Background: an optimization exercise with open tools, aiming at small area. Do not read the settings as production practice. Only simulation tests tie the RTL to the original design; equivalence was not proved. Some runs may be left out. An edit can pass the tests and still lose a function that they never use.

### M1 wires, run 1

The bar under the picture is 100 um long.
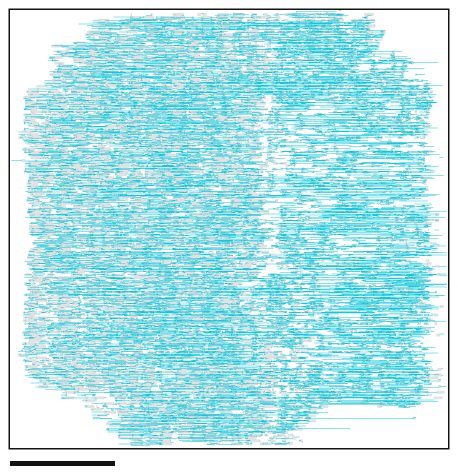
### Met2 routing, run 1

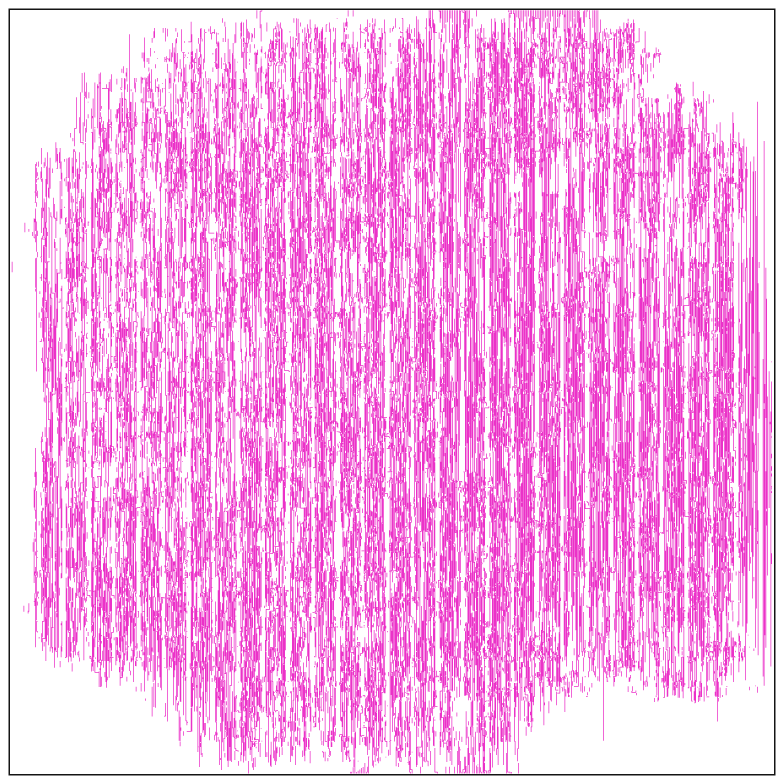
### The metal 3 layer, run 1

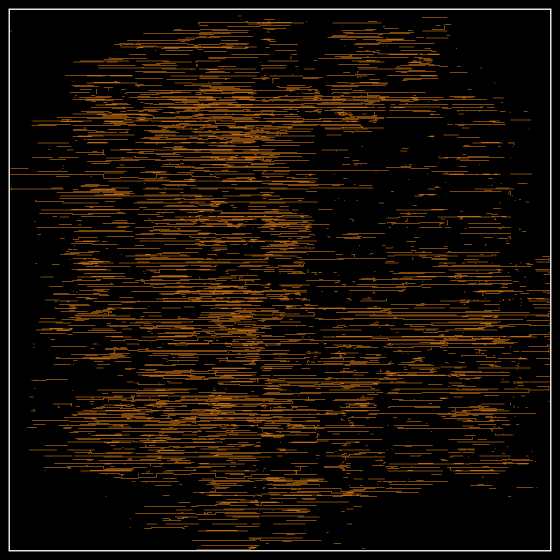
### Met4 routing, run 1

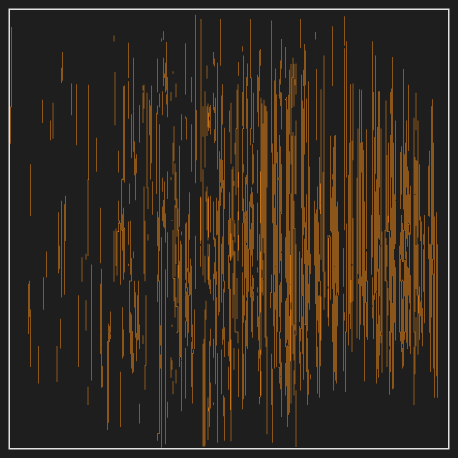
==> design.v <==
module processor( input         clk, reset,
                  output [31:0] PC,
                  input  [31:0] instruction,
                  output        WE,
                  output [31:0] address_to_mem,
                  output [31:0] data_to_mem,
                  input  [31:0] data_from_mem
                );
	wire reg_write, alu_src_a, alu_src_b, mem_to_reg, branch_beq, branch_jal, branch_jalr, zero;
	wire [2:0] alu_control, imm_control;
	wire [31:0]	rs1, rs2, imm_out, mux0_out, mux1_out, mux2_out, mux3_out, alu0_out, alu1_out, alu2_out, mux_2_0_out, mux_2_1_out;
	wire xxx1, xxx2; 
	wire [1:0] mux_2_1_control;
	reg [31:0] my_PC;
			controller ctr(	instruction[6:0], 
						instruction[14:12],
						instruction[31:25],
						reg_write,
						alu_control,
						WE,
						imm_control,
						alu_src_a,
						alu_src_b,
						mem_to_reg,
						branch_beq,
						branch_jal,
						branch_jalr,
						mux_2_1_control);
		gpr_set gpr(	instruction[19:15],
						instruction[24:20],
						instruction[11:7],
						reg_write,
						mux1_out,
						clk,
						rs1, 
						rs2,
						reset);
		imm_decoder imm(instruction[31:7],
						imm_control,
						imm_out);
		mux mux0(mux_2_1_out, alu2_out, branch_jal | branch_jalr, mux0_out);
		mux mux1(mux0_out, data_from_mem, mem_to_reg, mux1_out);
		mux mux2(rs1, my_PC, alu_src_a, mux2_out);
		mux mux3(rs2, imm_out, alu_src_b, mux3_out);
		alu alu0(	mux2_out,
					mux3_out,
					alu_control,
					alu0_out,
					zero);
		alu alu1(	imm_out,
					my_PC,
					3'b000,
					alu1_out,
					xxx1);
		alu alu2(	{{29{1'b0}},3'b100},
					my_PC,
					3'b000,
					alu2_out,
					xxx2);
		mux2 mux_2_0(	alu2_out,
						alu0_out,
						alu1_out,
						my_PC,
						{(zero & branch_beq) | branch_jal, branch_jalr},
						mux_2_0_out);
		mux2 mux_2_1(	alu0_out,
						imm_out,
						alu1_out,
						{32{1'b0}},
						mux_2_1_control,
						mux_2_1_out);				
	always @(posedge clk)
	begin
		if (reset)
		begin
			my_PC <= 0;
		end
		else
		begin
			my_PC <= mux_2_0_out;
		end
	end
	assign PC = my_PC;
	assign address_to_mem = mux_2_1_out;
	assign data_to_mem = rs2;
endmodule
module alu(	input	signed	[31:0]	src_a,
			input	signed	[31:0]	src_b,
			input			[2:0]	alu_control,
			output	reg		[31:0]	alu_out,
			output	reg				zero); 
	always @(*)
	begin
		case (alu_control)
			3'b000:  
				alu_out <= src_a + src_b;
			3'b001:  
				alu_out <= src_a & src_b;
			3'b010:  
				alu_out <= src_a - src_b;
			3'b011:  
				alu_out <= src_a < src_b;
			3'b100:  
				alu_out <= {src_a[31:24] + src_b[31:24], src_a[23:16] + src_b[23:16], src_a[15:8] + src_b[15:8], src_a[7:0] + src_b[7:0]};
			3'b101:  
				alu_out <= src_a << src_b;
			3'b110:  
				alu_out <= src_a >> src_b;
			3'b111:  
				alu_out <= src_a >>> src_b;
		endcase
		zero <= alu_out == {32{1'b0}} ? 1 : 0;
	end
endmodule
module mux(	input		[31:0]	in1,
			input		[31:0]	in2,
			input				control,
			output	reg	[31:0]	out);
	always @(*)
		if (control)
			out <= in2;
		else
			out <= in1;
endmodule
module mux2(input		[31:0]	in1,
			input		[31:0]	in2,
			input		[31:0]	in3,
			input		[31:0]	in4,
			input		[1:0]	control,
			output	reg	[31:0]	out);
	always @(*)
		case (control)
			0: out <= in1;
			1: out <= in2;
			2: out <= in3;
			3: out <= in4;
			default: out <= in1;
		endcase
endmodule
module gpr_set(	input		[4:0]	a1,
				input		[4:0]	a2,
				input		[4:0]	a3,
				input				we3,
				input		[31:0]	wd3,
				input				clk,
				output		[31:0]	rd1,
				output		[31:0]	rd2,
				input				reset);
	reg[31:0] regs [31:0];
	always @(posedge clk)
	begin
		if (reset)
		begin
			regs[0] <= {32{1'b0}};
			regs[1] <= {32{1'b0}};
			regs[2] <= {32{1'b0}};
			regs[3] <= {32{1'b0}};
			regs[4] <= {32{1'b0}};
			regs[5] <= {32{1'b0}};
			regs[6] <= {32{1'b0}};
			regs[7] <= {32{1'b0}};
			regs[8] <= {32{1'b0}};
			regs[9] <= {32{1'b0}};
			regs[10] <= {32{1'b0}};
			regs[11] <= {32{1'b0}};
			regs[12] <= {32{1'b0}};
			regs[13] <= {32{1'b0}};
			regs[14] <= {32{1'b0}};
			regs[15] <= {32{1'b0}};
			regs[16] <= {32{1'b0}};
			regs[17] <= {32{1'b0}};
			regs[18] <= {32{1'b0}};
			regs[19] <= {32{1'b0}};
			regs[20] <= {32{1'b0}};
			regs[21] <= {32{1'b0}};
			regs[22] <= {32{1'b0}};
			regs[23] <= {32{1'b0}};
			regs[24] <= {32{1'b0}};
			regs[25] <= {32{1'b0}};
			regs[26] <= {32{1'b0}};
			regs[27] <= {32{1'b0}};
			regs[28] <= {32{1'b0}};
			regs[29] <= {32{1'b0}};
			regs[30] <= {32{1'b0}};
			regs[31] <= {32{1'b0}};
		end
		else
		begin
			if (a3 != 5'b00000)
			begin
				if (we3)
				begin
					regs[a3] <= wd3;
				end
			end
		end
	end
	assign rd1 = regs[a1];
	assign rd2 = regs[a2];
endmodule
module imm_decoder(	input		[24:0]	imm_in,
					input		[2:0]	imm_control,
					output	reg	[31:0]	imm_out);
	always @(*)
		case (imm_control)
			3'b000:  
				imm_out <= {{21{imm_in[24]}}, imm_in[23:18], imm_in[17:14], imm_in[13]};
			3'b001:  
				imm_out <= {{21{imm_in[24]}}, imm_in[23:18], imm_in[4:1], imm_in[0]};
			3'b010:  
				imm_out <= {32{1'b0}};
			3'b011:  
				imm_out <= {{20{imm_in[24]}}, imm_in[0], imm_in[23:18], imm_in[4:1], 1'b0};
			3'b100:  
				imm_out <= {{12{imm_in[24]}}, imm_in[12:5], imm_in[13], imm_in[23:18], imm_in[17:14], 1'b0};
			3'b101:  
				imm_out <= {imm_in[24], imm_in[23:13], imm_in[12:5], {12{1'b0}}};
			default:
				imm_out <= {32{1'b0}};
		endcase
endmodule
module controller(	input 		[6:0] 	opcode, 
					input		[2:0]	funct3,
					input		[6:0]	funct7,
					output reg			reg_write,
					output reg	[2:0]	alu_control,
					output reg			mem_write,
					output reg	[2:0]	imm_control,
					output reg			alu_src_a,
					output reg			alu_src_b,
					output reg			mem_to_reg,
					output reg			branch_beq,
					output reg			branch_jal,
					output reg			branch_jalr,
					output reg	[1:0]	mux_2_1_control);
	always @(*)
		case (opcode)
			7'b0110011:	 
			begin
				case (funct7)
					7'b0000000:  
					begin
						case (funct3)
							3'b000:  
								alu_control <= 000;
							3'b111:  
								alu_control <= 001;
							3'b010:  
								alu_control <= 011;
							3'b001:  
								alu_control <= 101;
							3'b101:  
								alu_control <= 110;
							default:  
								alu_control <= 000;
						endcase
					end
					7'b0100000:  
					begin
						case (funct3)
							3'b000:  
								alu_control <= 010;
							3'b101:  
								alu_control <= 111;
							default:  
								alu_control <= 010;
						endcase
					end
					default:  
						alu_control <= 000;
				endcase
				{reg_write, mem_write, imm_control, alu_src_a, alu_src_b, mem_to_reg, branch_beq, branch_jal, branch_jalr, mux_2_1_control} <= {1'b1, 1'b0, 3'b000, 1'b0, 1'b0, 1'b0, 1'b0, 1'b0, 1'b0, 2'b00};
			end
			7'b0010011:  
				{reg_write, alu_control, mem_write, imm_control, alu_src_a, alu_src_b, mem_to_reg, branch_beq, branch_jal, branch_jalr, mux_2_1_control} <= {1'b1, 3'b000, 1'b0, 3'b000, 1'b0, 1'b1, 1'b0, 1'b0, 1'b0, 1'b0, 2'b00};
			7'b0001011:  
				{reg_write, alu_control, mem_write, imm_control, alu_src_a, alu_src_b, mem_to_reg, branch_beq, branch_jal, branch_jalr, mux_2_1_control} <= {1'b1, 3'b100, 1'b0, 3'b010, 1'b0, 1'b0, 1'b0, 1'b0, 1'b0, 1'b0, 2'b00};
			7'b0000011:  
				{reg_write, alu_control, mem_write, imm_control, alu_src_a, alu_src_b, mem_to_reg, branch_beq, branch_jal, branch_jalr, mux_2_1_control} <= {1'b1, 3'b000, 1'b0, 3'b000, 1'b0, 1'b1, 1'b1, 1'b0, 1'b0, 1'b0, 2'b00};
			7'b0100011:  
				{reg_write, alu_control, mem_write, imm_control, alu_src_a, alu_src_b, mem_to_reg, branch_beq, branch_jal, branch_jalr, mux_2_1_control} <= {1'b0, 3'b000, 1'b1, 3'b001, 1'b0, 1'b1, 1'b1, 1'b0, 1'b0, 1'b0, 2'b00};
			7'b1100011:  
				{reg_write, alu_control, mem_write, imm_control, alu_src_a, alu_src_b, mem_to_reg, branch_beq, branch_jal, branch_jalr, mux_2_1_control} <= {1'b0, 3'b010, 1'b0, 3'b011, 1'b0, 1'b0, 1'b0, 1'b1, 1'b0, 1'b0, 2'b00};
			7'b1101111:  
				{reg_write, alu_control, mem_write, imm_control, alu_src_a, alu_src_b, mem_to_reg, branch_beq, branch_jal, branch_jalr, mux_2_1_control} <= {1'b1, 3'b000, 1'b0, 3'b100, 1'b0, 1'b0, 1'b0, 1'b0, 1'b1, 1'b0, 2'b00};
			7'b1100111:  
				{reg_write, alu_control, mem_write, imm_control, alu_src_a, alu_src_b, mem_to_reg, branch_beq, branch_jal, branch_jalr, mux_2_1_control} <= {1'b1, 3'b000, 1'b0, 3'b000, 1'b0, 1'b1, 1'b0, 1'b0, 1'b0, 1'b1, 2'b00};
			7'b0010111:  
				{reg_write, alu_control, mem_write, imm_control, alu_src_a, alu_src_b, mem_to_reg, branch_beq, branch_jal, branch_jalr, mux_2_1_control} <= {1'b1, 3'b000, 1'b0, 3'b101, 1'b1, 1'b1, 1'b0, 1'b0, 1'b0, 1'b0, 2'b10};
			7'b0110111:  
				{reg_write, alu_control, mem_write, imm_control, alu_src_a, alu_src_b, mem_to_reg, branch_beq, branch_jal, branch_jalr, mux_2_1_control} <= {1'b1, 3'b000, 1'b0, 3'b101, 1'b0, 1'b1, 1'b0, 1'b0, 1'b0, 1'b0, 2'b01};
			default:  
				{reg_write, alu_control, mem_write, imm_control, alu_src_a, alu_src_b, mem_to_reg, branch_beq, branch_jal, branch_jalr, mux_2_1_control} <= {1'b0, 3'b000, 1'b0, 3'b000, 1'b0, 1'b0, 1'b0, 1'b0, 1'b1, 1'b1, 2'b00};
		endcase			
endmodule
==> run.sh <==
#!/bin/bash
# synth_recipe.tcl (not shown) runs the flow's synth.tcl, then flattens the netlist and writes it again
# the make line also repeats each setting of config.mk as NAME=value (left out here)
make -C /OpenROAD-flow-scripts/flow DESIGN_CONFIG=/design/flow/config.mk WORK_HOME=/design/flow/orfs CLKGATE_MAP_FILE= SYNTH_SCRIPT=/design/flow/synth_recipe.tcl finish
==> config.mk <==
export PLATFORM = sky130hd
export DESIGN_NAME = processor
export DESIGN_NICKNAME = processor
export VERILOG_FILES = /design/flow/design.v
export SDC_FILE = /design/flow/constraint.sdc
export NUM_CORES = 4
export LEC_CHECK = 0
export CAP_MARGIN = 20
export CORE_MARGIN = 2
export CORE_UTILIZATION = 40
export SETUP_SLACK_MARGIN = 0.5
export SLEW_MARGIN = 20
==> constraint.sdc <==
create_clock -name core_clock -period 14.0 [get_ports {clk}]
set_input_delay 2.8000 -clock core_clock [delete_from_list [all_inputs] [get_ports {clk}]]
set_output_delay 2.8000 -clock core_clock [all_outputs]
set_load 0.01 [all_outputs]
==> metrics.cfg, run 1 <==
[route]
antenna_left=0
vias_per_cell=6.94
wl_met3_um=43500
wl_met2_um=159000
drt_iter0_markers=9666
dr.pass1.iters=6
wl_per_cell_um=40.9
top_layer=met5

[synthesis]
synth_top_area_share=0.452
ys_types=108
synth_edf_count=1024
synth_ff_type=edfxtp_1
synth_area_sq_um=68000
synthCells=6325
synth_commonest_cells=1,346 x nor2_1, 1,024 x edfxtp_1, 471 x mux2i_1
synth.largest_area_cell=edfxtp_1

[worst_setup_path]
crit_top_cell=a21oi_1
path_depth=20
crit_family=compound AO/OA/AOI/OAI gates
path_buf_inv=4
max_stage_delay_ns=0.88
path_max_fanout=27
cp-end-kind=primary output
cp-startpoint=instruction[17]
r2r-start=gpr.regs[31][14]
cpMaxStageDelayCell=a21oi_1

[final_layout]
inv_count=111
buffers=592
largest_class=multi-input gates
multi_input_area_share=0.442
insertedDiodeCount=18
clock_cell_area_share=0.0461
seq_cell_count=1056
nClkBuffers=125
fin_util=0.460
fin_area_sq_um=77700
buf_share=0.0663

[min_path]
hold_depth=2
worstHoldEndpoint=my_PC[10]
hp-class=flip-flop to flip-flop

[floorplan]
core_sq_um=169000
initial_core_util=0.402
taps=2218
io_pins=163
die_w_um=416
rows=151
fp.dieH_um=416

[clock_tree]
h-tree-depth=3
postCtsSetupRepairBufs=0
clk_pin_slew_ns=0.07
cts_tree=done

[timing]
rsz0062_at_grt=no
fin_skew_ns=0.0639
report.final.slew_viol_count=0
max_freq_ghz=0.0737
hold_viol=0
fin_setup_tns_ns=0
tightest_slew_ns=1.35

[placement]
place_area_sq_um=74100
globalplace.congestion=1.07

[global_route]
first_global_vias=58100
grt.met1_usage=0.481
grt_start_max_net_pins=60
antenna_found_initial=26

[run_status]
outcome=finished clean

-- 'M1 wires' (at the start) --
The wires run mostly horizontal. The layer holds 33% of the routed length. 6,433 nets have wire on it.

-- 'Met2 routing' (at the start) --
The wires run mostly vertical. The longest straight run is 177 um.
grt met2 use: 0.623
final WL: 360,000 um

-- 'The metal 3 layer' (at the start) --
The wires run mostly horizontal. The layer holds 12% of the routed length. 1,064 nets have wire on it. The longest straight run is 177 um.

-- 'Met4 routing' (at the start) --
385 nets have wire on it. The wires run mostly vertical. The longest straight run is 244 um. The layer carries 36.8 mm of wire.
detailed-route via count: 61,100

run 1: state kept, by name (all words and copies together) (netlist names):
name and flops:
my_PC 32, gpr.regs 1024
run 1: cell families after synthesis:
| family | share of synthesized area |
|---|---|
| simple gates | 0.140 |
| compound gates | 0.135 |
| flops | 0.461 |
| mux | 0.188 |
| buf+inv | 0.0442 |
| fa+ha+maj | 0.0197 |
| xor+xnor | 0.0115 |
| other cells | 0.0000551 |
run 1: layout by cell type (no fill, tap or decap), drive strengths merged, types with 60 or more instances in the layout:
cell | synthesis | final
a21oi | 304 | 304
a22oi | 212 | 212
buf | 255 | 444
clkbuf | 326 | 125
clkdlybuf4s50 | 0 | 148
edfxtp | 1024 | 1024
ha | 99 | 99
inv | 109 | 113
mux2i | 471 | 471
mux4 | 347 | 347
nand2 | 319 | 319
nand2b | 60 | 60
nand3 | 119 | 119
nor2 | 1348 | 1348
nor3 | 70 | 70
o211ai | 67 | 67
o21ai | 199 | 199
o22ai | 68 | 68
xnor2 | 71 | 71
run 1: repair_timing:
item | CTS | global route
hold buffers | 0 | 0
resized for setup | 0 | 8
endpoints found under the setup margin | 0 | 8
--- run 2 (changed files replaced; the others as in run 1) ---
==> design.v <==
module processor( input         clk, reset,
                  output [31:0] PC,
                  input  [31:0] instruction,
                  output        WE,
                  output [31:0] address_to_mem,
                  output [31:0] data_to_mem,
                  input  [31:0] data_from_mem
                );
    wire [6:0] opcode = instruction[6:0];
    wire [2:0] f3     = instruction[14:12];
    wire [6:0] f7     = instruction[31:25];
    wire [4:0] a1     = instruction[19:15];
    wire [4:0] a2     = instruction[24:20];
    wire [4:0] a3     = instruction[11:7];
    wire is_op    = opcode == 7'b0110011;
    wire is_addi  = opcode == 7'b0010011;
    wire is_qb    = opcode == 7'b0001011;
    wire is_lw    = opcode == 7'b0000011;
    wire is_sw    = opcode == 7'b0100011;
    wire is_beq   = opcode == 7'b1100011;
    wire is_jal   = opcode == 7'b1101111;
    wire is_jalr  = opcode == 7'b1100111;
    wire is_auipc = opcode == 7'b0010111;
    wire is_lui   = opcode == 7'b0110111;
    wire stop     = ~(is_op | is_addi | is_qb | is_lw | is_sw | is_beq |
                      is_jal | is_jalr | is_auipc | is_lui);
    wire f7_zero = f7 == 7'b0000000;
    wire f7_sub  = f7 == 7'b0100000;
    wire op_and  = is_op & f7_zero & (f3 == 3'b111);
    wire op_slt  = is_op & f7_zero & (f3 == 3'b010);
    wire op_sll  = is_op & f7_zero & (f3 == 3'b001);
    wire op_srl  = is_op & f7_zero & (f3 == 3'b101);
    wire op_sra  = is_op & f7_sub  & (f3 == 3'b101);
    wire op_sub  = is_op & f7_sub  & (f3 != 3'b101);
    wire op_shift = op_sll | op_srl | op_sra;
    wire reg_write = is_op | is_addi | is_qb | is_lw | is_jal | is_jalr |
                     is_auipc | is_lui;
    reg  [31:0] my_PC;
    wire [31:0] rs1, rs2, wd;
    reg  [31:1] valid;
    wire [31:0] r [0:31];
    assign r[0] = 32'b0;
    wire [31:1] sel1, sel2, wen;
    genvar gi;
    generate
        for (gi = 1; gi < 32; gi = gi + 1) begin : g_reg
            reg [31:0] q;
            always @(posedge clk)
                if (wen[gi]) q <= wd;
            assign r[gi]    = q;
            assign wen[gi]  = reg_write & (a3 == gi);
            assign sel1[gi] = valid[gi] & (a1 == gi);
            assign sel2[gi] = valid[gi] & (a2 == gi);
        end
    endgenerate
    always @(posedge clk)
        if (reset) valid <= 31'b0;
        else       valid <= valid | wen;
    wire [32*31-1:0] rflat;
    generate
        for (gi = 1; gi < 32; gi = gi + 1) begin : g_flat
            assign rflat[32*(gi-1) +: 32] = r[gi];
        end
    endgenerate
    rdport p1(.sel(sel1), .d(rflat), .y(rs1));
    rdport p2(.sel(sel2), .d(rflat), .y(rs2));
    wire [31:0] immI = {{21{instruction[31]}}, instruction[30:20]};
    wire [31:0] immS = {{21{instruction[31]}}, instruction[30:25], instruction[11:7]};
    wire [31:0] immB = {{20{instruction[31]}}, instruction[7], instruction[30:25], instruction[11:8], 1'b0};
    wire [31:0] immJ = {{12{instruction[31]}}, instruction[19:12], instruction[20], instruction[30:21], 1'b0};
    wire [31:0] immU = {instruction[31:12], 12'b0};
    wire use_pc  = is_auipc | is_jal | is_beq;
    wire negb    = op_sub | op_slt;
    wire [31:0] opa = is_lui ? 32'b0 : (use_pc ? my_PC : rs1);
    reg  [31:0] imm;
    always @(*) begin
        case (1'b1)
            is_sw:              imm = immS;
            is_beq:             imm = immB;
            is_jal:             imm = immJ;
            is_auipc | is_lui:  imm = immU;
            default:            imm = immI;
        endcase
    end
    wire [31:0] opb = (is_op | is_qb) ? (rs2 ^ {32{negb}}) : imm;
    wire [8:0] s0 = {1'b0, opa[7:0]}   + {1'b0, opb[7:0]}   + {8'b0, negb};
    wire [8:0] s1 = {1'b0, opa[15:8]}  + {1'b0, opb[15:8]}  + {8'b0, s0[8] & ~is_qb};
    wire [8:0] s2 = {1'b0, opa[23:16]} + {1'b0, opb[23:16]} + {8'b0, s1[8] & ~is_qb};
    wire [7:0] s3 = opa[31:24] + opb[31:24] + {7'b0, s2[8] & ~is_qb};
    wire [31:0] sum = {s3, s2[7:0], s1[7:0], s0[7:0]};
    wire slt = (rs1[31] ^ rs2[31]) ? rs1[31] : sum[31];
    function [31:0] rev32(input [31:0] x);
        integer k;
        for (k = 0; k < 32; k = k + 1) rev32[k] = x[31 - k];
    endfunction
    wire fill = op_sra & rs1[31];
    wire [31:0] sh_in  = op_sll ? rev32(rs1) : rs1;
    wire [31:0] st1 = rs2[0] ? {fill,        sh_in[31:1]} : sh_in;
    wire [31:0] st2 = rs2[1] ? {{2{fill}},   st1[31:2]}   : st1;
    wire [31:0] st3 = rs2[2] ? {{4{fill}},   st2[31:4]}   : st2;
    wire [31:0] st4 = rs2[3] ? {{8{fill}},   st3[31:8]}   : st3;
    wire [31:0] sh_r = rs2[4] ? {{16{fill}}, st4[31:16]}  : st4;
    wire big = |rs2[31:5];
    wire [31:0] sh_o   = big ? {32{fill}} : sh_r;
    wire [31:0] shres  = op_sll ? rev32(sh_o) : sh_o;
    wire [31:0] pc4 = my_PC + 32'd4;
    reg  [31:0] wdr;
    always @(*) begin
        if (is_lw)                 wdr = data_from_mem;
        else if (is_jal | is_jalr) wdr = pc4;
        else if (op_and)           wdr = rs1 & rs2;
        else if (op_slt)           wdr = {31'b0, slt};
        else if (op_shift)         wdr = shres;
        else                       wdr = sum;
    end
    assign wd = wdr;
    wire taken = is_jal | is_jalr | (is_beq & (rs1 == rs2));
    always @(posedge clk)
        if (reset)      my_PC <= 32'b0;
        else if (stop)  my_PC <= my_PC;
        else if (taken) my_PC <= sum;
        else            my_PC <= pc4;
    assign PC = my_PC;
    assign WE = is_sw;
    assign address_to_mem = sum;
    assign data_to_mem = rs2;
endmodule
module rdport(input [31:1] sel, input [32*31-1:0] d, output [31:0] y);
    genvar b;
    generate
        for (b = 0; b < 32; b = b + 1) begin : g_bit
            wire [31:1] t;
            wire [9:0]  g;
            genvar k;
            for (k = 1; k < 32; k = k + 1) begin : g_t
                assign t[k] = d[32*(k-1) + b];
            end
            for (k = 0; k < 10; k = k + 1) begin : g_g
                aoi222 u(.a1(sel[3*k+1]), .a2(t[3*k+1]), .b1(sel[3*k+2]), .b2(t[3*k+2]),
                         .c1(sel[3*k+3]), .c2(t[3*k+3]), .y(g[k]));
            end
            wire n31, o0, o1, o2;
            nand2g u31(.a(sel[31]), .b(t[31]), .y(n31));
            nand4g u0(.a(g[0]), .b(g[1]), .c(g[2]), .d(g[3]), .y(o0));
            nand4g u1(.a(g[4]), .b(g[5]), .c(g[6]), .d(g[7]), .y(o1));
            nand3g u2(.a(g[8]), .b(g[9]), .c(n31), .y(o2));
            or3g   uo(.a(o0), .b(o1), .c(o2), .y(y[b]));
        end
    endgenerate
endmodule
module aoi222(input a1, a2, b1, b2, c1, c2, output y);
    assign y = ~((a1 & a2) | (b1 & b2) | (c1 & c2));
endmodule
module nand2g(input a, b, output y);
    assign y = ~(a & b);
endmodule
module nand3g(input a, b, c, output y);
    assign y = ~(a & b & c);
endmodule
module nand4g(input a, b, c, d, output y);
    assign y = ~(a & b & c & d);
endmodule
module or3g(input a, b, c, output y);
    assign y = a | b | c;
endmodule
==> config.mk <==
export PLATFORM = sky130hd
export DESIGN_NAME = processor
export DESIGN_NICKNAME = processor
export VERILOG_FILES = /design/flow/design.v
export SDC_FILE = /design/flow/constraint.sdc
export NUM_CORES = 4
export LEC_CHECK = 0
export CAP_MARGIN = 20
export CORE_MARGIN = 2
export CORE_UTILIZATION = 40
export SETUP_SLACK_MARGIN = 0.5
export SLEW_MARGIN = 20
export SYNTH_HIERARCHICAL = 1
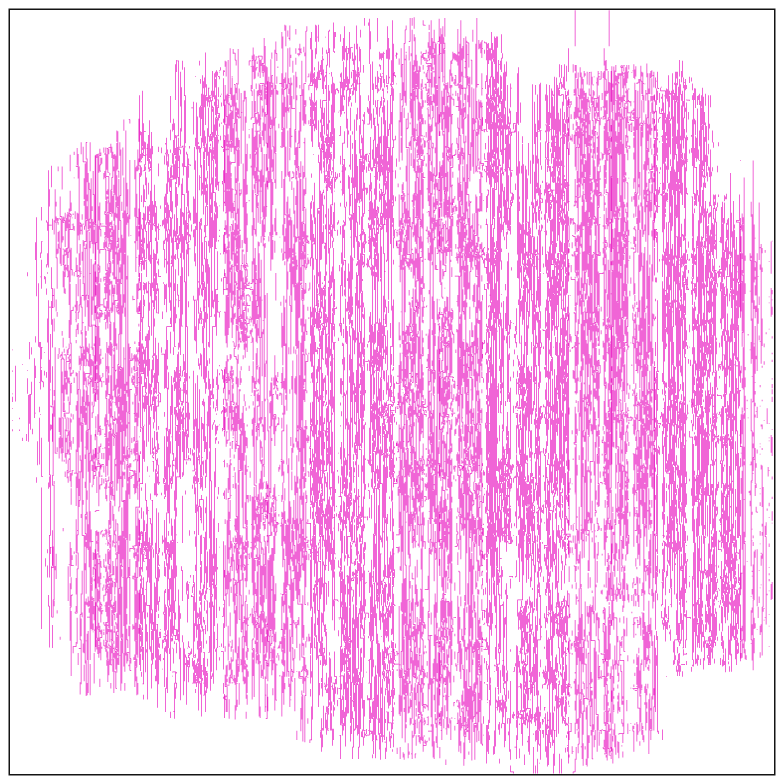
*Met2 routing, run 2*
3,887 nets have wire on it. The layer carries 98.4 mm of wire. The wires run mostly vertical. The layer holds 43% of the routed length.

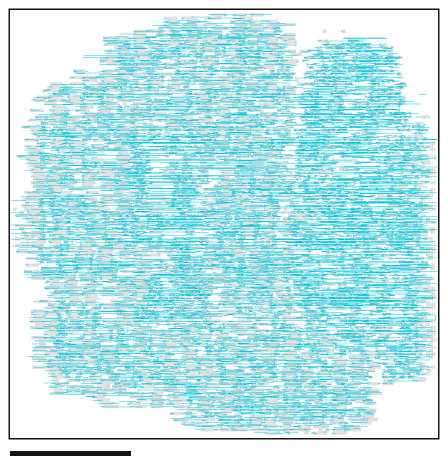
*M1 wires, run 2*
The bar under the picture is 100 um long.
4,125 nets have wire on it. The layer holds 36% of the routed length. The longest straight run is 78.2 um.

==> run 2 against run 1 <==
Now fails the layout checks on setup timing; highest routed layer unchanged; via count shrank 30%; design area shrank 22%; critical path type unchanged; routed wire length shrank 37%; critical path depth grew 25; die area shrank 28%; critical endpoint is now address_to_mem[30]; register-to-register slack gained 0.15 ns.
==> metrics.cfg, run 2 <==
[final_layout]
insertedDiodeCount=8
buf_share=0.0948
fin_util=0.500
seq_share=0.511
seqCellArea_sq_um=31000
seq_cell_count=1055
areaGrowthSynthToFinish_pct=24.3
regMostFlops=g.q
top_regs=g.q (992), my_PC (32), valid (31)
layout-drive-gt1-share=0.213
largest_register_ffs=992
layout.cells.non_filler=5948
multi_input_gates=2347
layout_commonest_cell=edfxtp_1
multi_input_area_share=0.300
inv_count=31
nets=4357
nClkBuffers=143
num-fill-cells=10400
largest_class=sequential cells
buffers=679
final_cell_mix=992 x edfxtp_1, 644 x a222oi_1, 481 x buf_4, 251 x nand2_1, 153 x nor2_1
clock_cell_area_share=0.0585

[floorplan]
fp.dieH_um=353
taps=1625
die_w_um=353
io_pins=163
initial_core_util=0.402
rows=128
core_sq_um=122000

[synthesis]
synthCells=3548
synthAdderAreaFrac=0.0186
synth.largest_area_cell=edfxtp_1
ys_types=82
yosys_warnings=7
synth_top_family_by_area=compound AO/OA/AOI/OAI gates
synth_top_area_share=0.610
synth_area_sq_um=48900
synth_compound_area_frac=0.202
ys_seq_area_frac=0.636
synthMuxAreaShare=0.0139
yosys.area_share.simple=0.104
synth_xor_area_frac=0.0143
yosysMostFrequentCell=edfxtp_1
synth_commonest_cells=992 x edfxtp_1, 644 x a222oi_1, 253 x nand2_1
ys_seq_elements=1055
synth_area_leaders=edfxtp_1 61%, a222oi_1 13%, dfxtp_1 2.6%
synth_edf_count=992
synth_ff_type=edfxtp_1

[worst_setup_path]
cpMaxStageDelayCell=or3_1
worstPathArrival_ns=11.26
cp.required_ns=11.20
rr_endpoint=g_reg[8].q[31]
crit_top_cell=a21oi_2
crit_type=input pin to primary output
r2r-start=valid[22]
start_kind=input pin
cp-startpoint=instruction[21]
max_stage_delay_ns=0.55
path_max_fanout=8
cp-end-kind=primary output
reg2reg_depth=46
regToRegSetupSlack_ns=4.36

[route]
vias_per_cell=7.20
drt_iter0_markers=8905
dr.pass1.iters=14
wl_met1_um=81700
wl_per_cell_um=38.1
wl_met3_um=30100
wl_met2_um=98400
antenna_left=0
top_layer=met5
vias=42800
finalWirelength_um=227000

[global_route]
grt.total_usage=0.351
first_global_vias=39800
grt.met1_usage=0.452
grt_start_max_net_pins=64
antenna_found_initial=11
use_met3=0.0951
gr-total-overflow=0
grt_use_met2=0.530

[timing]
hold_viol=0
tightest_slew_ns=1.16
finalSetupViolCount=2
fin_skew_ns=0.0686
max_freq_ghz=0.0711
setup_ws_ns=-0.0638
max-slew-margin-rel=0.221
rsz0062_at_grt=yes
report.final.slew_viol_count=0

[clock_tree]
clk_pin_slew_ns=0.06
cts-resized-gates=150
root_buffer=clkbuf_16
postCtsSetupRepairBufs=29
h-tree-depth=3
cts_tree=done
cts_hold_buf=0
cts_buffer_depth=3

[job]
cap_violations=0

[run_status]
outcome=complete, but fails checks
so.violations=setup timing

[min_path]
hp-class=flip-flop to flip-flop
hold_depth=2
min_from=valid[31]
worstHoldEndpoint=valid[31]

[placement]
dp.cells=5698
portBuffers=162
globalplace.congestion=1.02
place_hpwl_um=158000

==> run 2: changes by cell type in the layout (fill, tap and decap cells not counted), sizes merged, moves of 44 or more <==
cell | before | now
o21ai | 199 | 84
nand2 | 319 | 253
a222oi | 2 | 644
a22o | 53 | 4
nor2 | 1348 | 185
a21oi | 304 | 145
mux4 | 347 | 13
buf | 444 | 530
mux2i | 471 | 33
inv | 113 | 32
nand4 | 27 | 144
a22oi | 212 | 26
nand2b | 60 | 16
o211ai | 67 | 15
==> run 2: worst max-delay path, delay by kind of cell <==
kind            cells  cell delay (ns)
buf+inv             5             0.75
fa+ha+maj           7             2.55
simple gates       11             1.85
xor+xnor            2             0.34
compound gates     20             2.91
==> run 2: stage by stage <==
step / setup WS (ns) / setup TNS (ns) / hold slack, ns / instance area (sq um)
floorplan: 0.485 / 0 / 0.446 / 49200
global placement: -0.929 / -4.59 / 0.465 / 56400
detailed placement: -0.923 / -4.41 / 0.475 / 56400
CTS: 0.00102 / 0 / 0.491 / 60500
global route: -0.453 / -1.76 / 0.522 / 60700
finish: -0.0638 / -0.0712 / 0.489 / 60700
## Run 3: files that changed since run 2, shown whole
removed: run.sh
==> design.v <==
module processor( input         clk, reset,
                  output [31:0] PC,
                  input  [31:0] instruction,
                  output        WE,
                  output [31:0] address_to_mem,
                  output [31:0] data_to_mem,
                  input  [31:0] data_from_mem
                );
    wire [6:0] opcode = instruction[6:0];
    wire [2:0] f3     = instruction[14:12];
    wire [6:0] f7     = instruction[31:25];
    wire [4:0] a1     = instruction[19:15];
    wire [4:0] a2     = instruction[24:20];
    wire [4:0] a3     = instruction[11:7];
    wire is_op    = opcode == 7'b0110011;
    wire is_addi  = opcode == 7'b0010011;
    wire is_qb    = opcode == 7'b0001011;
    wire is_lw    = opcode == 7'b0000011;
    wire is_sw    = opcode == 7'b0100011;
    wire is_beq   = opcode == 7'b1100011;
    wire is_jal   = opcode == 7'b1101111;
    wire is_jalr  = opcode == 7'b1100111;
    wire is_auipc = opcode == 7'b0010111;
    wire is_lui   = opcode == 7'b0110111;
    wire stop     = ~(is_op | is_addi | is_qb | is_lw | is_sw | is_beq |
                      is_jal | is_jalr | is_auipc | is_lui);
    wire f7_zero = f7 == 7'b0000000;
    wire f7_sub  = f7 == 7'b0100000;
    wire op_and  = is_op & f7_zero & (f3 == 3'b111);
    wire op_slt  = is_op & f7_zero & (f3 == 3'b010);
    wire op_sll  = is_op & f7_zero & (f3 == 3'b001);
    wire op_srl  = is_op & f7_zero & (f3 == 3'b101);
    wire op_sra  = is_op & f7_sub  & (f3 == 3'b101);
    wire op_sub  = is_op & f7_sub  & (f3 != 3'b101);
    wire op_shift = op_sll | op_srl | op_sra;
    wire reg_write = is_op | is_addi | is_qb | is_lw | is_jal | is_jalr |
                     is_auipc | is_lui;
    reg  [31:0] my_PC;
    wire [31:0] rs1, rs2, wd;
    reg  [31:1] valid;
    wire [31:0] r [0:31];
    assign r[0] = 32'b0;
    wire [31:1] sel1, sel2, wen;
    genvar gi;
    generate
        for (gi = 1; gi < 32; gi = gi + 1) begin : g_reg
            reg [31:0] q;
            always @(posedge clk)
                if (wen[gi]) q <= wd;
            assign r[gi]    = q;
            assign wen[gi]  = reg_write & (a3 == gi);
            assign sel1[gi] = valid[gi] & (a1 == gi);
            assign sel2[gi] = valid[gi] & (a2 == gi);
        end
    endgenerate
    always @(posedge clk)
        if (reset) valid <= 31'b0;
        else       valid <= valid | wen;
    wire [32*31-1:0] rflat;
    generate
        for (gi = 1; gi < 32; gi = gi + 1) begin : g_flat
            assign rflat[32*(gi-1) +: 32] = r[gi];
        end
    endgenerate
    rdport p1(.sel(sel1), .d(rflat), .y(rs1));
    rdport p2(.sel(sel2), .d(rflat), .y(rs2));
    wire [31:0] immI = {{21{instruction[31]}}, instruction[30:20]};
    wire [31:0] immS = {{21{instruction[31]}}, instruction[30:25], instruction[11:7]};
    wire [31:0] immB = {{20{instruction[31]}}, instruction[7], instruction[30:25], instruction[11:8], 1'b0};
    wire [31:0] immJ = {{12{instruction[31]}}, instruction[19:12], instruction[20], instruction[30:21], 1'b0};
    wire [31:0] immU = {instruction[31:12], 12'b0};
    wire use_pc = is_auipc | is_jal | is_beq;
    wire negb   = op_sub | op_slt;
    wire useR   = is_op | is_qb;
    wire selA_r = ~(use_pc | is_lui);
    wire selI   = is_addi | is_lw | is_jalr;
    wire selS   = is_sw;
    wire selB   = is_beq;
    wire selJ   = is_jal;
    wire selU   = is_auipc | is_lui;
    wire [31:0] sum;
    addsec u_add(.rs1(rs1), .rs2(rs2), .pc(my_PC), .ins(instruction[31:7]),
                 .selA_r(selA_r), .selA_pc(use_pc), .useR(useR), .negb(negb), .qb(is_qb),
                 .selI(selI), .selS(selS), .selB(selB), .selJ(selJ), .selU(selU),
                 .sum(sum));
    wire slt = (rs1[31] ^ rs2[31]) ? rs1[31] : sum[31];
    wire [31:0] shr, shl;
    wire big  = |rs2[31:5];
    wire fill = op_sra & rs1[31];
    shifter u_sh(.x(rs1), .amt(rs2[4:0]), .left(op_sll), .fill(fill), .r(shr), .l(shl));
    wire [31:0] pc4;
    inc30 u_inc(.pc(my_PC[31:2]), .y(pc4[31:2]));
    assign pc4[1:0] = my_PC[1:0];
    wire sh_r = (op_srl | op_sra) & ~big;
    wire sh_l = op_sll & ~big;
    wire sh_f = op_sra & big & rs1[31];
    wire s_sum = ~(is_lw | is_jal | is_jalr | op_and | op_slt | op_shift);
    wbmux u_wb(.s_mem(is_lw), .s_pc4(is_jal | is_jalr), .s_and(op_and), .s_slt(op_slt),
               .s_shr(sh_r), .s_shl(sh_l), .s_sum(s_sum), .fillall(sh_f),
               .mem(data_from_mem), .pc4(pc4), .rs1(rs1), .rs2(rs2), .slt(slt),
               .shr(shr), .shl(shl), .sum(sum), .y(wd));
    wire eqv;
    eqm u_eq(.a(rs1), .b(rs2), .eq(eqv));
    wire taken = is_jal | is_jalr | (is_beq & eqv);
    always @(posedge clk)
        if (reset)      my_PC <= 32'b0;
        else if (stop)  my_PC <= my_PC;
        else if (taken) my_PC <= sum;
        else            my_PC <= pc4;
    assign PC = my_PC;
    assign WE = is_sw;
    assign address_to_mem = sum;
    assign data_to_mem = rs2;
endmodule
module rdport(input [31:1] sel, input [32*31-1:0] d, output [31:0] y);
    genvar b;
    generate
        for (b = 0; b < 32; b = b + 1) begin : g_bit
            wire [31:1] t;
            wire [9:0]  g;
            genvar k;
            for (k = 1; k < 32; k = k + 1) begin : g_t
                assign t[k] = d[32*(k-1) + b];
            end
            for (k = 0; k < 10; k = k + 1) begin : g_g
                aoi222 u(.a1(sel[3*k+1]), .a2(t[3*k+1]), .b1(sel[3*k+2]), .b2(t[3*k+2]),
                         .c1(sel[3*k+3]), .c2(t[3*k+3]), .y(g[k]));
            end
            wire n31, o0, o1, z;
            nand2g u31(.a(sel[31]), .b(t[31]), .y(n31));
            nand4g u0(.a(g[0]), .b(g[1]), .c(g[2]), .d(g[3]), .y(o0));
            nand4g u1(.a(g[4]), .b(g[5]), .c(g[6]), .d(g[7]), .y(o1));
            nor2g  u2(.a(o0), .b(o1), .y(z));
            nand4g uo(.a(z), .b(g[8]), .c(g[9]), .d(n31), .y(y[b]));
        end
    endgenerate
endmodule
module aoi222(input a1, a2, b1, b2, c1, c2, output y);
    assign y = ~((a1 & a2) | (b1 & b2) | (c1 & c2));
endmodule
module nand2g(input a, b, output y);
    assign y = ~(a & b);
endmodule
module nand3g(input a, b, c, output y);
    assign y = ~(a & b & c);
endmodule
module nand4g(input a, b, c, d, output y);
    assign y = ~(a & b & c & d);
endmodule
module or3g(input a, b, c, output y);
    assign y = a | b | c;
endmodule
module mux2i(input a0, a1, s, output y);
    assign y = ~(s ? a1 : a0);
endmodule
module shifter(input [31:0] x, input [4:0] amt, input left, input fill,
               output [31:0] r, output [31:0] l);
    wire [31:0] s0, s1, s2, s3, s4, s5;
    wire nfill = ~fill;
    genvar i;
    generate
        for (i = 0; i < 32; i = i + 1) begin : g_s
            mux2i u0(.a0(x[i]),  .a1(x[31-i]), .s(left), .y(s0[i]));
            mux2i u1(.a0(s0[i]), .a1(i + 1  < 32 ? s0[(i+1)  % 32] : nfill), .s(amt[0]), .y(s1[i]));
            mux2i u2(.a0(s1[i]), .a1(i + 2  < 32 ? s1[(i+2)  % 32] :  fill), .s(amt[1]), .y(s2[i]));
            mux2i u3(.a0(s2[i]), .a1(i + 4  < 32 ? s2[(i+4)  % 32] : nfill), .s(amt[2]), .y(s3[i]));
            mux2i u4(.a0(s3[i]), .a1(i + 8  < 32 ? s3[(i+8)  % 32] :  fill), .s(amt[3]), .y(s4[i]));
            mux2i u5(.a0(s4[i]), .a1(i + 16 < 32 ? s4[(i+16) % 32] : nfill), .s(amt[4]), .y(s5[i]));
            assign r[i] = s5[i];
            assign l[i] = s5[31-i];
        end
    endgenerate
endmodule
module wbmux(input s_mem, s_pc4, s_and, s_slt, s_shr, s_shl, s_sum, fillall,
             input [31:0] mem, pc4, rs1, rs2, input slt,
             input [31:0] shr, shl, sum, output [31:0] y);
    genvar i;
    generate
        for (i = 0; i < 32; i = i + 1) begin : g_b
            wire n1, n2, np;
            a32oi  u1(.a1(rs1[i]), .a2(rs2[i]), .a3(s_and), .b1(s_mem), .b2(mem[i]), .y(n1));
            nand2g up(.a(s_pc4), .b(pc4[i]), .y(np));
            aoi222 u2(.a1(s_shr), .a2(shr[i]), .b1(s_shl), .b2(shl[i]), .c1(s_sum), .c2(sum[i]), .y(n2));
            if (i == 0) begin : g_0
                wire n3 = ~((s_slt & slt) | fillall);
                nand4g u3(.a(n1), .b(n2), .c(n3), .d(np), .y(y[i]));
            end else begin : g_n
                wire nf = ~fillall;
                nand4g u3(.a(n1), .b(n2), .c(nf), .d(np), .y(y[i]));
            end
        end
    endgenerate
endmodule
module inc30(input [29:0] pc, output [29:0] y);
    wire [30:0] c;
    assign c[0] = 1'b1;
    genvar i;
    generate
        for (i = 0; i < 30; i = i + 1) begin : g_i
            hadd u(.a(pc[i]), .b(c[i]), .s(y[i]), .c(c[i+1]));
        end
    endgenerate
endmodule
module eqm(input [31:0] a, b, output eq);
    assign eq = a == b;
endmodule
module addsec(input [31:0] rs1, rs2, pc, input [31:7] ins,
              input selA_r, selA_pc, useR, negb, qb,
              input selI, selS, selB, selJ, selU,
              output [31:0] sum);
    wire [31:0] na, nb, x, g, p, gq, pq;
    wire selIJ   = selI | selJ;
    wire selSB   = selS | selB;
    wire selIS   = selI | selS;
    wire selISB  = selI | selS | selB;
    wire selJU   = selJ | selU;
    wire selIm   = selISB | selJ;
    wire selAll  = selIm | selU;
    genvar i;
    generate
        for (i = 0; i < 32; i = i + 1) begin : g_op
            a22oi ua(.a1(rs1[i]), .a2(selA_r), .b1(pc[i]), .b2(selA_pc), .y(na[i]));
            xor2g ux(.a(rs2[i]), .b(negb), .y(x[i]));
            if (i == 0) begin : b0
                aoi222 ub(.a1(useR), .a2(x[i]), .b1(selI), .b2(ins[20]), .c1(selS), .c2(ins[7]), .y(nb[i]));
            end else if (i < 5) begin : b4
                aoi222 ub(.a1(useR), .a2(x[i]), .b1(selIJ), .b2(ins[20+i]), .c1(selSB), .c2(ins[7+i]), .y(nb[i]));
            end else if (i < 11) begin : b10
                a22oi  ub(.a1(useR), .a2(x[i]), .b1(selIm), .b2(ins[20+i]), .y(nb[i]));
            end else if (i == 11) begin : b11
                assign nb[i] = ~((useR & x[i]) | (selIS & ins[31]) | (selB & ins[7]) | (selJ & ins[20]));
            end else if (i < 20) begin : b19
                aoi222 ub(.a1(useR), .a2(x[i]), .b1(selISB), .b2(ins[31]), .c1(selJU), .c2(ins[i]), .y(nb[i]));
            end else if (i < 31) begin : b30
                aoi222 ub(.a1(useR), .a2(x[i]), .b1(selIm), .b2(ins[31]), .c1(selU), .c2(ins[i]), .y(nb[i]));
            end else begin : b31
                a22oi  ub(.a1(useR), .a2(x[i]), .b1(selAll), .b2(ins[31]), .y(nb[i]));
            end
            xor2g up(.a(na[i]), .b(nb[i]), .y(p[i]));
            if (i % 8 == 7) begin : q
                nor3g ug(.a(na[i]), .b(nb[i]), .c(qb), .y(g[i]));
                nor2bg uq(.a(qb), .bn(p[i]), .y(pq[i]));
            end else begin : nq
                nor2g ug(.a(na[i]), .b(nb[i]), .y(g[i]));
                assign pq[i] = p[i];
            end
        end
    endgenerate
    assign gq[0] = 1'b0;
    wire g0c;
    a21og u0(.a1(p[0]), .a2(negb), .b1(g[0]), .y(g0c));
    wire [31:0] G0 = {g[31:1], g0c};
    wire [31:0] P0 = pq;
    wire [31:0] G1, P1, G2, P2, G3, P3, G4, P4, G5;
    generate
        for (i = 0; i < 32; i = i + 1) begin : g_up
            if (i % 2 == 1) begin : l1
                a21og ug(.a1(P0[i]), .a2(G0[i-1]), .b1(G0[i]), .y(G1[i]));
                if (i >= 2) begin : pp and2g up(.a(P0[i]), .b(P0[i-1]), .y(P1[i])); end
                else begin : np assign P1[i] = 1'b0; end
            end else begin : k1
                assign G1[i] = G0[i]; assign P1[i] = P0[i];
            end
            if (i % 4 == 3) begin : l2
                a21og ug(.a1(P1[i]), .a2(G1[i-2]), .b1(G1[i]), .y(G2[i]));
                if (i >= 4) begin : pp and2g up(.a(P1[i]), .b(P1[i-2]), .y(P2[i])); end
                else begin : np assign P2[i] = 1'b0; end
            end else begin : k2
                assign G2[i] = G1[i]; assign P2[i] = P1[i];
            end
            if (i % 8 == 7) begin : l3
                a21og ug(.a1(P2[i]), .a2(G2[i-4]), .b1(G2[i]), .y(G3[i]));
                if (i >= 8) begin : pp and2g up(.a(P2[i]), .b(P2[i-4]), .y(P3[i])); end
                else begin : np assign P3[i] = 1'b0; end
            end else begin : k3
                assign G3[i] = G2[i]; assign P3[i] = P2[i];
            end
            if (i % 16 == 15) begin : l4
                a21og ug(.a1(P3[i]), .a2(G3[i-8]), .b1(G3[i]), .y(G4[i]));
                if (i >= 16) begin : pp and2g up(.a(P3[i]), .b(P3[i-8]), .y(P4[i])); end
                else begin : np assign P4[i] = 1'b0; end
            end else begin : k4
                assign G4[i] = G3[i]; assign P4[i] = P3[i];
            end
        end
    endgenerate
    assign G5 = G4;
    wire [31:0] C3, C2, C1, C0;
    generate
        for (i = 0; i < 32; i = i + 1) begin : g_dn
            if (i == 23) begin : d3
                a21og u(.a1(P3[i]), .a2(G5[15]), .b1(G5[i]), .y(C3[i]));
            end else begin : e3
                assign C3[i] = G5[i];
            end
            if (i % 8 == 3 && i >= 8) begin : d2
                a21og u(.a1(P2[i]), .a2(C3[i-4]), .b1(C3[i]), .y(C2[i]));
            end else begin : e2
                assign C2[i] = C3[i];
            end
            if (i % 4 == 1 && i >= 4) begin : d1
                a21og u(.a1(P1[i]), .a2(C2[i-2]), .b1(C2[i]), .y(C1[i]));
            end else begin : e1
                assign C1[i] = C2[i];
            end
            if (i % 2 == 0 && i >= 2) begin : d0
                a21og u(.a1(P0[i]), .a2(C1[i-1]), .b1(C1[i]), .y(C0[i]));
            end else begin : e0
                assign C0[i] = C1[i];
            end
        end
    endgenerate
    generate
        for (i = 0; i < 32; i = i + 1) begin : g_s
            if (i == 0) begin : s0
                xor2g u(.a(p[i]), .b(negb), .y(sum[i]));
            end else begin : sn
                xor2g u(.a(p[i]), .b(C0[i-1]), .y(sum[i]));
            end
        end
    endgenerate
endmodule
module hadd(input a, b, output s, c);
    assign s = a ^ b;
    assign c = a & b;
endmodule
module a22oi(input a1, a2, b1, b2, output y);
    assign y = ~((a1 & a2) | (b1 & b2));
endmodule
module a21og(input a1, a2, b1, output y);
    assign y = (a1 & a2) | b1;
endmodule
module and2g(input a, b, output y);
    assign y = a & b;
endmodule
module xor2g(input a, b, output y);
    assign y = a ^ b;
endmodule
module nor2g(input a, b, output y);
    assign y = ~(a | b);
endmodule
module nor3g(input a, b, c, output y);
    assign y = ~(a | b | c);
endmodule
module nor2bg(input a, bn, output y);
    assign y = ~(a | ~bn);
endmodule
module a32oi(input a1, a2, a3, b1, b2, output y);
    assign y = ~((a1 & a2 & a3) | (b1 & b2));
endmodule
==> flow/run.sh <==
#!/bin/bash
# Standard ORFS layout with two changes: ports are buffered with the smallest
# buffer, and clock tree synthesis inserts no dummy loads.
set -euo pipefail
export BUFFER_PORTS_ARGS="-buffer_cell sky130_fd_sc_hd__buf_1"
export CTS_ARGS="-sink_clustering_enable -repair_clock_nets -dont_use_dummy_load -buf_list sky130_fd_sc_hd__clkbuf_16 -sink_clustering_size 25 -sink_clustering_max_diameter 80"
bash standard.sh finish > standard_flow.log 2>&1
==> standard.sh <==
#!/bin/bash
# synth_recipe.tcl (not shown) runs the flow's synth.tcl, then flattens the netlist and writes it again
# the make line also repeats each setting of config.mk as NAME=value (left out here)
make -C /OpenROAD-flow-scripts/flow DESIGN_CONFIG=/design/flow/config.mk WORK_HOME=/design/flow/orfs CLKGATE_MAP_FILE= SYNTH_SCRIPT=/design/flow/synth_recipe.tcl "${@:-finish}"
==> config.mk <==
export PLATFORM = sky130hd
export DESIGN_NAME = processor
export DESIGN_NICKNAME = processor
export VERILOG_FILES = /design/flow/design.v
export SDC_FILE = /design/flow/constraint.sdc
export NUM_CORES = 4
export LEC_CHECK = 0
export CAP_MARGIN = 10
export CORE_MARGIN = 2
export CORE_UTILIZATION = 58
export CTS_BUF_LIST = sky130_fd_sc_hd__clkbuf_16
export CTS_CLUSTER_DIAMETER = 80
export CTS_CLUSTER_SIZE = 25
export SETUP_SLACK_MARGIN = 0
export SLEW_MARGIN = 10
export SYNTH_HIERARCHICAL = 1
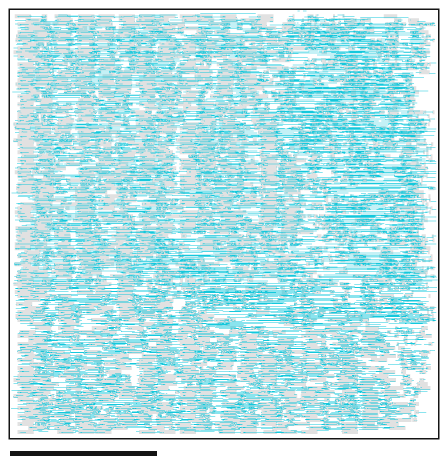
*M1 wires, run 3*
The bar under the picture is 100 um long.
The wires run mostly horizontal. The layer holds 33% of the routed length. 3,403 nets have wire on it.
detailed-route via count: 39,400
M1 GR Usage: 0.609
final WL: 198,000 um

==> run 3 against run 2 <==
The run now finishes clean; flip-flop and latch count did not move; synthesized cell count fell by 12%; via count fell by 8.1%; routed wire length fell by 12%; clock-buffer cell count fell by 91; critical endpoint is now address_to_mem[31]; highest routed layer unchanged.
==> metrics.cfg, run 3 <==
[run_status]
outcome=finished clean

[clock_tree]
cts_tree=done
postCtsSetupRepairBufs=0
cts_buffers=52
root_buffer=clkbuf_16
cts_hold_buf=0
clk_latency_ns=0.68
cts_buffer_depth=3
clk_pin_slew_ns=0.10
cts_sinks=1055
h-tree-depth=2
cts-resized-gates=0

[worst_setup_path]
crit_family=simple AND/OR/NAND/NOR gates
max_stage_delay_ns=0.74
regToRegSetupSlack_ns=6.29
cpMaxStageDelayCell=nand4_1
crit_top_cell=a21o_1
path_max_fanout=17
path_buf_inv=3
cp-end-kind=primary output
start_kind=input pin
cp.required_ns=11.20
crit_type=input pin to primary output
path_cells=buf_1 -> nor3_1 -> and3_1 -> buf_4 -> a222oi_1 -> nand4_1 -> nor2_1 -> nand4_1 -> xor2_1 -> a222oi_1 -> xor2_1 -> and2_1 -> and2_1 -> and2_1 -> a21o_1 -> a21o_1 -> a21o_1 -> a21o_1 -> xor2_1 -> buf_1
worstPathArrival_ns=9.90

[timing]
fin_skew_ns=0.110
hold_viol=0
holdWs_ns=0.492
max-slew-margin-rel=0.149
max_freq_ghz=0.0788
period_share=0.907
rsz0062_at_grt=no
finalSetupViolCount=0
report.final.slew_viol_count=0
tightest_slew_ns=1.27

[placement]
globalplace.congestion=1.05
dp.cells=4482
portBuffers=162
place_hpwl_um=127000

[global_route]
gr-total-overflow=0
first_global_vias=36300
use_met3=0.123
grt.busiest_layer=met2
antenna_found_initial=7
grt_start_max_net_pins=65
grt_pass1_wl_um=275000
grt.total_usage=0.454
grt_use_met2=0.668

[synthesis]
avgSynthCellArea_sq_um=15.3
yosysMostFrequentCell=edfxtp_1
ys_seq_elements=1055
ys_types=65
yosys_warnings=7
synth_area_sq_um=47900
synth_edf_count=992
synth.largest_area_cell=edfxtp_1
ys_seq_area_frac=0.649
synth_area_leaders=edfxtp_1 62%, a222oi_1 15%, mux2i_1 4.7%
synth_ff_type=edfxtp_1
synthCells=3130
synth_commonest_cells=992 x edfxtp_1, 697 x a222oi_1, 228 x nand4_1
synth_top_area_share=0.622
async_flop_share=0

[final_layout]
areaGrowthSynthToFinish_pct=9.54
regMostFlops=g.q
largest_register_ffs=992
final_cell_mix=992 x edfxtp_1, 697 x a222oi_1, 228 x nand4_1, 224 x mux2i_1, 187 x buf_4
layout-drive-gt1-share=0.103
top_regs=g.q (992), my_PC (32), valid (31)
layout_commonest_cell=edfxtp_1
nets=3562

[floorplan]
die_w_um=291
core_sq_um=81800
fp.dieH_um=291
io_pins=163
initial_core_util=0.585
rows=105
die_area_sq_um=84800

[route]
wl_met1_um=64800
antenna_left=0
top_layer=met5
drc_errors=0
wl_met3_um=34200
drt_iter0_markers=10800
dr.pass1.iters=21
wl_met2_um=83200
vias_per_cell=8.68
wl_per_cell_um=43.8

[job]
cap_violations=0

[min_path]
hp-class=flip-flop to flip-flop

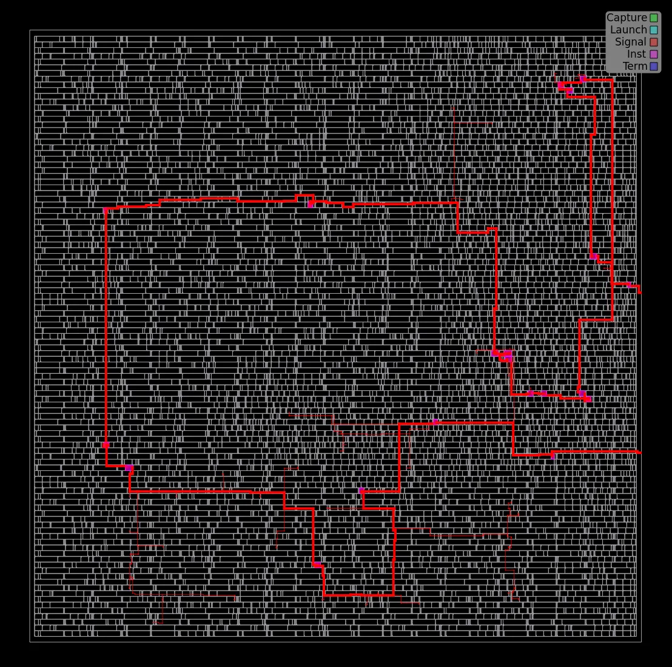
*The worst timing path, run 3*
Total Neg Setup Slack: 0 ns
Non-Filler Instances: 4,536
Final min period: 12.70 ns
Final Core Density: 0.641

run 3: changes by cell type in the layout (fill, tap and decap cells not counted), moves of 89 or more:
cell,delta
a21oi_1,-111
buf_1,+161
buf_4,-294
clkdlybuf4s50_1,-143
mux2i_1,+191
nand2_1,-145
nand3_1,-89
xor2_1,+101
run 3: area by class of cell:
class	instances	area, sq um
inverter	8	30.0
sequential	1055	31000
tap	1070	1340
multi-input combinational	2000	16700
timing repair buffer	349	2010
fill	5975	29400
antenna	2	5.00
clock buffer	52	1300
run 3: kinds of logic after synthesis:
family	Yosys count	share of synthesized area
mux	224	0.0468
xor+xnor	129	0.0236
simple gates	715	0.0803
other cells	1	0.0000783
fa+ha+maj	32	0.00826
buf+inv	75	0.00931
flops	1055	0.649
compound gates	899	0.183
run 3: path summary, 6_finish.rpt:
check	from	to	cells past startpoint
min	valid[14]	valid[14]	2
max reg2reg	my_PC[2]	g_reg[29].q[31]	33
min reg2reg	valid[14]	valid[14]	2
max	instruction[21]	address_to_mem[31]	20
run 3: per-stage QoR:
step / worst slack [ns] / area (sq um)
detailed placement: 1.93 / 51100
finish: 1.30 / 52400
global placement: 1.88 / 51100
CTS: 1.90 / 52400
floorplan: 2.12 / 47900
global route: 1.47 / 52400
### The metal 3 layer, run 3

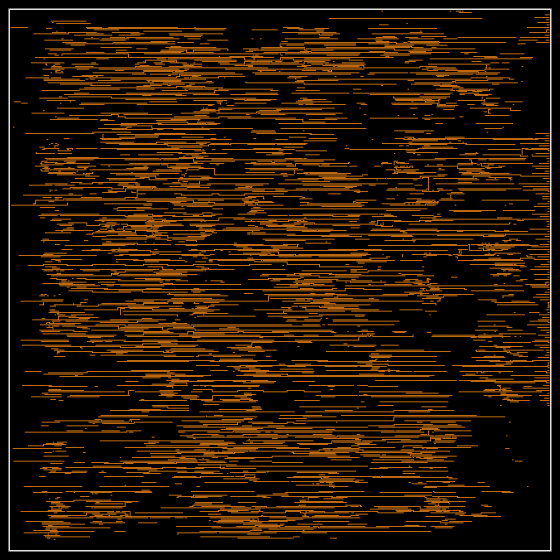

--- run 4 (diff from run 3) ---
==> flow/run.sh (replaced) <==
#!/bin/bash
# Standard ORFS layout with two changes: ports are buffered with the smallest
# buffer, and clock tree synthesis inserts no dummy loads.
set -euo pipefail
export BUFFER_PORTS_ARGS="-buffer_cell sky130_fd_sc_hd__buf_1"
export CTS_ARGS="-sink_clustering_enable -repair_clock_nets -dont_use_dummy_load -buf_list sky130_fd_sc_hd__clkbuf_16 -sink_clustering_size 30 -sink_clustering_max_diameter 80"
bash standard.sh finish > standard_flow.log 2>&1
--- a/config.mk
+++ b/config.mk
@@ -7,10 +7,10 @@
 export LEC_CHECK = 0
 export CAP_MARGIN = 10
 export CORE_MARGIN = 2
-export CORE_UTILIZATION = 58
+export CORE_UTILIZATION = 63
 export CTS_BUF_LIST = sky130_fd_sc_hd__clkbuf_16
 export CTS_CLUSTER_DIAMETER = 80
-export CTS_CLUSTER_SIZE = 25
+export CTS_CLUSTER_SIZE = 30
 export SETUP_SLACK_MARGIN = 0
 export SLEW_MARGIN = 10
 export SYNTH_HIERARCHICAL = 1
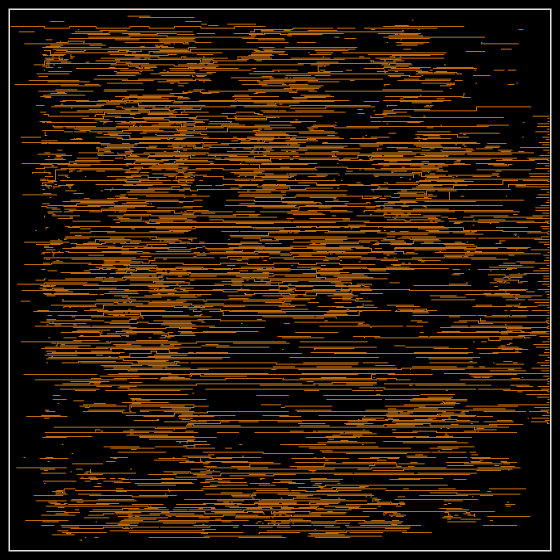
*The metal 3 layer, run 4*
The layer holds 19% of the routed length. The longest straight run is 165 um. The wires run mostly horizontal.

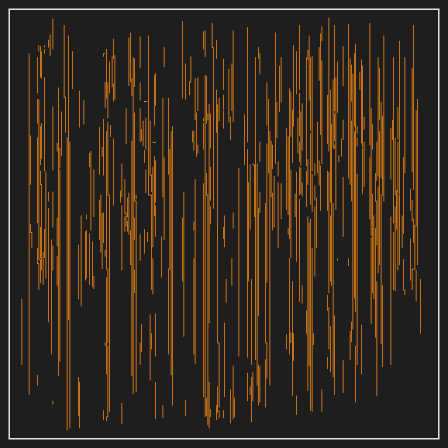
*Met4 routing, run 4*
266 nets have wire on it. The layer carries 16,900 um of wire. The layer holds 8.7% of the routed length. The longest straight run is 223 um. The wires run mostly vertical.
final WL: 195,000 um
detailed-route via count: 39,600

==> run 4 against run 3 <==
Routed wire length fell by 1.6%; sequential share of layout area rose by 0.42 points; non-clock buffer count down 19; synthesized cell count unchanged; die area down 7.8%; utilization is 4.8 points higher; design area fell by 0.70%; via count up 0.65%; critical path type unchanged; critical endpoint unchanged; highest routed layer unchanged.
==> metrics.cfg, run 4 <==
[run_status]
outcome=finished clean

[placement]
place_hpwl_um=122000
globalplace.congestion=1.06
portBuffers=162
place_ws_ns=2.10

[timing]
max-slew-margin-rel=0.0592
fin_skew_ns=0.135
finalCriticalPeriod_ns=12.52
setup_ws_ns=1.48
tightest_slew_ns=1.41
finalSetupViolCount=0
period_share=0.894
fin_setup_tns_ns=0
rsz0062_at_grt=no
max_freq_ghz=0.0799
report.final.slew_viol_count=0
holdWs_ns=0.493

[global_route]
grt_pass1_wl_um=268000
first_global_vias=36400
use_met3=0.162
antenna_found_initial=4
grt_use_met2=0.701
grt_start_max_net_pins=65
grt.total_usage=0.485
grt.busiest_layer=met2
grt.met1_usage=0.633

[final_layout]
fin_util=0.689
layout_commonest_cell=edfxtp_1
top_regs=g.q (992), my_PC (32), valid (31)
layout-drive-gt1-share=0.0983
regMostFlops=g.q
areaGrowthSynthToFinish_pct=8.77
largest_register_ffs=992
nets=3538

[floorplan]
die_area_sq_um=78200
initial_core_util=0.633
core_sq_um=75600
rows=101
fp.dieH_um=280
io_pins=163

[route]
drt_iter0_markers=11100
wl_met3_um=36700
dr.pass1.iters=14
wl_met1_um=60700
top_layer=met5
wl_met2_um=81000
drc_errors=0
vias_per_cell=8.95
antenna_left=0

[worst_setup_path]
cp-startpoint=instruction[18]
crit_top_cell=a21o_1
worstPathArrival_ns=9.72
path_buf_inv=3
cpMaxStageDelayCell=nand4_1
path_cells=buf_1 -> nor2b_1 -> and3_1 -> buf_4 -> a222oi_1 -> nand4_1 -> nor2_1 -> nand4_1 -> a22oi_2 -> xor2_1 -> a21o_1 -> a21o_1 -> a21o_1 -> a21o_1 -> a21o_1 -> a21o_1 -> a21o_1 -> a21o_1 -> a21o_1 -> xor2_1 -> buf_1
cp-end-kind=primary output
crit_family=compound AO/OA/AOI/OAI gates
r2r-start=valid[6]
crit_type=input pin to primary output
path_max_fanout=17
max_stage_delay_ns=0.77

[job]
cap_violations=0

[min_path]
hp-class=flip-flop to flip-flop
min_from=valid[27]

[clock_tree]
postCtsSetupRepairBufs=0
cts-resized-gates=0
cts_sinks=1055
cts_buffers=47
root_buffer=clkbuf_16
clk_latency_ns=0.69
cts_buffer_depth=3
cts_tree=done
clk_pin_slew_ns=0.06
h-tree-depth=2
cts_hold_buf=0

[synthesis]
ys_types=65
yosys.area_share.simple=0.0803
yosysMostFrequentCell=edfxtp_1
synth_edf_count=992
synth_xor_area_frac=0.0236
synth_compound_area_frac=0.183
synth_top_family_by_area=compound AO/OA/AOI/OAI gates
synthMuxAreaShare=0.0468
synthAdderAreaFrac=0.00826
synthCells=3130
avgSynthCellArea_sq_um=15.3
synth_commonest_cells=992 x edfxtp_1, 697 x a222oi_1, 228 x nand4_1
synth.largest_area_cell=edfxtp_1
async_flop_share=0
synth_area_sq_um=47900
yosys_warnings=7
ys_seq_elements=1055
synth_top_area_share=0.622
ys_seq_area_frac=0.649

[run 4: changes by cell type in the layout (fill, tap and decap cells not counted), sizes merged]
| cell | delta |
|---|---|
| buf | -19 |
| clkbuf | -5 |
| diode | +3 |
[run 4: path summary, 6_finish.rpt]
path / slack (ns) / to / cells after the start
worst max-delay path: 1.48 / address_to_mem[31] / 21
worst min-delay path: 0.49 / valid[27] / 1
worst max register to register: 6.44 / g_reg[27].q[0] / 22
worst min register to register: 0.49 / valid[27] / 1
[run 4: final cells by class]
class	count	area (sq um)
tap	978	1220
multi-input combinational	2000	16700
timing repair buffer	330	1870
inverter	8	30.0
antenna	5	12.5
sequential	1055	31000
fill	5169	23500
clock buffer	47	1180
[run 4: per-stage QoR]
step,area (sq um),instances
final,52100,4423
after global routing,52100,4418
after CTS,52100,4418
after detailed placement,50900,4371
after global placement,50900,4371
after floorplan,47900,3130
--- run 5 (diff from run 4) ---
--- a/design.v
+++ b/design.v
@@ -37,7 +37,6 @@
                      is_auipc | is_lui;
     reg  [31:0] my_PC;
     wire [31:0] rs1, rs2, wd;
-    reg  [31:1] valid;
     wire [31:0] r [0:31];
     assign r[0] = 32'b0;
     wire [31:1] sel1, sel2, wen;
@@ -48,14 +47,11 @@
             always @(posedge clk)
                 if (wen[gi]) q <= wd;
             assign r[gi]    = q;
-            assign wen[gi]  = reg_write & (a3 == gi);
-            assign sel1[gi] = valid[gi] & (a1 == gi);
-            assign sel2[gi] = valid[gi] & (a2 == gi);
+            assign wen[gi]  = (reg_write & (a3 == gi)) | reset;
+            assign sel1[gi] = a1 == gi;
+            assign sel2[gi] = a2 == gi;
         end
     endgenerate
-    always @(posedge clk)
-        if (reset) valid <= 31'b0;
-        else       valid <= valid | wen;
     wire [32*31-1:0] rflat;
     generate
         for (gi = 1; gi < 32; gi = gi + 1) begin : g_flat
@@ -93,10 +89,12 @@
     assign pc4[1:0] = my_PC[1:0];
     wire sh_r = (op_srl | op_sra) & ~big;
     wire sh_l = op_sll & ~big;
-    wire sh_f = op_sra & big & rs1[31];
-    wire s_sum = ~(is_lw | is_jal | is_jalr | op_and | op_slt | op_shift);
-    wbmux u_wb(.s_mem(is_lw), .s_pc4(is_jal | is_jalr), .s_and(op_and), .s_slt(op_slt),
-               .s_shr(sh_r), .s_shl(sh_l), .s_sum(s_sum), .fillall(sh_f),
+    wire nrst = ~reset;
+    wire sh_f = op_sra & big & rs1[31] & nrst;
+    wire s_sum = ~(is_lw | is_jal | is_jalr | op_and | op_slt | op_shift) & nrst;
+    wbmux u_wb(.s_mem(is_lw & nrst), .s_pc4((is_jal | is_jalr) & nrst), .s_and(op_and & nrst),
+               .s_slt(op_slt & nrst), .s_shr(sh_r & nrst), .s_shl(sh_l & nrst), .s_sum(s_sum),
+               .fillall(sh_f),
                .mem(data_from_mem), .pc4(pc4), .rs1(rs1), .rs2(rs2), .slt(slt),
                .shr(shr), .shl(shl), .sum(sum), .y(wd));
     wire eqv;
==> flow/run.sh (replaced) <==
#!/bin/bash
# Standard ORFS layout with two changes: ports are buffered with the smallest
# buffer, and clock tree synthesis inserts no dummy loads.
set -euo pipefail
export BUFFER_PORTS_ARGS="-buffer_cell sky130_fd_sc_hd__buf_1"
export CTS_ARGS="-sink_clustering_enable -repair_clock_nets -dont_use_dummy_load -buf_list sky130_fd_sc_hd__clkbuf_16 -sink_clustering_size 25 -sink_clustering_max_diameter 80"
bash standard.sh finish > standard_flow.log 2>&1
--- a/config.mk
+++ b/config.mk
@@ -7,10 +7,10 @@
 export LEC_CHECK = 0
 export CAP_MARGIN = 10
 export CORE_MARGIN = 2
-export CORE_UTILIZATION = 63
+export CORE_UTILIZATION = 58
 export CTS_BUF_LIST = sky130_fd_sc_hd__clkbuf_16
 export CTS_CLUSTER_DIAMETER = 80
-export CTS_CLUSTER_SIZE = 30
+export CTS_CLUSTER_SIZE = 25
 export SETUP_SLACK_MARGIN = 0
 export SLEW_MARGIN = 10
 export SYNTH_HIERARCHICAL = 1
==> run 5 against run 4 <==
Non-clock buffer count shrank 11; die area grew 7.3%; utilization shrank 4.8 points; fmax shrank 0.83%; final cell count grew 0.41%; first-iteration DRC count shrank 4.9%; critical endpoint unchanged; largest cell class unchanged.
==> metrics.cfg, run 5 <==
[global_route]
grt_pass1_wl_um=263000
grt.total_usage=0.444
first_global_vias=35500
gr-total-overflow=0
antenna_found_initial=16
grt_start_max_net_pins=70

[final_layout]
multi_input_area_share=0.326
buffers=319
inv_count=5
largest_register_ffs=992
largest_class=sequential cells
layout-drive-gt1-share=0.114
clock_cell_area_share=0.0252
final_cell_mix=992 x edfxtp_1, 697 x a222oi_1, 227 x nand4_1, 224 x mux2i_1, 161 x buf_1
regMostFlops=g.q
seq_cell_count=1024
layout.cells.non_filler=4441
top_regs=g.q (992), my_PC (32)
layout_commonest_cell=edfxtp_1
nets=3469
seq_share=0.588
fin_util=0.641
multi_input_gates=1971
fin_area_sq_um=51700
insertedDiodeCount=10

[route]
top_layer=met5
wl_met1_um=63400
wl_met2_um=81900
dr.pass1.iters=16
wl_per_cell_um=43.2
finalWirelength_um=192000
drt_iter0_markers=10600
wl_met3_um=33400
drc_errors=0
antenna_left=0
vias_per_cell=8.70

[placement]
place_ws_ns=1.84
dp.cells=4379
portBuffers=162
globalplace.congestion=1.03
place_area_sq_um=50400
place_hpwl_um=120000

[timing]
max_freq_ghz=0.0792
report.final.slew_viol_count=0
fin_skew_ns=0.145
tightest_slew_ns=1.38
rsz0062_at_grt=no
finalCriticalPeriod_ns=12.63
finalSetupViolCount=0
fin_setup_tns_ns=0
period_share=0.902
holdWs_ns=0.607
max-slew-margin-rel=0.0789
hold_viol=0

[clock_tree]
cts_sinks=1024
cts_buffers=52
cts_buffer_depth=3
postCtsSetupRepairBufs=0
root_buffer=clkbuf_16
h-tree-depth=2
cts-resized-gates=0
cts_hold_buf=0
clk_latency_ns=0.69
cts_tree=done
clk_pin_slew_ns=0.07

[synthesis]
synthCells=3081
yosysMostFrequentCell=edfxtp_1
synth_compound_area_frac=0.191
synth_edf_count=992
synth_area_leaders=edfxtp_1 63%, a222oi_1 15%, mux2i_1 4.7%
synth_commonest_cells=992 x edfxtp_1, 697 x a222oi_1, 227 x nand4_1
synthMuxAreaShare=0.0474
synth_top_area_share=0.629
async_flop_share=0
ys_seq_elements=1024
ys_types=57
synth.largest_area_cell=edfxtp_1
synth_xor_area_frac=0.0239
synth_top_family_by_area=compound AO/OA/AOI/OAI gates
ys_seq_area_frac=0.643
avgSynthCellArea_sq_um=15.4
yosys.area_share.simple=0.0753
yosys_warnings=7
synth_area_sq_um=47300

[floorplan]
core_sq_um=80700
die_area_sq_um=83900
die_w_um=290
initial_core_util=0.587
fp.dieH_um=290
rows=104
io_pins=163

[worst_setup_path]
worstPathArrival_ns=9.83
regToRegSetupSlack_ns=6.41
path_buf_inv=4
cp.required_ns=11.20
crit_family=simple AND/OR/NAND/NOR gates
crit_type=input pin to primary output
path_max_fanout=32
cpMaxStageDelayCell=buf_1
start_kind=input pin
cp-end-kind=primary output
max_stage_delay_ns=0.83
path_cells=buf_1 -> buf_4 -> or3_1 -> nor2_4 -> buf_4 -> a222oi_1 -> nand4_1 -> nor2_1 -> nand4_1 -> xor2_1 -> a222oi_1 -> xor2_1 -> nor2b_4 -> and2_1 -> and2_1 -> and2_1 -> a21o_1 -> a21o_1 -> a21o_1 -> a21o_1 -> xor2_1 -> buf_1
rr_endpoint=g_reg[29].q[31]
crit_top_cell=a21o_1
r2r-start=my_PC[2]

[min_path]
min_from=my_PC[29]
worstHoldEndpoint=my_PC[29]
hp-class=flip-flop to flip-flop

[job]
cap_violations=0

[run_status]
outcome=finished clean

-- run 5: changes by cell type after synthesis, sizes merged, moves of 17 or more --
cell	before	now
and3	62	5
a221oi	30	0
a31o	0	31
dfxtp	63	32
nor2	173	156
a21oi	19	37
a2111oi	0	30
nor4b	1	30
-- run 5: per-layer routing --
layer	vias up	track usage
li1	14900	-
met4	8	0.224
met1	18900	0.584
met3	786	0.162
met5	-	0
met2	4027	0.653
-- run 5: worst max-delay path by stage --
| stage | start | endpoint | slack [ns] | depth (start not counted) |
|---|---|---|---|---|
| finish | instruction[20] | address_to_mem[31] | 1.37 | 22 |
| global route | instruction[20] | address_to_mem[31] | 1.36 | 22 |
| CTS | instruction[20] | address_to_mem[31] | 1.83 | 22 |
| detailed placement | instruction[20] | address_to_mem[31] | 1.84 | 21 |
| global placement | instruction[20] | address_to_mem[31] | 2.01 | 22 |
| floorplan | instruction[24] | address_to_mem[31] | 1.68 | 20 |
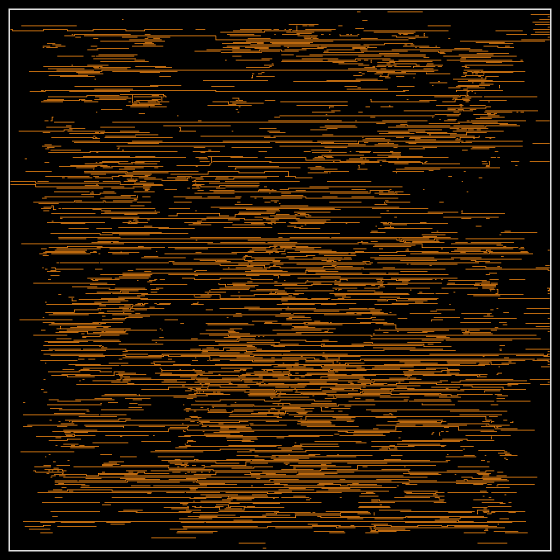
*The metal 3 layer, run 5*
The longest straight run is 232 um. The wires run mostly horizontal.

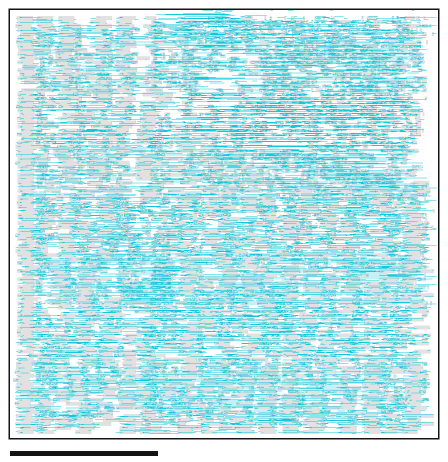
*M1 wires, run 5*
The bar under the picture is 100 um long.
The longest straight run is 94.3 um. The layer carries 63.4 mm of wire. The layer holds 33% of the routed length. The wires run mostly horizontal. 3,355 nets have wire on it.

--- run 6 (diff from run 5) ---
==> flow/run.sh (replaced) <==
#!/bin/bash
# Standard ORFS layout with three changes: ports are buffered with the
# smallest buffer, clock tree synthesis inserts no dummy loads, and global
# routing downsizes gates off the critical paths (power recovery).
set -euo pipefail
export BUFFER_PORTS_ARGS="-buffer_cell sky130_fd_sc_hd__buf_1"
export CTS_ARGS="-sink_clustering_enable -repair_clock_nets -dont_use_dummy_load -buf_list sky130_fd_sc_hd__clkbuf_16 -sink_clustering_size 30 -sink_clustering_max_diameter 80"
export RECOVER_POWER=100
bash standard.sh finish > standard_flow.log 2>&1
==> config.mk (replaced) <==
export PLATFORM = sky130hd
export DESIGN_NAME = processor
export DESIGN_NICKNAME = processor
export VERILOG_FILES = /design/flow/design.v
export SDC_FILE = /design/flow/constraint.sdc
export NUM_CORES = 4
export LEC_CHECK = 0
export CAP_MARGIN = 25
export CORE_MARGIN = 2
export CORE_UTILIZATION = 63
export CTS_BUF_LIST = sky130_fd_sc_hd__clkbuf_16
export CTS_CLUSTER_DIAMETER = 80
export CTS_CLUSTER_SIZE = 30
export SETUP_SLACK_MARGIN = 0
export SLEW_MARGIN = 15
export SYNTH_HIERARCHICAL = 1
==> run 6 against run 5 <==
Now fails the layout checks on capacitance limit, slew limit; design area shrank 0.99%; register-to-register slack lost 0.99 ns; clock-buffer cell count shrank 8; global-route usage grew 2.7 points; hold slack lost 0.011 ns; synthesized cell count is the same; non-clock buffer count grew 24; via count grew 1.2%; utilization grew 4.7 points; area after synthesis is the same; highest routed layer unchanged.
==> metrics.cfg, run 6 <==
[placement]
globalplace.congestion=1.04
dp.cells=4308
place_hpwl_um=119000
place_area_sq_um=50600
portBuffers=162
place_ws_ns=2.09

[worst_setup_path]
reg2reg_depth=33
worstPathArrival_ns=10.55
crit_top_cell=a21o_1
start_kind=input pin
cp-startpoint=instruction[21]
path_buf_inv=3
path_cells=clkbuf_1 -> nand2b_1 -> nor3_2 -> clkbuf_1 -> a222oi_1 -> nand4_1 -> nor2_1 -> nand4_1 -> xor2_1 -> a222oi_1 -> xor2_1 -> and2_0 -> and2_1 -> a21o_1 -> a21o_1 -> a21o_1 -> a21o_1 -> a21o_1 -> a21o_1 -> xor2_1 -> buf_1
rr_endpoint=g_reg[27].q[31]
crit_family=compound AO/OA/AOI/OAI gates
crit_type=input pin to primary output
r2r-start=my_PC[2]
regToRegSetupSlack_ns=5.42
cpMaxStageDelayCell=clkbuf_1
path_depth=21
cp.required_ns=11.20
path_max_fanout=32
max_stage_delay_ns=1.68
cp-end-kind=primary output
crit_path_end=address_to_mem[31]

[timing]
holdWs_ns=0.595
max_freq_ghz=0.0749
setup_ws_ns=0.647
fin_skew_ns=0.0996
rsz0062_at_grt=no
period_share=0.954
finalSetupViolCount=0
finalCriticalPeriod_ns=13.35
fin_setup_tns_ns=0
report.final.slew_viol_count=1958
max-slew-margin-rel=-1.04
hold_viol=0
tightest_slew_ns=3.06

[final_layout]
layout.cells.non_filler=4373
nets=3485
final_cell_mix=992 x edfxtp_1, 697 x a222oi_1, 227 x nand4_1, 224 x mux2i_1, 156 x buf_1
fin_area_sq_um=51200
layout_commonest_cell=edfxtp_1
regMostFlops=g.q
layout-drive-gt1-share=0.0850
fin_util=0.688
top_regs=g.q (992), my_PC (32)
largest_register_ffs=992
areaGrowthSynthToFinish_pct=8.20

[clock_tree]
h-tree-depth=2
clk_latency_ns=0.66
cts_hold_buf=0
cts_tree=done
cts-resized-gates=0
root_buffer=clkbuf_16
cts_sinks=1024
postCtsSetupRepairBufs=0
cts_buffers=44
clk_pin_slew_ns=0.07
cts_buffer_depth=3

[synthesis]
synth_top_area_share=0.629
synth_top_family_by_area=compound AO/OA/AOI/OAI gates
synth.largest_area_cell=edfxtp_1
synth_edf_count=992
async_flop_share=0
ys_types=57
synth_commonest_cells=992 x edfxtp_1, 697 x a222oi_1, 227 x nand4_1
synth_area_leaders=edfxtp_1 63%, a222oi_1 15%, mux2i_1 4.7%
synth_ff_type=edfxtp_1
yosys.area_share.simple=0.0753
synth_area_sq_um=47300
ys_seq_area_frac=0.643
synthMuxAreaShare=0.0474
yosys_warnings=7
yosysMostFrequentCell=edfxtp_1
synth_xor_area_frac=0.0239
synth_compound_area_frac=0.191
synthCells=3081
avgSynthCellArea_sq_um=15.4
synthAdderAreaFrac=0.00835
ys_seq_elements=1024

[floorplan]
die_w_um=278
die_area_sq_um=77300
io_pins=163
core_sq_um=74400
rows=100
initial_core_util=0.636
fp.dieH_um=278

[route]
antenna_left=0
drt_iter0_markers=10700
drc_errors=0
dr.pass1.iters=14
wl_met2_um=80500
wl_met1_um=59300
vias_per_cell=8.94
wl_met3_um=32900
top_layer=met5
wl_per_cell_um=43.0

[global_route]
first_global_vias=36700
grt.total_usage=0.471
grt_start_max_net_pins=70
gr-total-overflow=0
antenna_found_initial=15
grt_pass1_wl_um=261000
grt.busiest_layer=met2
grt.met1_usage=0.592

[job]
cap_violations=65

[min_path]
hp-class=flip-flop to flip-flop
worstHoldEndpoint=my_PC[31]
min_from=my_PC[31]
hold_depth=2

[run_status]
so.violations=capacitance limit, slew limit
outcome=complete, but fails checks

[run 6: changes by cell type in the layout (fill, tap and decap cells not counted), sizes merged]
cell	change
clkbuf	+82
buf	-66
diode	+7
[run 6: per-module statistics from Yosys (local to each module, per instance), a selection]
| module | cells | area (sq um) | times used |
|---|---|---|---|
| a21og | 1 | 7.51 | 53 |
| a22oi | 1 | 12.5 | 39 |
| addsec | 9 | 63.8 | 1 |
| and2g | 1 | 6.26 | 22 |
| eqm | 43 | 347 | 1 |
| hadd | 1 | 12.5 | 30 |
| nor2g | 1 | 3.75 | 92 |
| nor3g | 1 | 10.0 | 3 |
| processor | 1415 | 33100 | 1 |
| shifter | 33 | 244 | 1 |
| wbmux | 2 | 12.5 | 1 |
[run 6: area by class of cell]
type                            instances  area, sq um
Sequential cell                      1024        30400
Fill cell                            5115        23200
Multi-Input combinational cell       1971        16700
Timing Repair Buffer                  343         1690
Tap cell                              969         1210
Clock buffer                           44         1100
Antenna cell                           17         42.5
Inverter                                5         18.8
[run 6: tightest hold or removal path: cells and delay by family, from the launching register on]
kind	cells	cell delay, ns
flip-flops	1	0.36
AO/OA/AOI/OAI	2	0.19
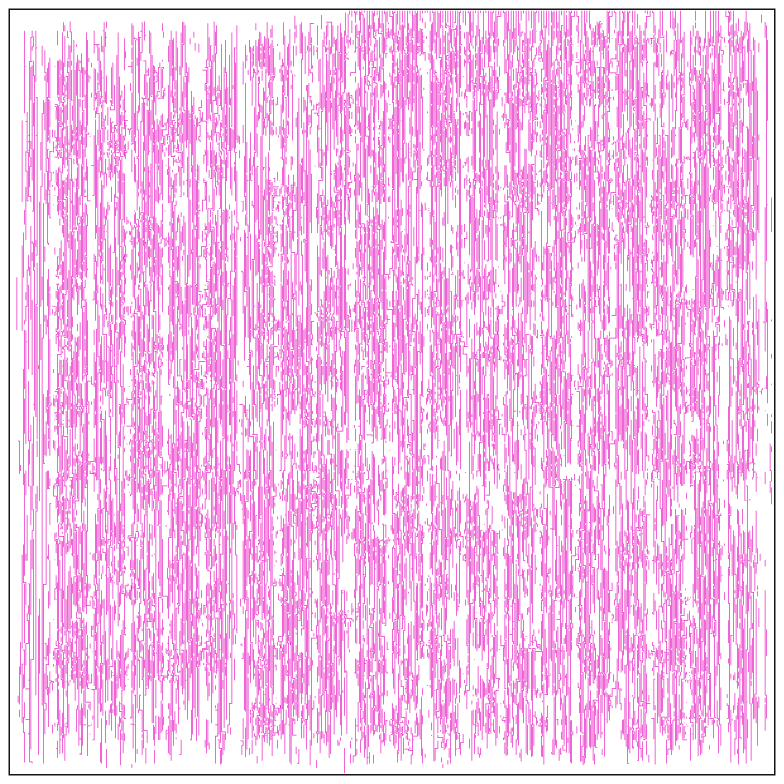
*Met2 routing, run 6*
The longest straight run is 147 um. The wires run mostly vertical. The layer holds 43% of the routed length.
grt met2 use: 0.699
detailed-route via count: 39,100
final WL: 188,000 um

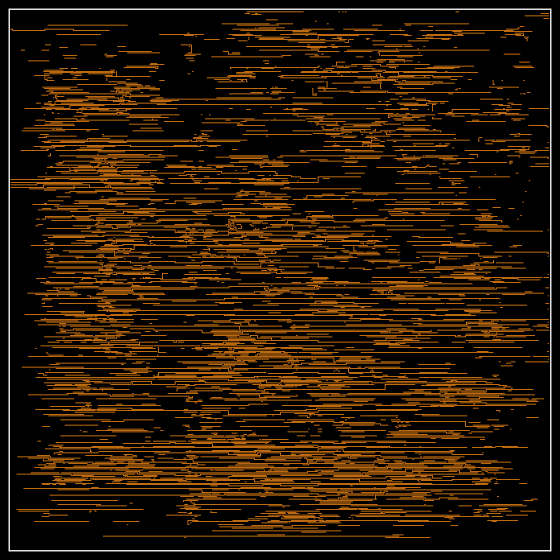
*The metal 3 layer, run 6*
The layer carries 32.9 mm of wire. The layer holds 17% of the routed length. 917 nets have wire on it. The wires run mostly horizontal.
met3 Use GR: 0.179

### Met4 routing, run 6

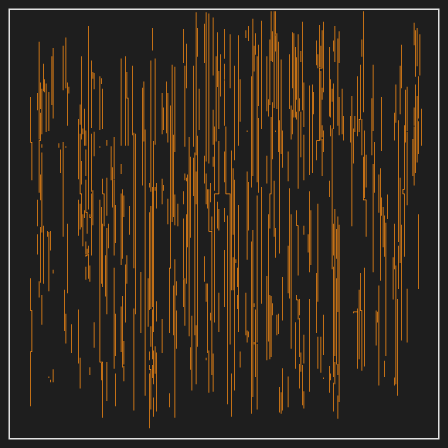

--- run 7 (diff from run 6) ---
--- a/design.v
+++ b/design.v
@@ -47,9 +47,6 @@
             always @(posedge clk)
                 if (wen[gi]) q <= wd;
             assign r[gi]    = q;
-            assign wen[gi]  = (reg_write & (a3 == gi)) | reset;
-            assign sel1[gi] = a1 == gi;
-            assign sel2[gi] = a2 == gi;
         end
     endgenerate
     wire [32*31-1:0] rflat;
@@ -58,6 +55,9 @@
             assign rflat[32*(gi-1) +: 32] = r[gi];
         end
     endgenerate
+    seldec d1(.a(a1), .y(sel1));
+    seldec d2(.a(a2), .y(sel2));
+    wendec d3(.a(a3), .en(reg_write), .force1(reset), .y(wen));
     rdport p1(.sel(sel1), .d(rflat), .y(rs1));
     rdport p2(.sel(sel2), .d(rflat), .y(rs2));
     wire [31:0] immI = {{21{instruction[31]}}, instruction[30:20]};
@@ -346,3 +346,35 @@
 module a32oi(input a1, a2, a3, b1, b2, output y);
     assign y = ~((a1 & a2 & a3) | (b1 & b2));
 endmodule
+module seldec(input [4:0] a, output [31:1] y);
+    wire [3:0] lo;
+    wire [7:0] hi;
+    genvar i;
+    generate
+        for (i = 0; i < 4; i = i + 1) begin : g_lo
+            assign lo[i] = a[1:0] == i;
+        end
+        for (i = 0; i < 8; i = i + 1) begin : g_hi
+            assign hi[i] = a[4:2] == i;
+        end
+        for (i = 1; i < 32; i = i + 1) begin : g_y
+            and2g u(.a(lo[i % 4]), .b(hi[i / 4]), .y(y[i]));
+        end
+    endgenerate
+endmodule
+module wendec(input [4:0] a, input en, force1, output [31:1] y);
+    wire [3:0] lo;
+    wire [7:0] hi;
+    genvar i;
+    generate
+        for (i = 0; i < 4; i = i + 1) begin : g_lo
+            assign lo[i] = (a[1:0] == i) & en;
+        end
+        for (i = 0; i < 8; i = i + 1) begin : g_hi
+            assign hi[i] = a[4:2] == i;
+        end
+        for (i = 1; i < 32; i = i + 1) begin : g_y
+            a21og u(.a1(lo[i % 4]), .a2(hi[i / 4]), .b1(force1), .y(y[i]));
+        end
+    endgenerate
+endmodule
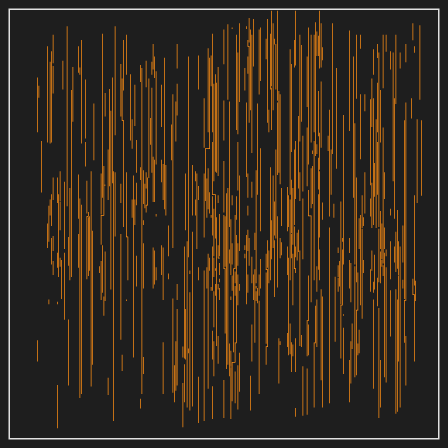
*Met4 routing, run 7*
The wires run mostly vertical. 354 nets have wire on it. The layer holds 8.7% of the routed length. The layer carries 16,800 um of wire. The longest straight run is 212 um.
final WL: 193,000 um
detailed-route via count: 39,600

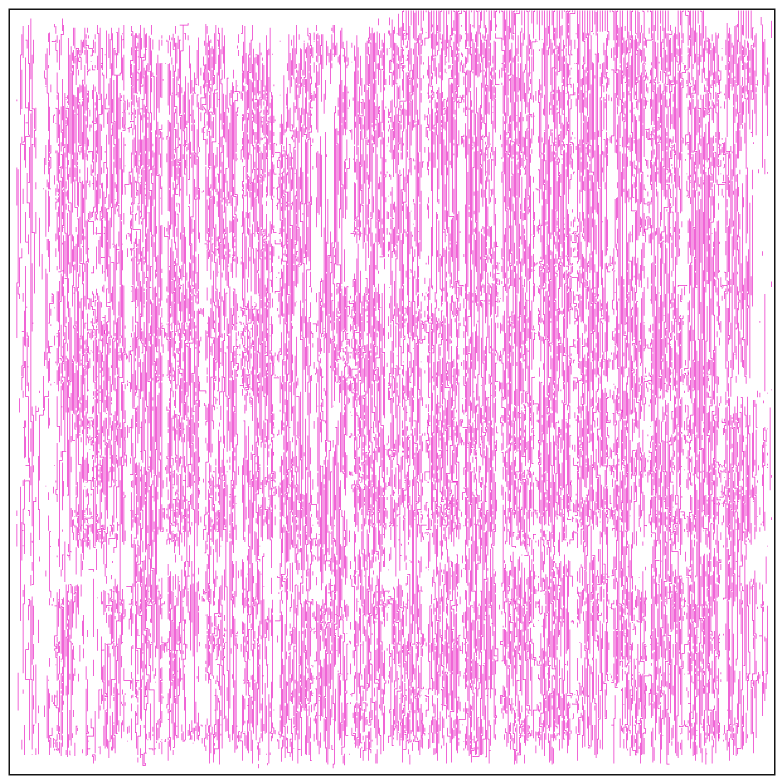
*Met2 routing, run 7*
3,266 nets have wire on it. The layer carries 80.1 mm of wire.

==> run 7 against run 6 <==
Design area is essentially flat; area after synthesis grew 0.71%; die area up 0.70%; still fails the layout checks on capacitance limit, slew limit; critical endpoint unchanged.
==> metrics.cfg, run 7 <==
[final_layout]
buf_share=0.0327
seqCellArea_sq_um=30400
seq_share=0.594
layout.cells.non_filler=4384
layout-drive-gt1-share=0.0669
multi_input_area_share=0.327
seq_cell_count=1024
largest_register_ffs=992
fin_util=0.685
buffers=334
areaGrowthSynthToFinish_pct=7.40
regMostFlops=g.q
num-fill-cells=5176
final_cell_mix=992 x edfxtp_1, 697 x a222oi_1, 228 x nand4_1, 224 x mux2i_1, 154 x buf_1
inv_count=7
multi_input_gates=1999
nClkBuffers=43
fin_area_sq_um=51200

[clock_tree]
cts_buffers=43
clk_pin_slew_ns=0.07
cts_buffer_depth=3
h-tree-depth=2
root_buffer=clkbuf_16
cts-resized-gates=0

[worst_setup_path]
cp.required_ns=11.20
path_cells=clkbuf_1 -> nor3b_1 -> and2_0 -> clkbuf_1 -> a222oi_1 -> nand4_1 -> nor2_1 -> nand4_1 -> xor2_1 -> a222oi_1 -> and2_0 -> xor2_1 -> and2_1 -> and2_1 -> and2_1 -> a21o_1 -> a21o_1 -> a21o_1 -> a21o_1 -> a21o_1 -> xor2_1 -> buf_1
crit_top_cell=a21o_1
cp-end-kind=primary output
max_stage_delay_ns=1.03
cp-startpoint=instruction[22]
r2r-start=my_PC[2]
cpMaxStageDelayCell=and2_0
worstPathArrival_ns=10.55
crit_type=input pin to primary output
path_max_fanout=17

[timing]
finalCriticalPeriod_ns=13.35
fin_setup_tns_ns=0
period_share=0.954
report.final.slew_viol_count=2013
tightest_slew_ns=2.70
max-slew-margin-rel=-0.798
finalSetupViolCount=0

[min_path]
hp-class=flip-flop to flip-flop

[floorplan]
taps=969
io_pins=163
die_area_sq_um=77900

[placement]
place_ws_ns=1.86
portBuffers=162

[synthesis]
synthCells=3098
synth_xor_area_frac=0.0237
synthMuxAreaShare=0.0470
synth_compound_area_frac=0.192
synth_area_leaders=edfxtp_1 62%, a222oi_1 15%, mux2i_1 4.7%
ys_seq_elements=1024
synth_area_sq_um=47700
synth_top_family_by_area=compound AO/OA/AOI/OAI gates
ys_types=58
async_flop_share=0
synth.largest_area_cell=edfxtp_1
synth_ff_type=edfxtp_1

[route]
wl_per_cell_um=44.1
drt_iter0_markers=11800
drc_errors=0

[global_route]
grt.total_usage=0.481
gr-total-overflow=0
antenna_found_initial=12

[run_status]
so.violations=capacitance limit, slew limit
outcome=complete, but fails checks

[job]
cap_violations=64

[run 7: cell count changes after synthesis, moves of 17 or more]
| cell | previous run | this run |
|---|---|---|
| a31o_2 | 31 | 0 |
| o22ai_1 | 0 | 30 |
| nor2_1 | 156 | 109 |
| clkbuf_1 | 31 | 14 |
| a21oi_1 | 36 | 14 |
| and2_1 | 25 | 90 |
| a21o_1 | 53 | 84 |
| a2111oi_1 | 18 | 1 |
| nand2b_1 | 8 | 30 |
[run 7: worst paths after layout]
| path | slack, ns | depth (start not counted) | end |
|---|---|---|---|
| max | 0.65 | 22 | address_to_mem[31] |
| min | 0.67 | 2 | my_PC[1] |
| max reg2reg | 5.55 | 32 | g_reg[30].q[30] |
| min reg2reg | 0.67 | 2 | my_PC[1] |
[run 7: routing by layer]
layer / wire length, um / share of wire / track usage
met1: 60100 / 0.31 / 0.617
met5: 134 / 0.00069 / 0.00625
met2: 80100 / 0.41 / 0.702
met3: 36300 / 0.19 / 0.188
met4: 16800 / 0.087 / 0.268
### The worst timing path, run 7

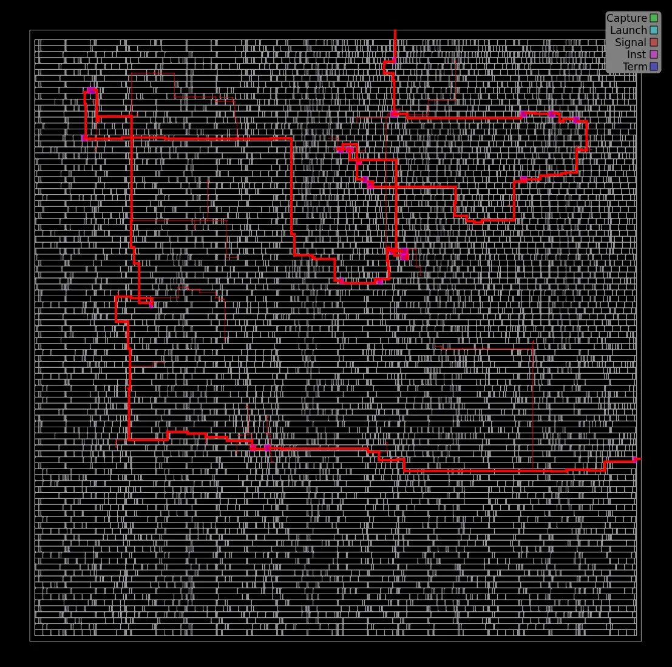

--- run 8 (diff from run 7) ---
==> flow/run.sh (replaced) <==
#!/bin/bash
# Standard ORFS layout with two changes: ports are buffered with the smallest
# buffer, and clock tree synthesis inserts no dummy loads.
set -euo pipefail
export BUFFER_PORTS_ARGS="-buffer_cell sky130_fd_sc_hd__buf_1"
export CTS_ARGS="-sink_clustering_enable -repair_clock_nets -dont_use_dummy_load -buf_list sky130_fd_sc_hd__clkbuf_16 -sink_clustering_size 25 -sink_clustering_max_diameter 80"
bash standard.sh finish > standard_flow.log 2>&1
==> config.mk (replaced) <==
export PLATFORM = sky130hd
export DESIGN_NAME = processor
export DESIGN_NICKNAME = processor
export VERILOG_FILES = /design/flow/design.v
export SDC_FILE = /design/flow/constraint.sdc
export NUM_CORES = 4
export LEC_CHECK = 0
export CAP_MARGIN = 15
export CORE_MARGIN = 2
export CORE_UTILIZATION = 58
export CTS_BUF_LIST = sky130_fd_sc_hd__clkbuf_16
export CTS_CLUSTER_DIAMETER = 80
export CTS_CLUSTER_SIZE = 25
export SETUP_SLACK_MARGIN = 0
export SLEW_MARGIN = 15
export SYNTH_HIERARCHICAL = 1
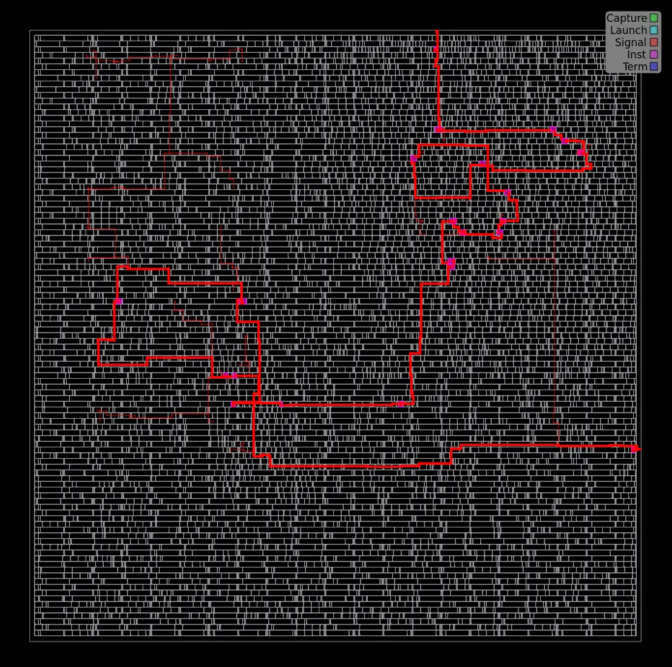
*The worst timing path, run 8*
Final Core Density: 0.633
setup ws final: 1.26 ns

==> run 8 against run 7 <==
The run now finishes clean; flip-flop and latch count is the same; clock-buffer cell count is 7 higher; first-iteration DRC count fell by 12%; critical path type unchanged; largest cell class unchanged.
==> metrics.cfg, run 8 <==
[final_layout]
seq_cell_count=1024
seqCellArea_sq_um=30400
multi_input_area_share=0.327
nClkBuffers=50
areaGrowthSynthToFinish_pct=8.46
nets=3492
regMostFlops=g.q
insertedDiodeCount=6
largest_class=sequential cells
num-fill-cells=6047
final_cell_mix=992 x edfxtp_1, 697 x a222oi_1, 228 x nand4_1, 224 x mux2i_1, 160 x buf_1
fin_area_sq_um=51700
buf_share=0.0339
layout.cells.non_filler=4470
seq_share=0.589
largest_register_ffs=992
buffers=314
multi_input_gates=1999
layout_commonest_cell=edfxtp_1
inv_count=7
multi_input_area_sq_um=16900
layout-drive-gt1-share=0.0958
top_regs=g.q (992), my_PC (32)
clock_cell_area_share=0.0242

[worst_setup_path]
crit_family=compound AO/OA/AOI/OAI gates
cpMaxStageDelayCell=buf_1
worstPathArrival_ns=9.94
regToRegSetupSlack_ns=6.65
crit_top_cell=a21o_1
path_buf_inv=3
path_cells=buf_1 -> nor3_1 -> and2_1 -> buf_4 -> a222oi_1 -> nand4_1 -> nor2_1 -> nand4_1 -> xor2_1 -> a222oi_1 -> xor2_1 -> a21o_1 -> a21o_1 -> a21o_1 -> a21o_1 -> a21o_1 -> a21o_1 -> a21o_1 -> a21o_1 -> a21o_1 -> xor2_1 -> buf_1
path_max_fanout=21
cp.required_ns=11.20
path_depth=22
cp-end-kind=primary output
rr_endpoint=g_reg[31].q[31]
reg2reg_depth=33
start_kind=input pin
r2r-start=my_PC[2]
max_stage_delay_ns=0.88
crit_type=input pin to primary output

[route]
dr.pass1.iters=17
wl_per_cell_um=43.3
vias_per_cell=8.67
antenna_left=0
drt_iter0_markers=10300
top_layer=met5
wl_met3_um=32900
wl_met2_um=81900
wl_met1_um=64100
drc_errors=0

[global_route]
antenna_found_initial=14
grt.met1_usage=0.582
use_met3=0.145
grt.busiest_layer=met2
grt.total_usage=0.443
gr-total-overflow=0
grt_start_max_net_pins=71
grt_pass1_wl_um=268000
grt_use_met2=0.650
first_global_vias=35700

[clock_tree]
cts_buffers=50
h-tree-depth=2
cts_tree=done
cts_buffer_depth=3
cts_sinks=1024
clk_pin_slew_ns=0.05
clk_latency_ns=0.69
cts-resized-gates=0
postCtsSetupRepairBufs=0
root_buffer=clkbuf_16
cts_hold_buf=0

[timing]
report.final.slew_viol_count=0
hold_viol=0
max-slew-margin-rel=0.175
tightest_slew_ns=1.24
max_freq_ghz=0.0785
period_share=0.910
finalCriticalPeriod_ns=12.74
fin_setup_tns_ns=0
fin_skew_ns=0.129
finalSetupViolCount=0
rsz0062_at_grt=no
holdWs_ns=0.643

[synthesis]
synth_commonest_cells=992 x edfxtp_1, 697 x a222oi_1, 228 x nand4_1
synthCells=3098
synth_top_family_by_area=compound AO/OA/AOI/OAI gates
yosys.area_share.simple=0.0810
avgSynthCellArea_sq_um=15.4
synthAdderAreaFrac=0.00829
synth_compound_area_frac=0.192
synthMuxAreaShare=0.0470
synth_top_area_share=0.625
synth_edf_count=992
yosys_warnings=7
async_flop_share=0
ys_seq_area_frac=0.638
synth.largest_area_cell=edfxtp_1
ys_types=58
synth_area_sq_um=47700
synth_xor_area_frac=0.0237
synth_ff_type=edfxtp_1
ys_seq_elements=1024
yosysMostFrequentCell=edfxtp_1
synth_area_leaders=edfxtp_1 62%, a222oi_1 15%, mux2i_1 4.7%

[placement]
portBuffers=162
place_hpwl_um=123000
dp.cells=4414
globalplace.congestion=1.03
place_ws_ns=1.80
place_area_sq_um=50400

[floorplan]
rows=105
initial_core_util=0.583
die_area_sq_um=84500
fp.dieH_um=291
io_pins=163
core_sq_um=81700
taps=1070
die_w_um=291

[min_path]
worstHoldEndpoint=my_PC[0]
hold_depth=2
min_from=my_PC[0]
hp-class=flip-flop to flip-flop

[job]
cap_violations=0

[run_status]
outcome=finished clean

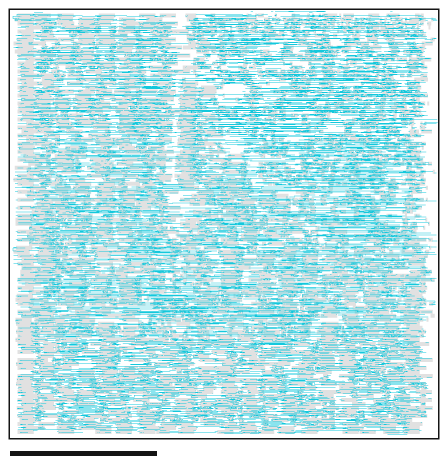
*M1 wires, run 8*
The bar under the picture is 100 um long.
The wires run mostly horizontal. 3,351 nets have wire on it. The layer carries 64.1 mm of wire. The longest straight run is 116 um.
detailed-route via count: 38,700
final WL: 194,000 um

==> run 8: cell count changes in the layout (fill, tap and decap cells not counted), sizes merged <==
cell | before | now
clkbuf | 118 | 51
buf | 259 | 313
diode | 8 | 6
==> run 8: worst register-to-register path: cells and delay by family, from the launching register on <==
family	cells	cell delay (ns)
adders and majority gates	30	6.09
buffers and inverters	1	0.40
DFF	1	0.44
and+or+nand+nor	2	0.18
==> run 8: worst max-delay path by stage <==
stage / startpoint / to / slack (ns)
2_1_floorplan: instruction[4] / address_to_mem[31] / 2.32
3_3_place_gp: instruction[21] / address_to_mem[31] / 1.89
3_5_place_dp: instruction[21] / address_to_mem[31] / 1.80
4_1_cts: instruction[21] / address_to_mem[31] / 1.78
5_1_grt: instruction[21] / address_to_mem[31] / 1.29
6_report: instruction[24] / address_to_mem[31] / 1.26

==> notes/layouts.md <==
Pictures saved along the way, in no particular order.

The metal 3 layer.
picture 1
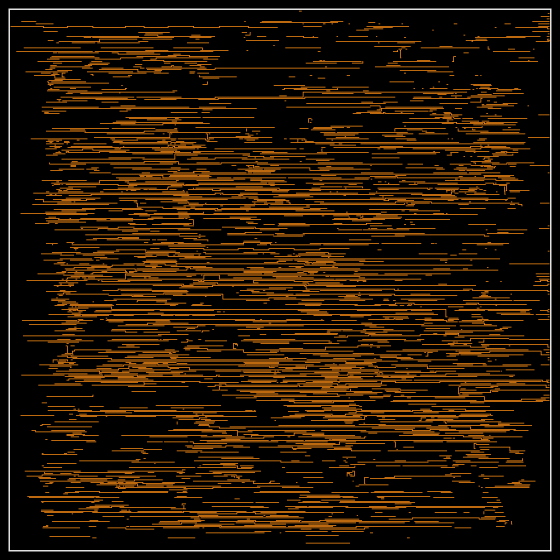
picture 2
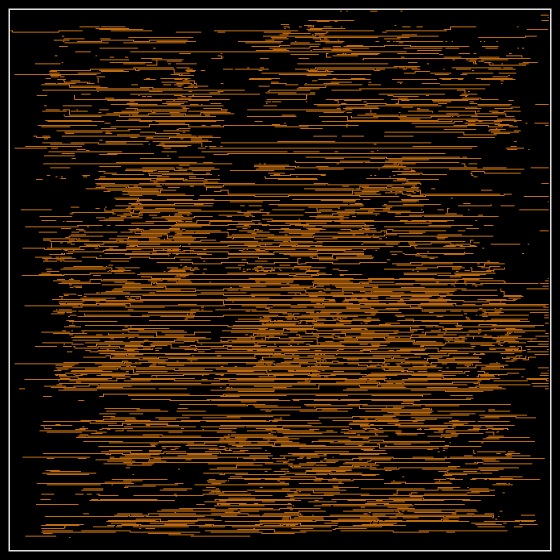
picture 3
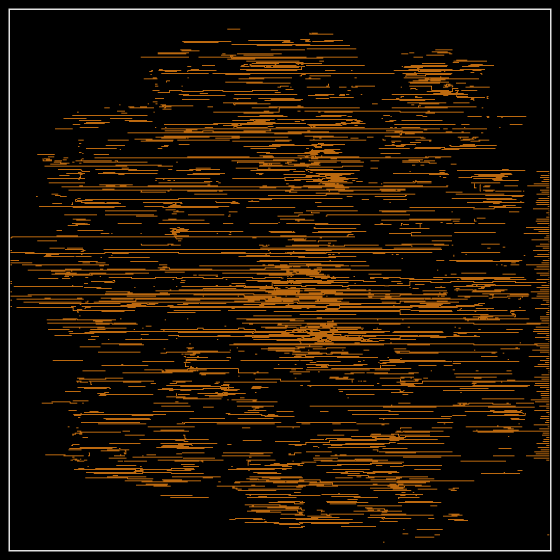
For run 8, see picture 1.
For run 2, see picture 3.
For run 7, see picture 2.


==> gallery <==
Met4 routing.
Plate I
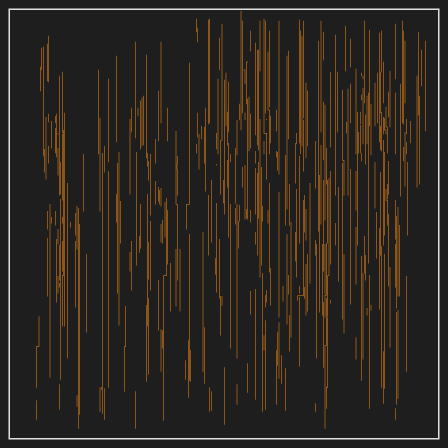
Plate II
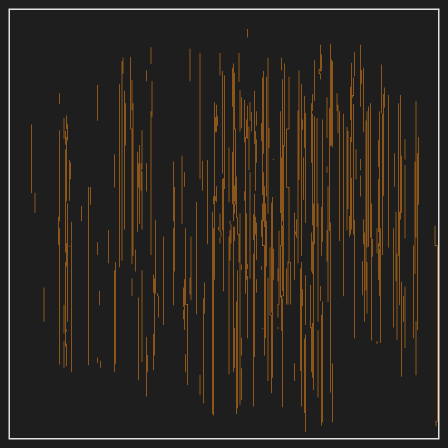
Plate III
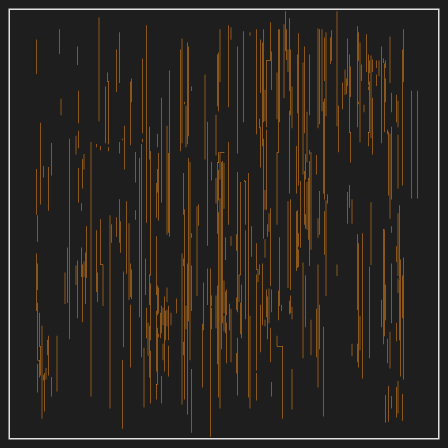
Plate IV
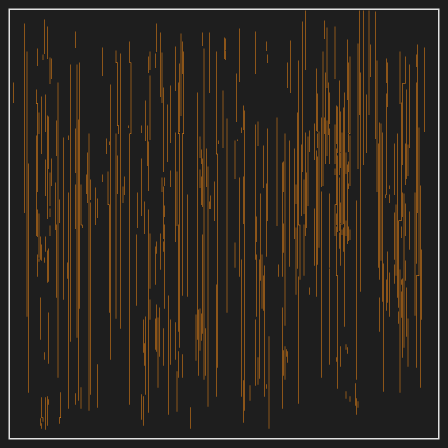
run 2 -> Plate II
run 3 -> Plate IV
run 8 -> Plate I
run 5 -> Plate III

Key to Plate II:
The layer holds 7.3% of the routed length. 245 nets have wire on it. The longest straight run is 167 um. The layer carries 16,500 um of wire.

-- separate check: timing with driven ports --
How much do the figures lean on ideal ports? The routed layouts below were timed once more, with nothing changed but the port constraints. Step 1, drivers: a clkbuf_16 drives clk and a buf_2 each remaining input, both assumed. Step 2, shift: input delay + t, output delay - t, t = (earliest + latest rising clock arrival at the registers) / 2. This alone moves slack from input paths to output paths. Three values: no drivers, after step 1, after step 2; two values: the first two.
run	shift t [ns]	setup WS [ns]	worst slew at a driven data input, ns
run 1	0.835	0.438 / 0.409 / 0.409	0.24
run 2	0.830	-0.064 / -0.096 / -0.096	0.14
run 3	0.704	1.303 / 1.224 / 1.224	0.09
run 4	0.696	1.477 / 1.444 / 1.444	0.11
run 5	0.688	1.372 / 1.336 / 1.336	0.12
run 6	0.684	0.647 / 0.620 / 0.620	0.12
run 7	0.690	0.647 / 0.622 / 0.622	0.10
run 8	0.697	1.262 / 1.230 / 1.230	0.13
For run 3, which loses most, drivers alone change the setup slack by -0.079 ns; drivers and shift together by -0.079 ns.
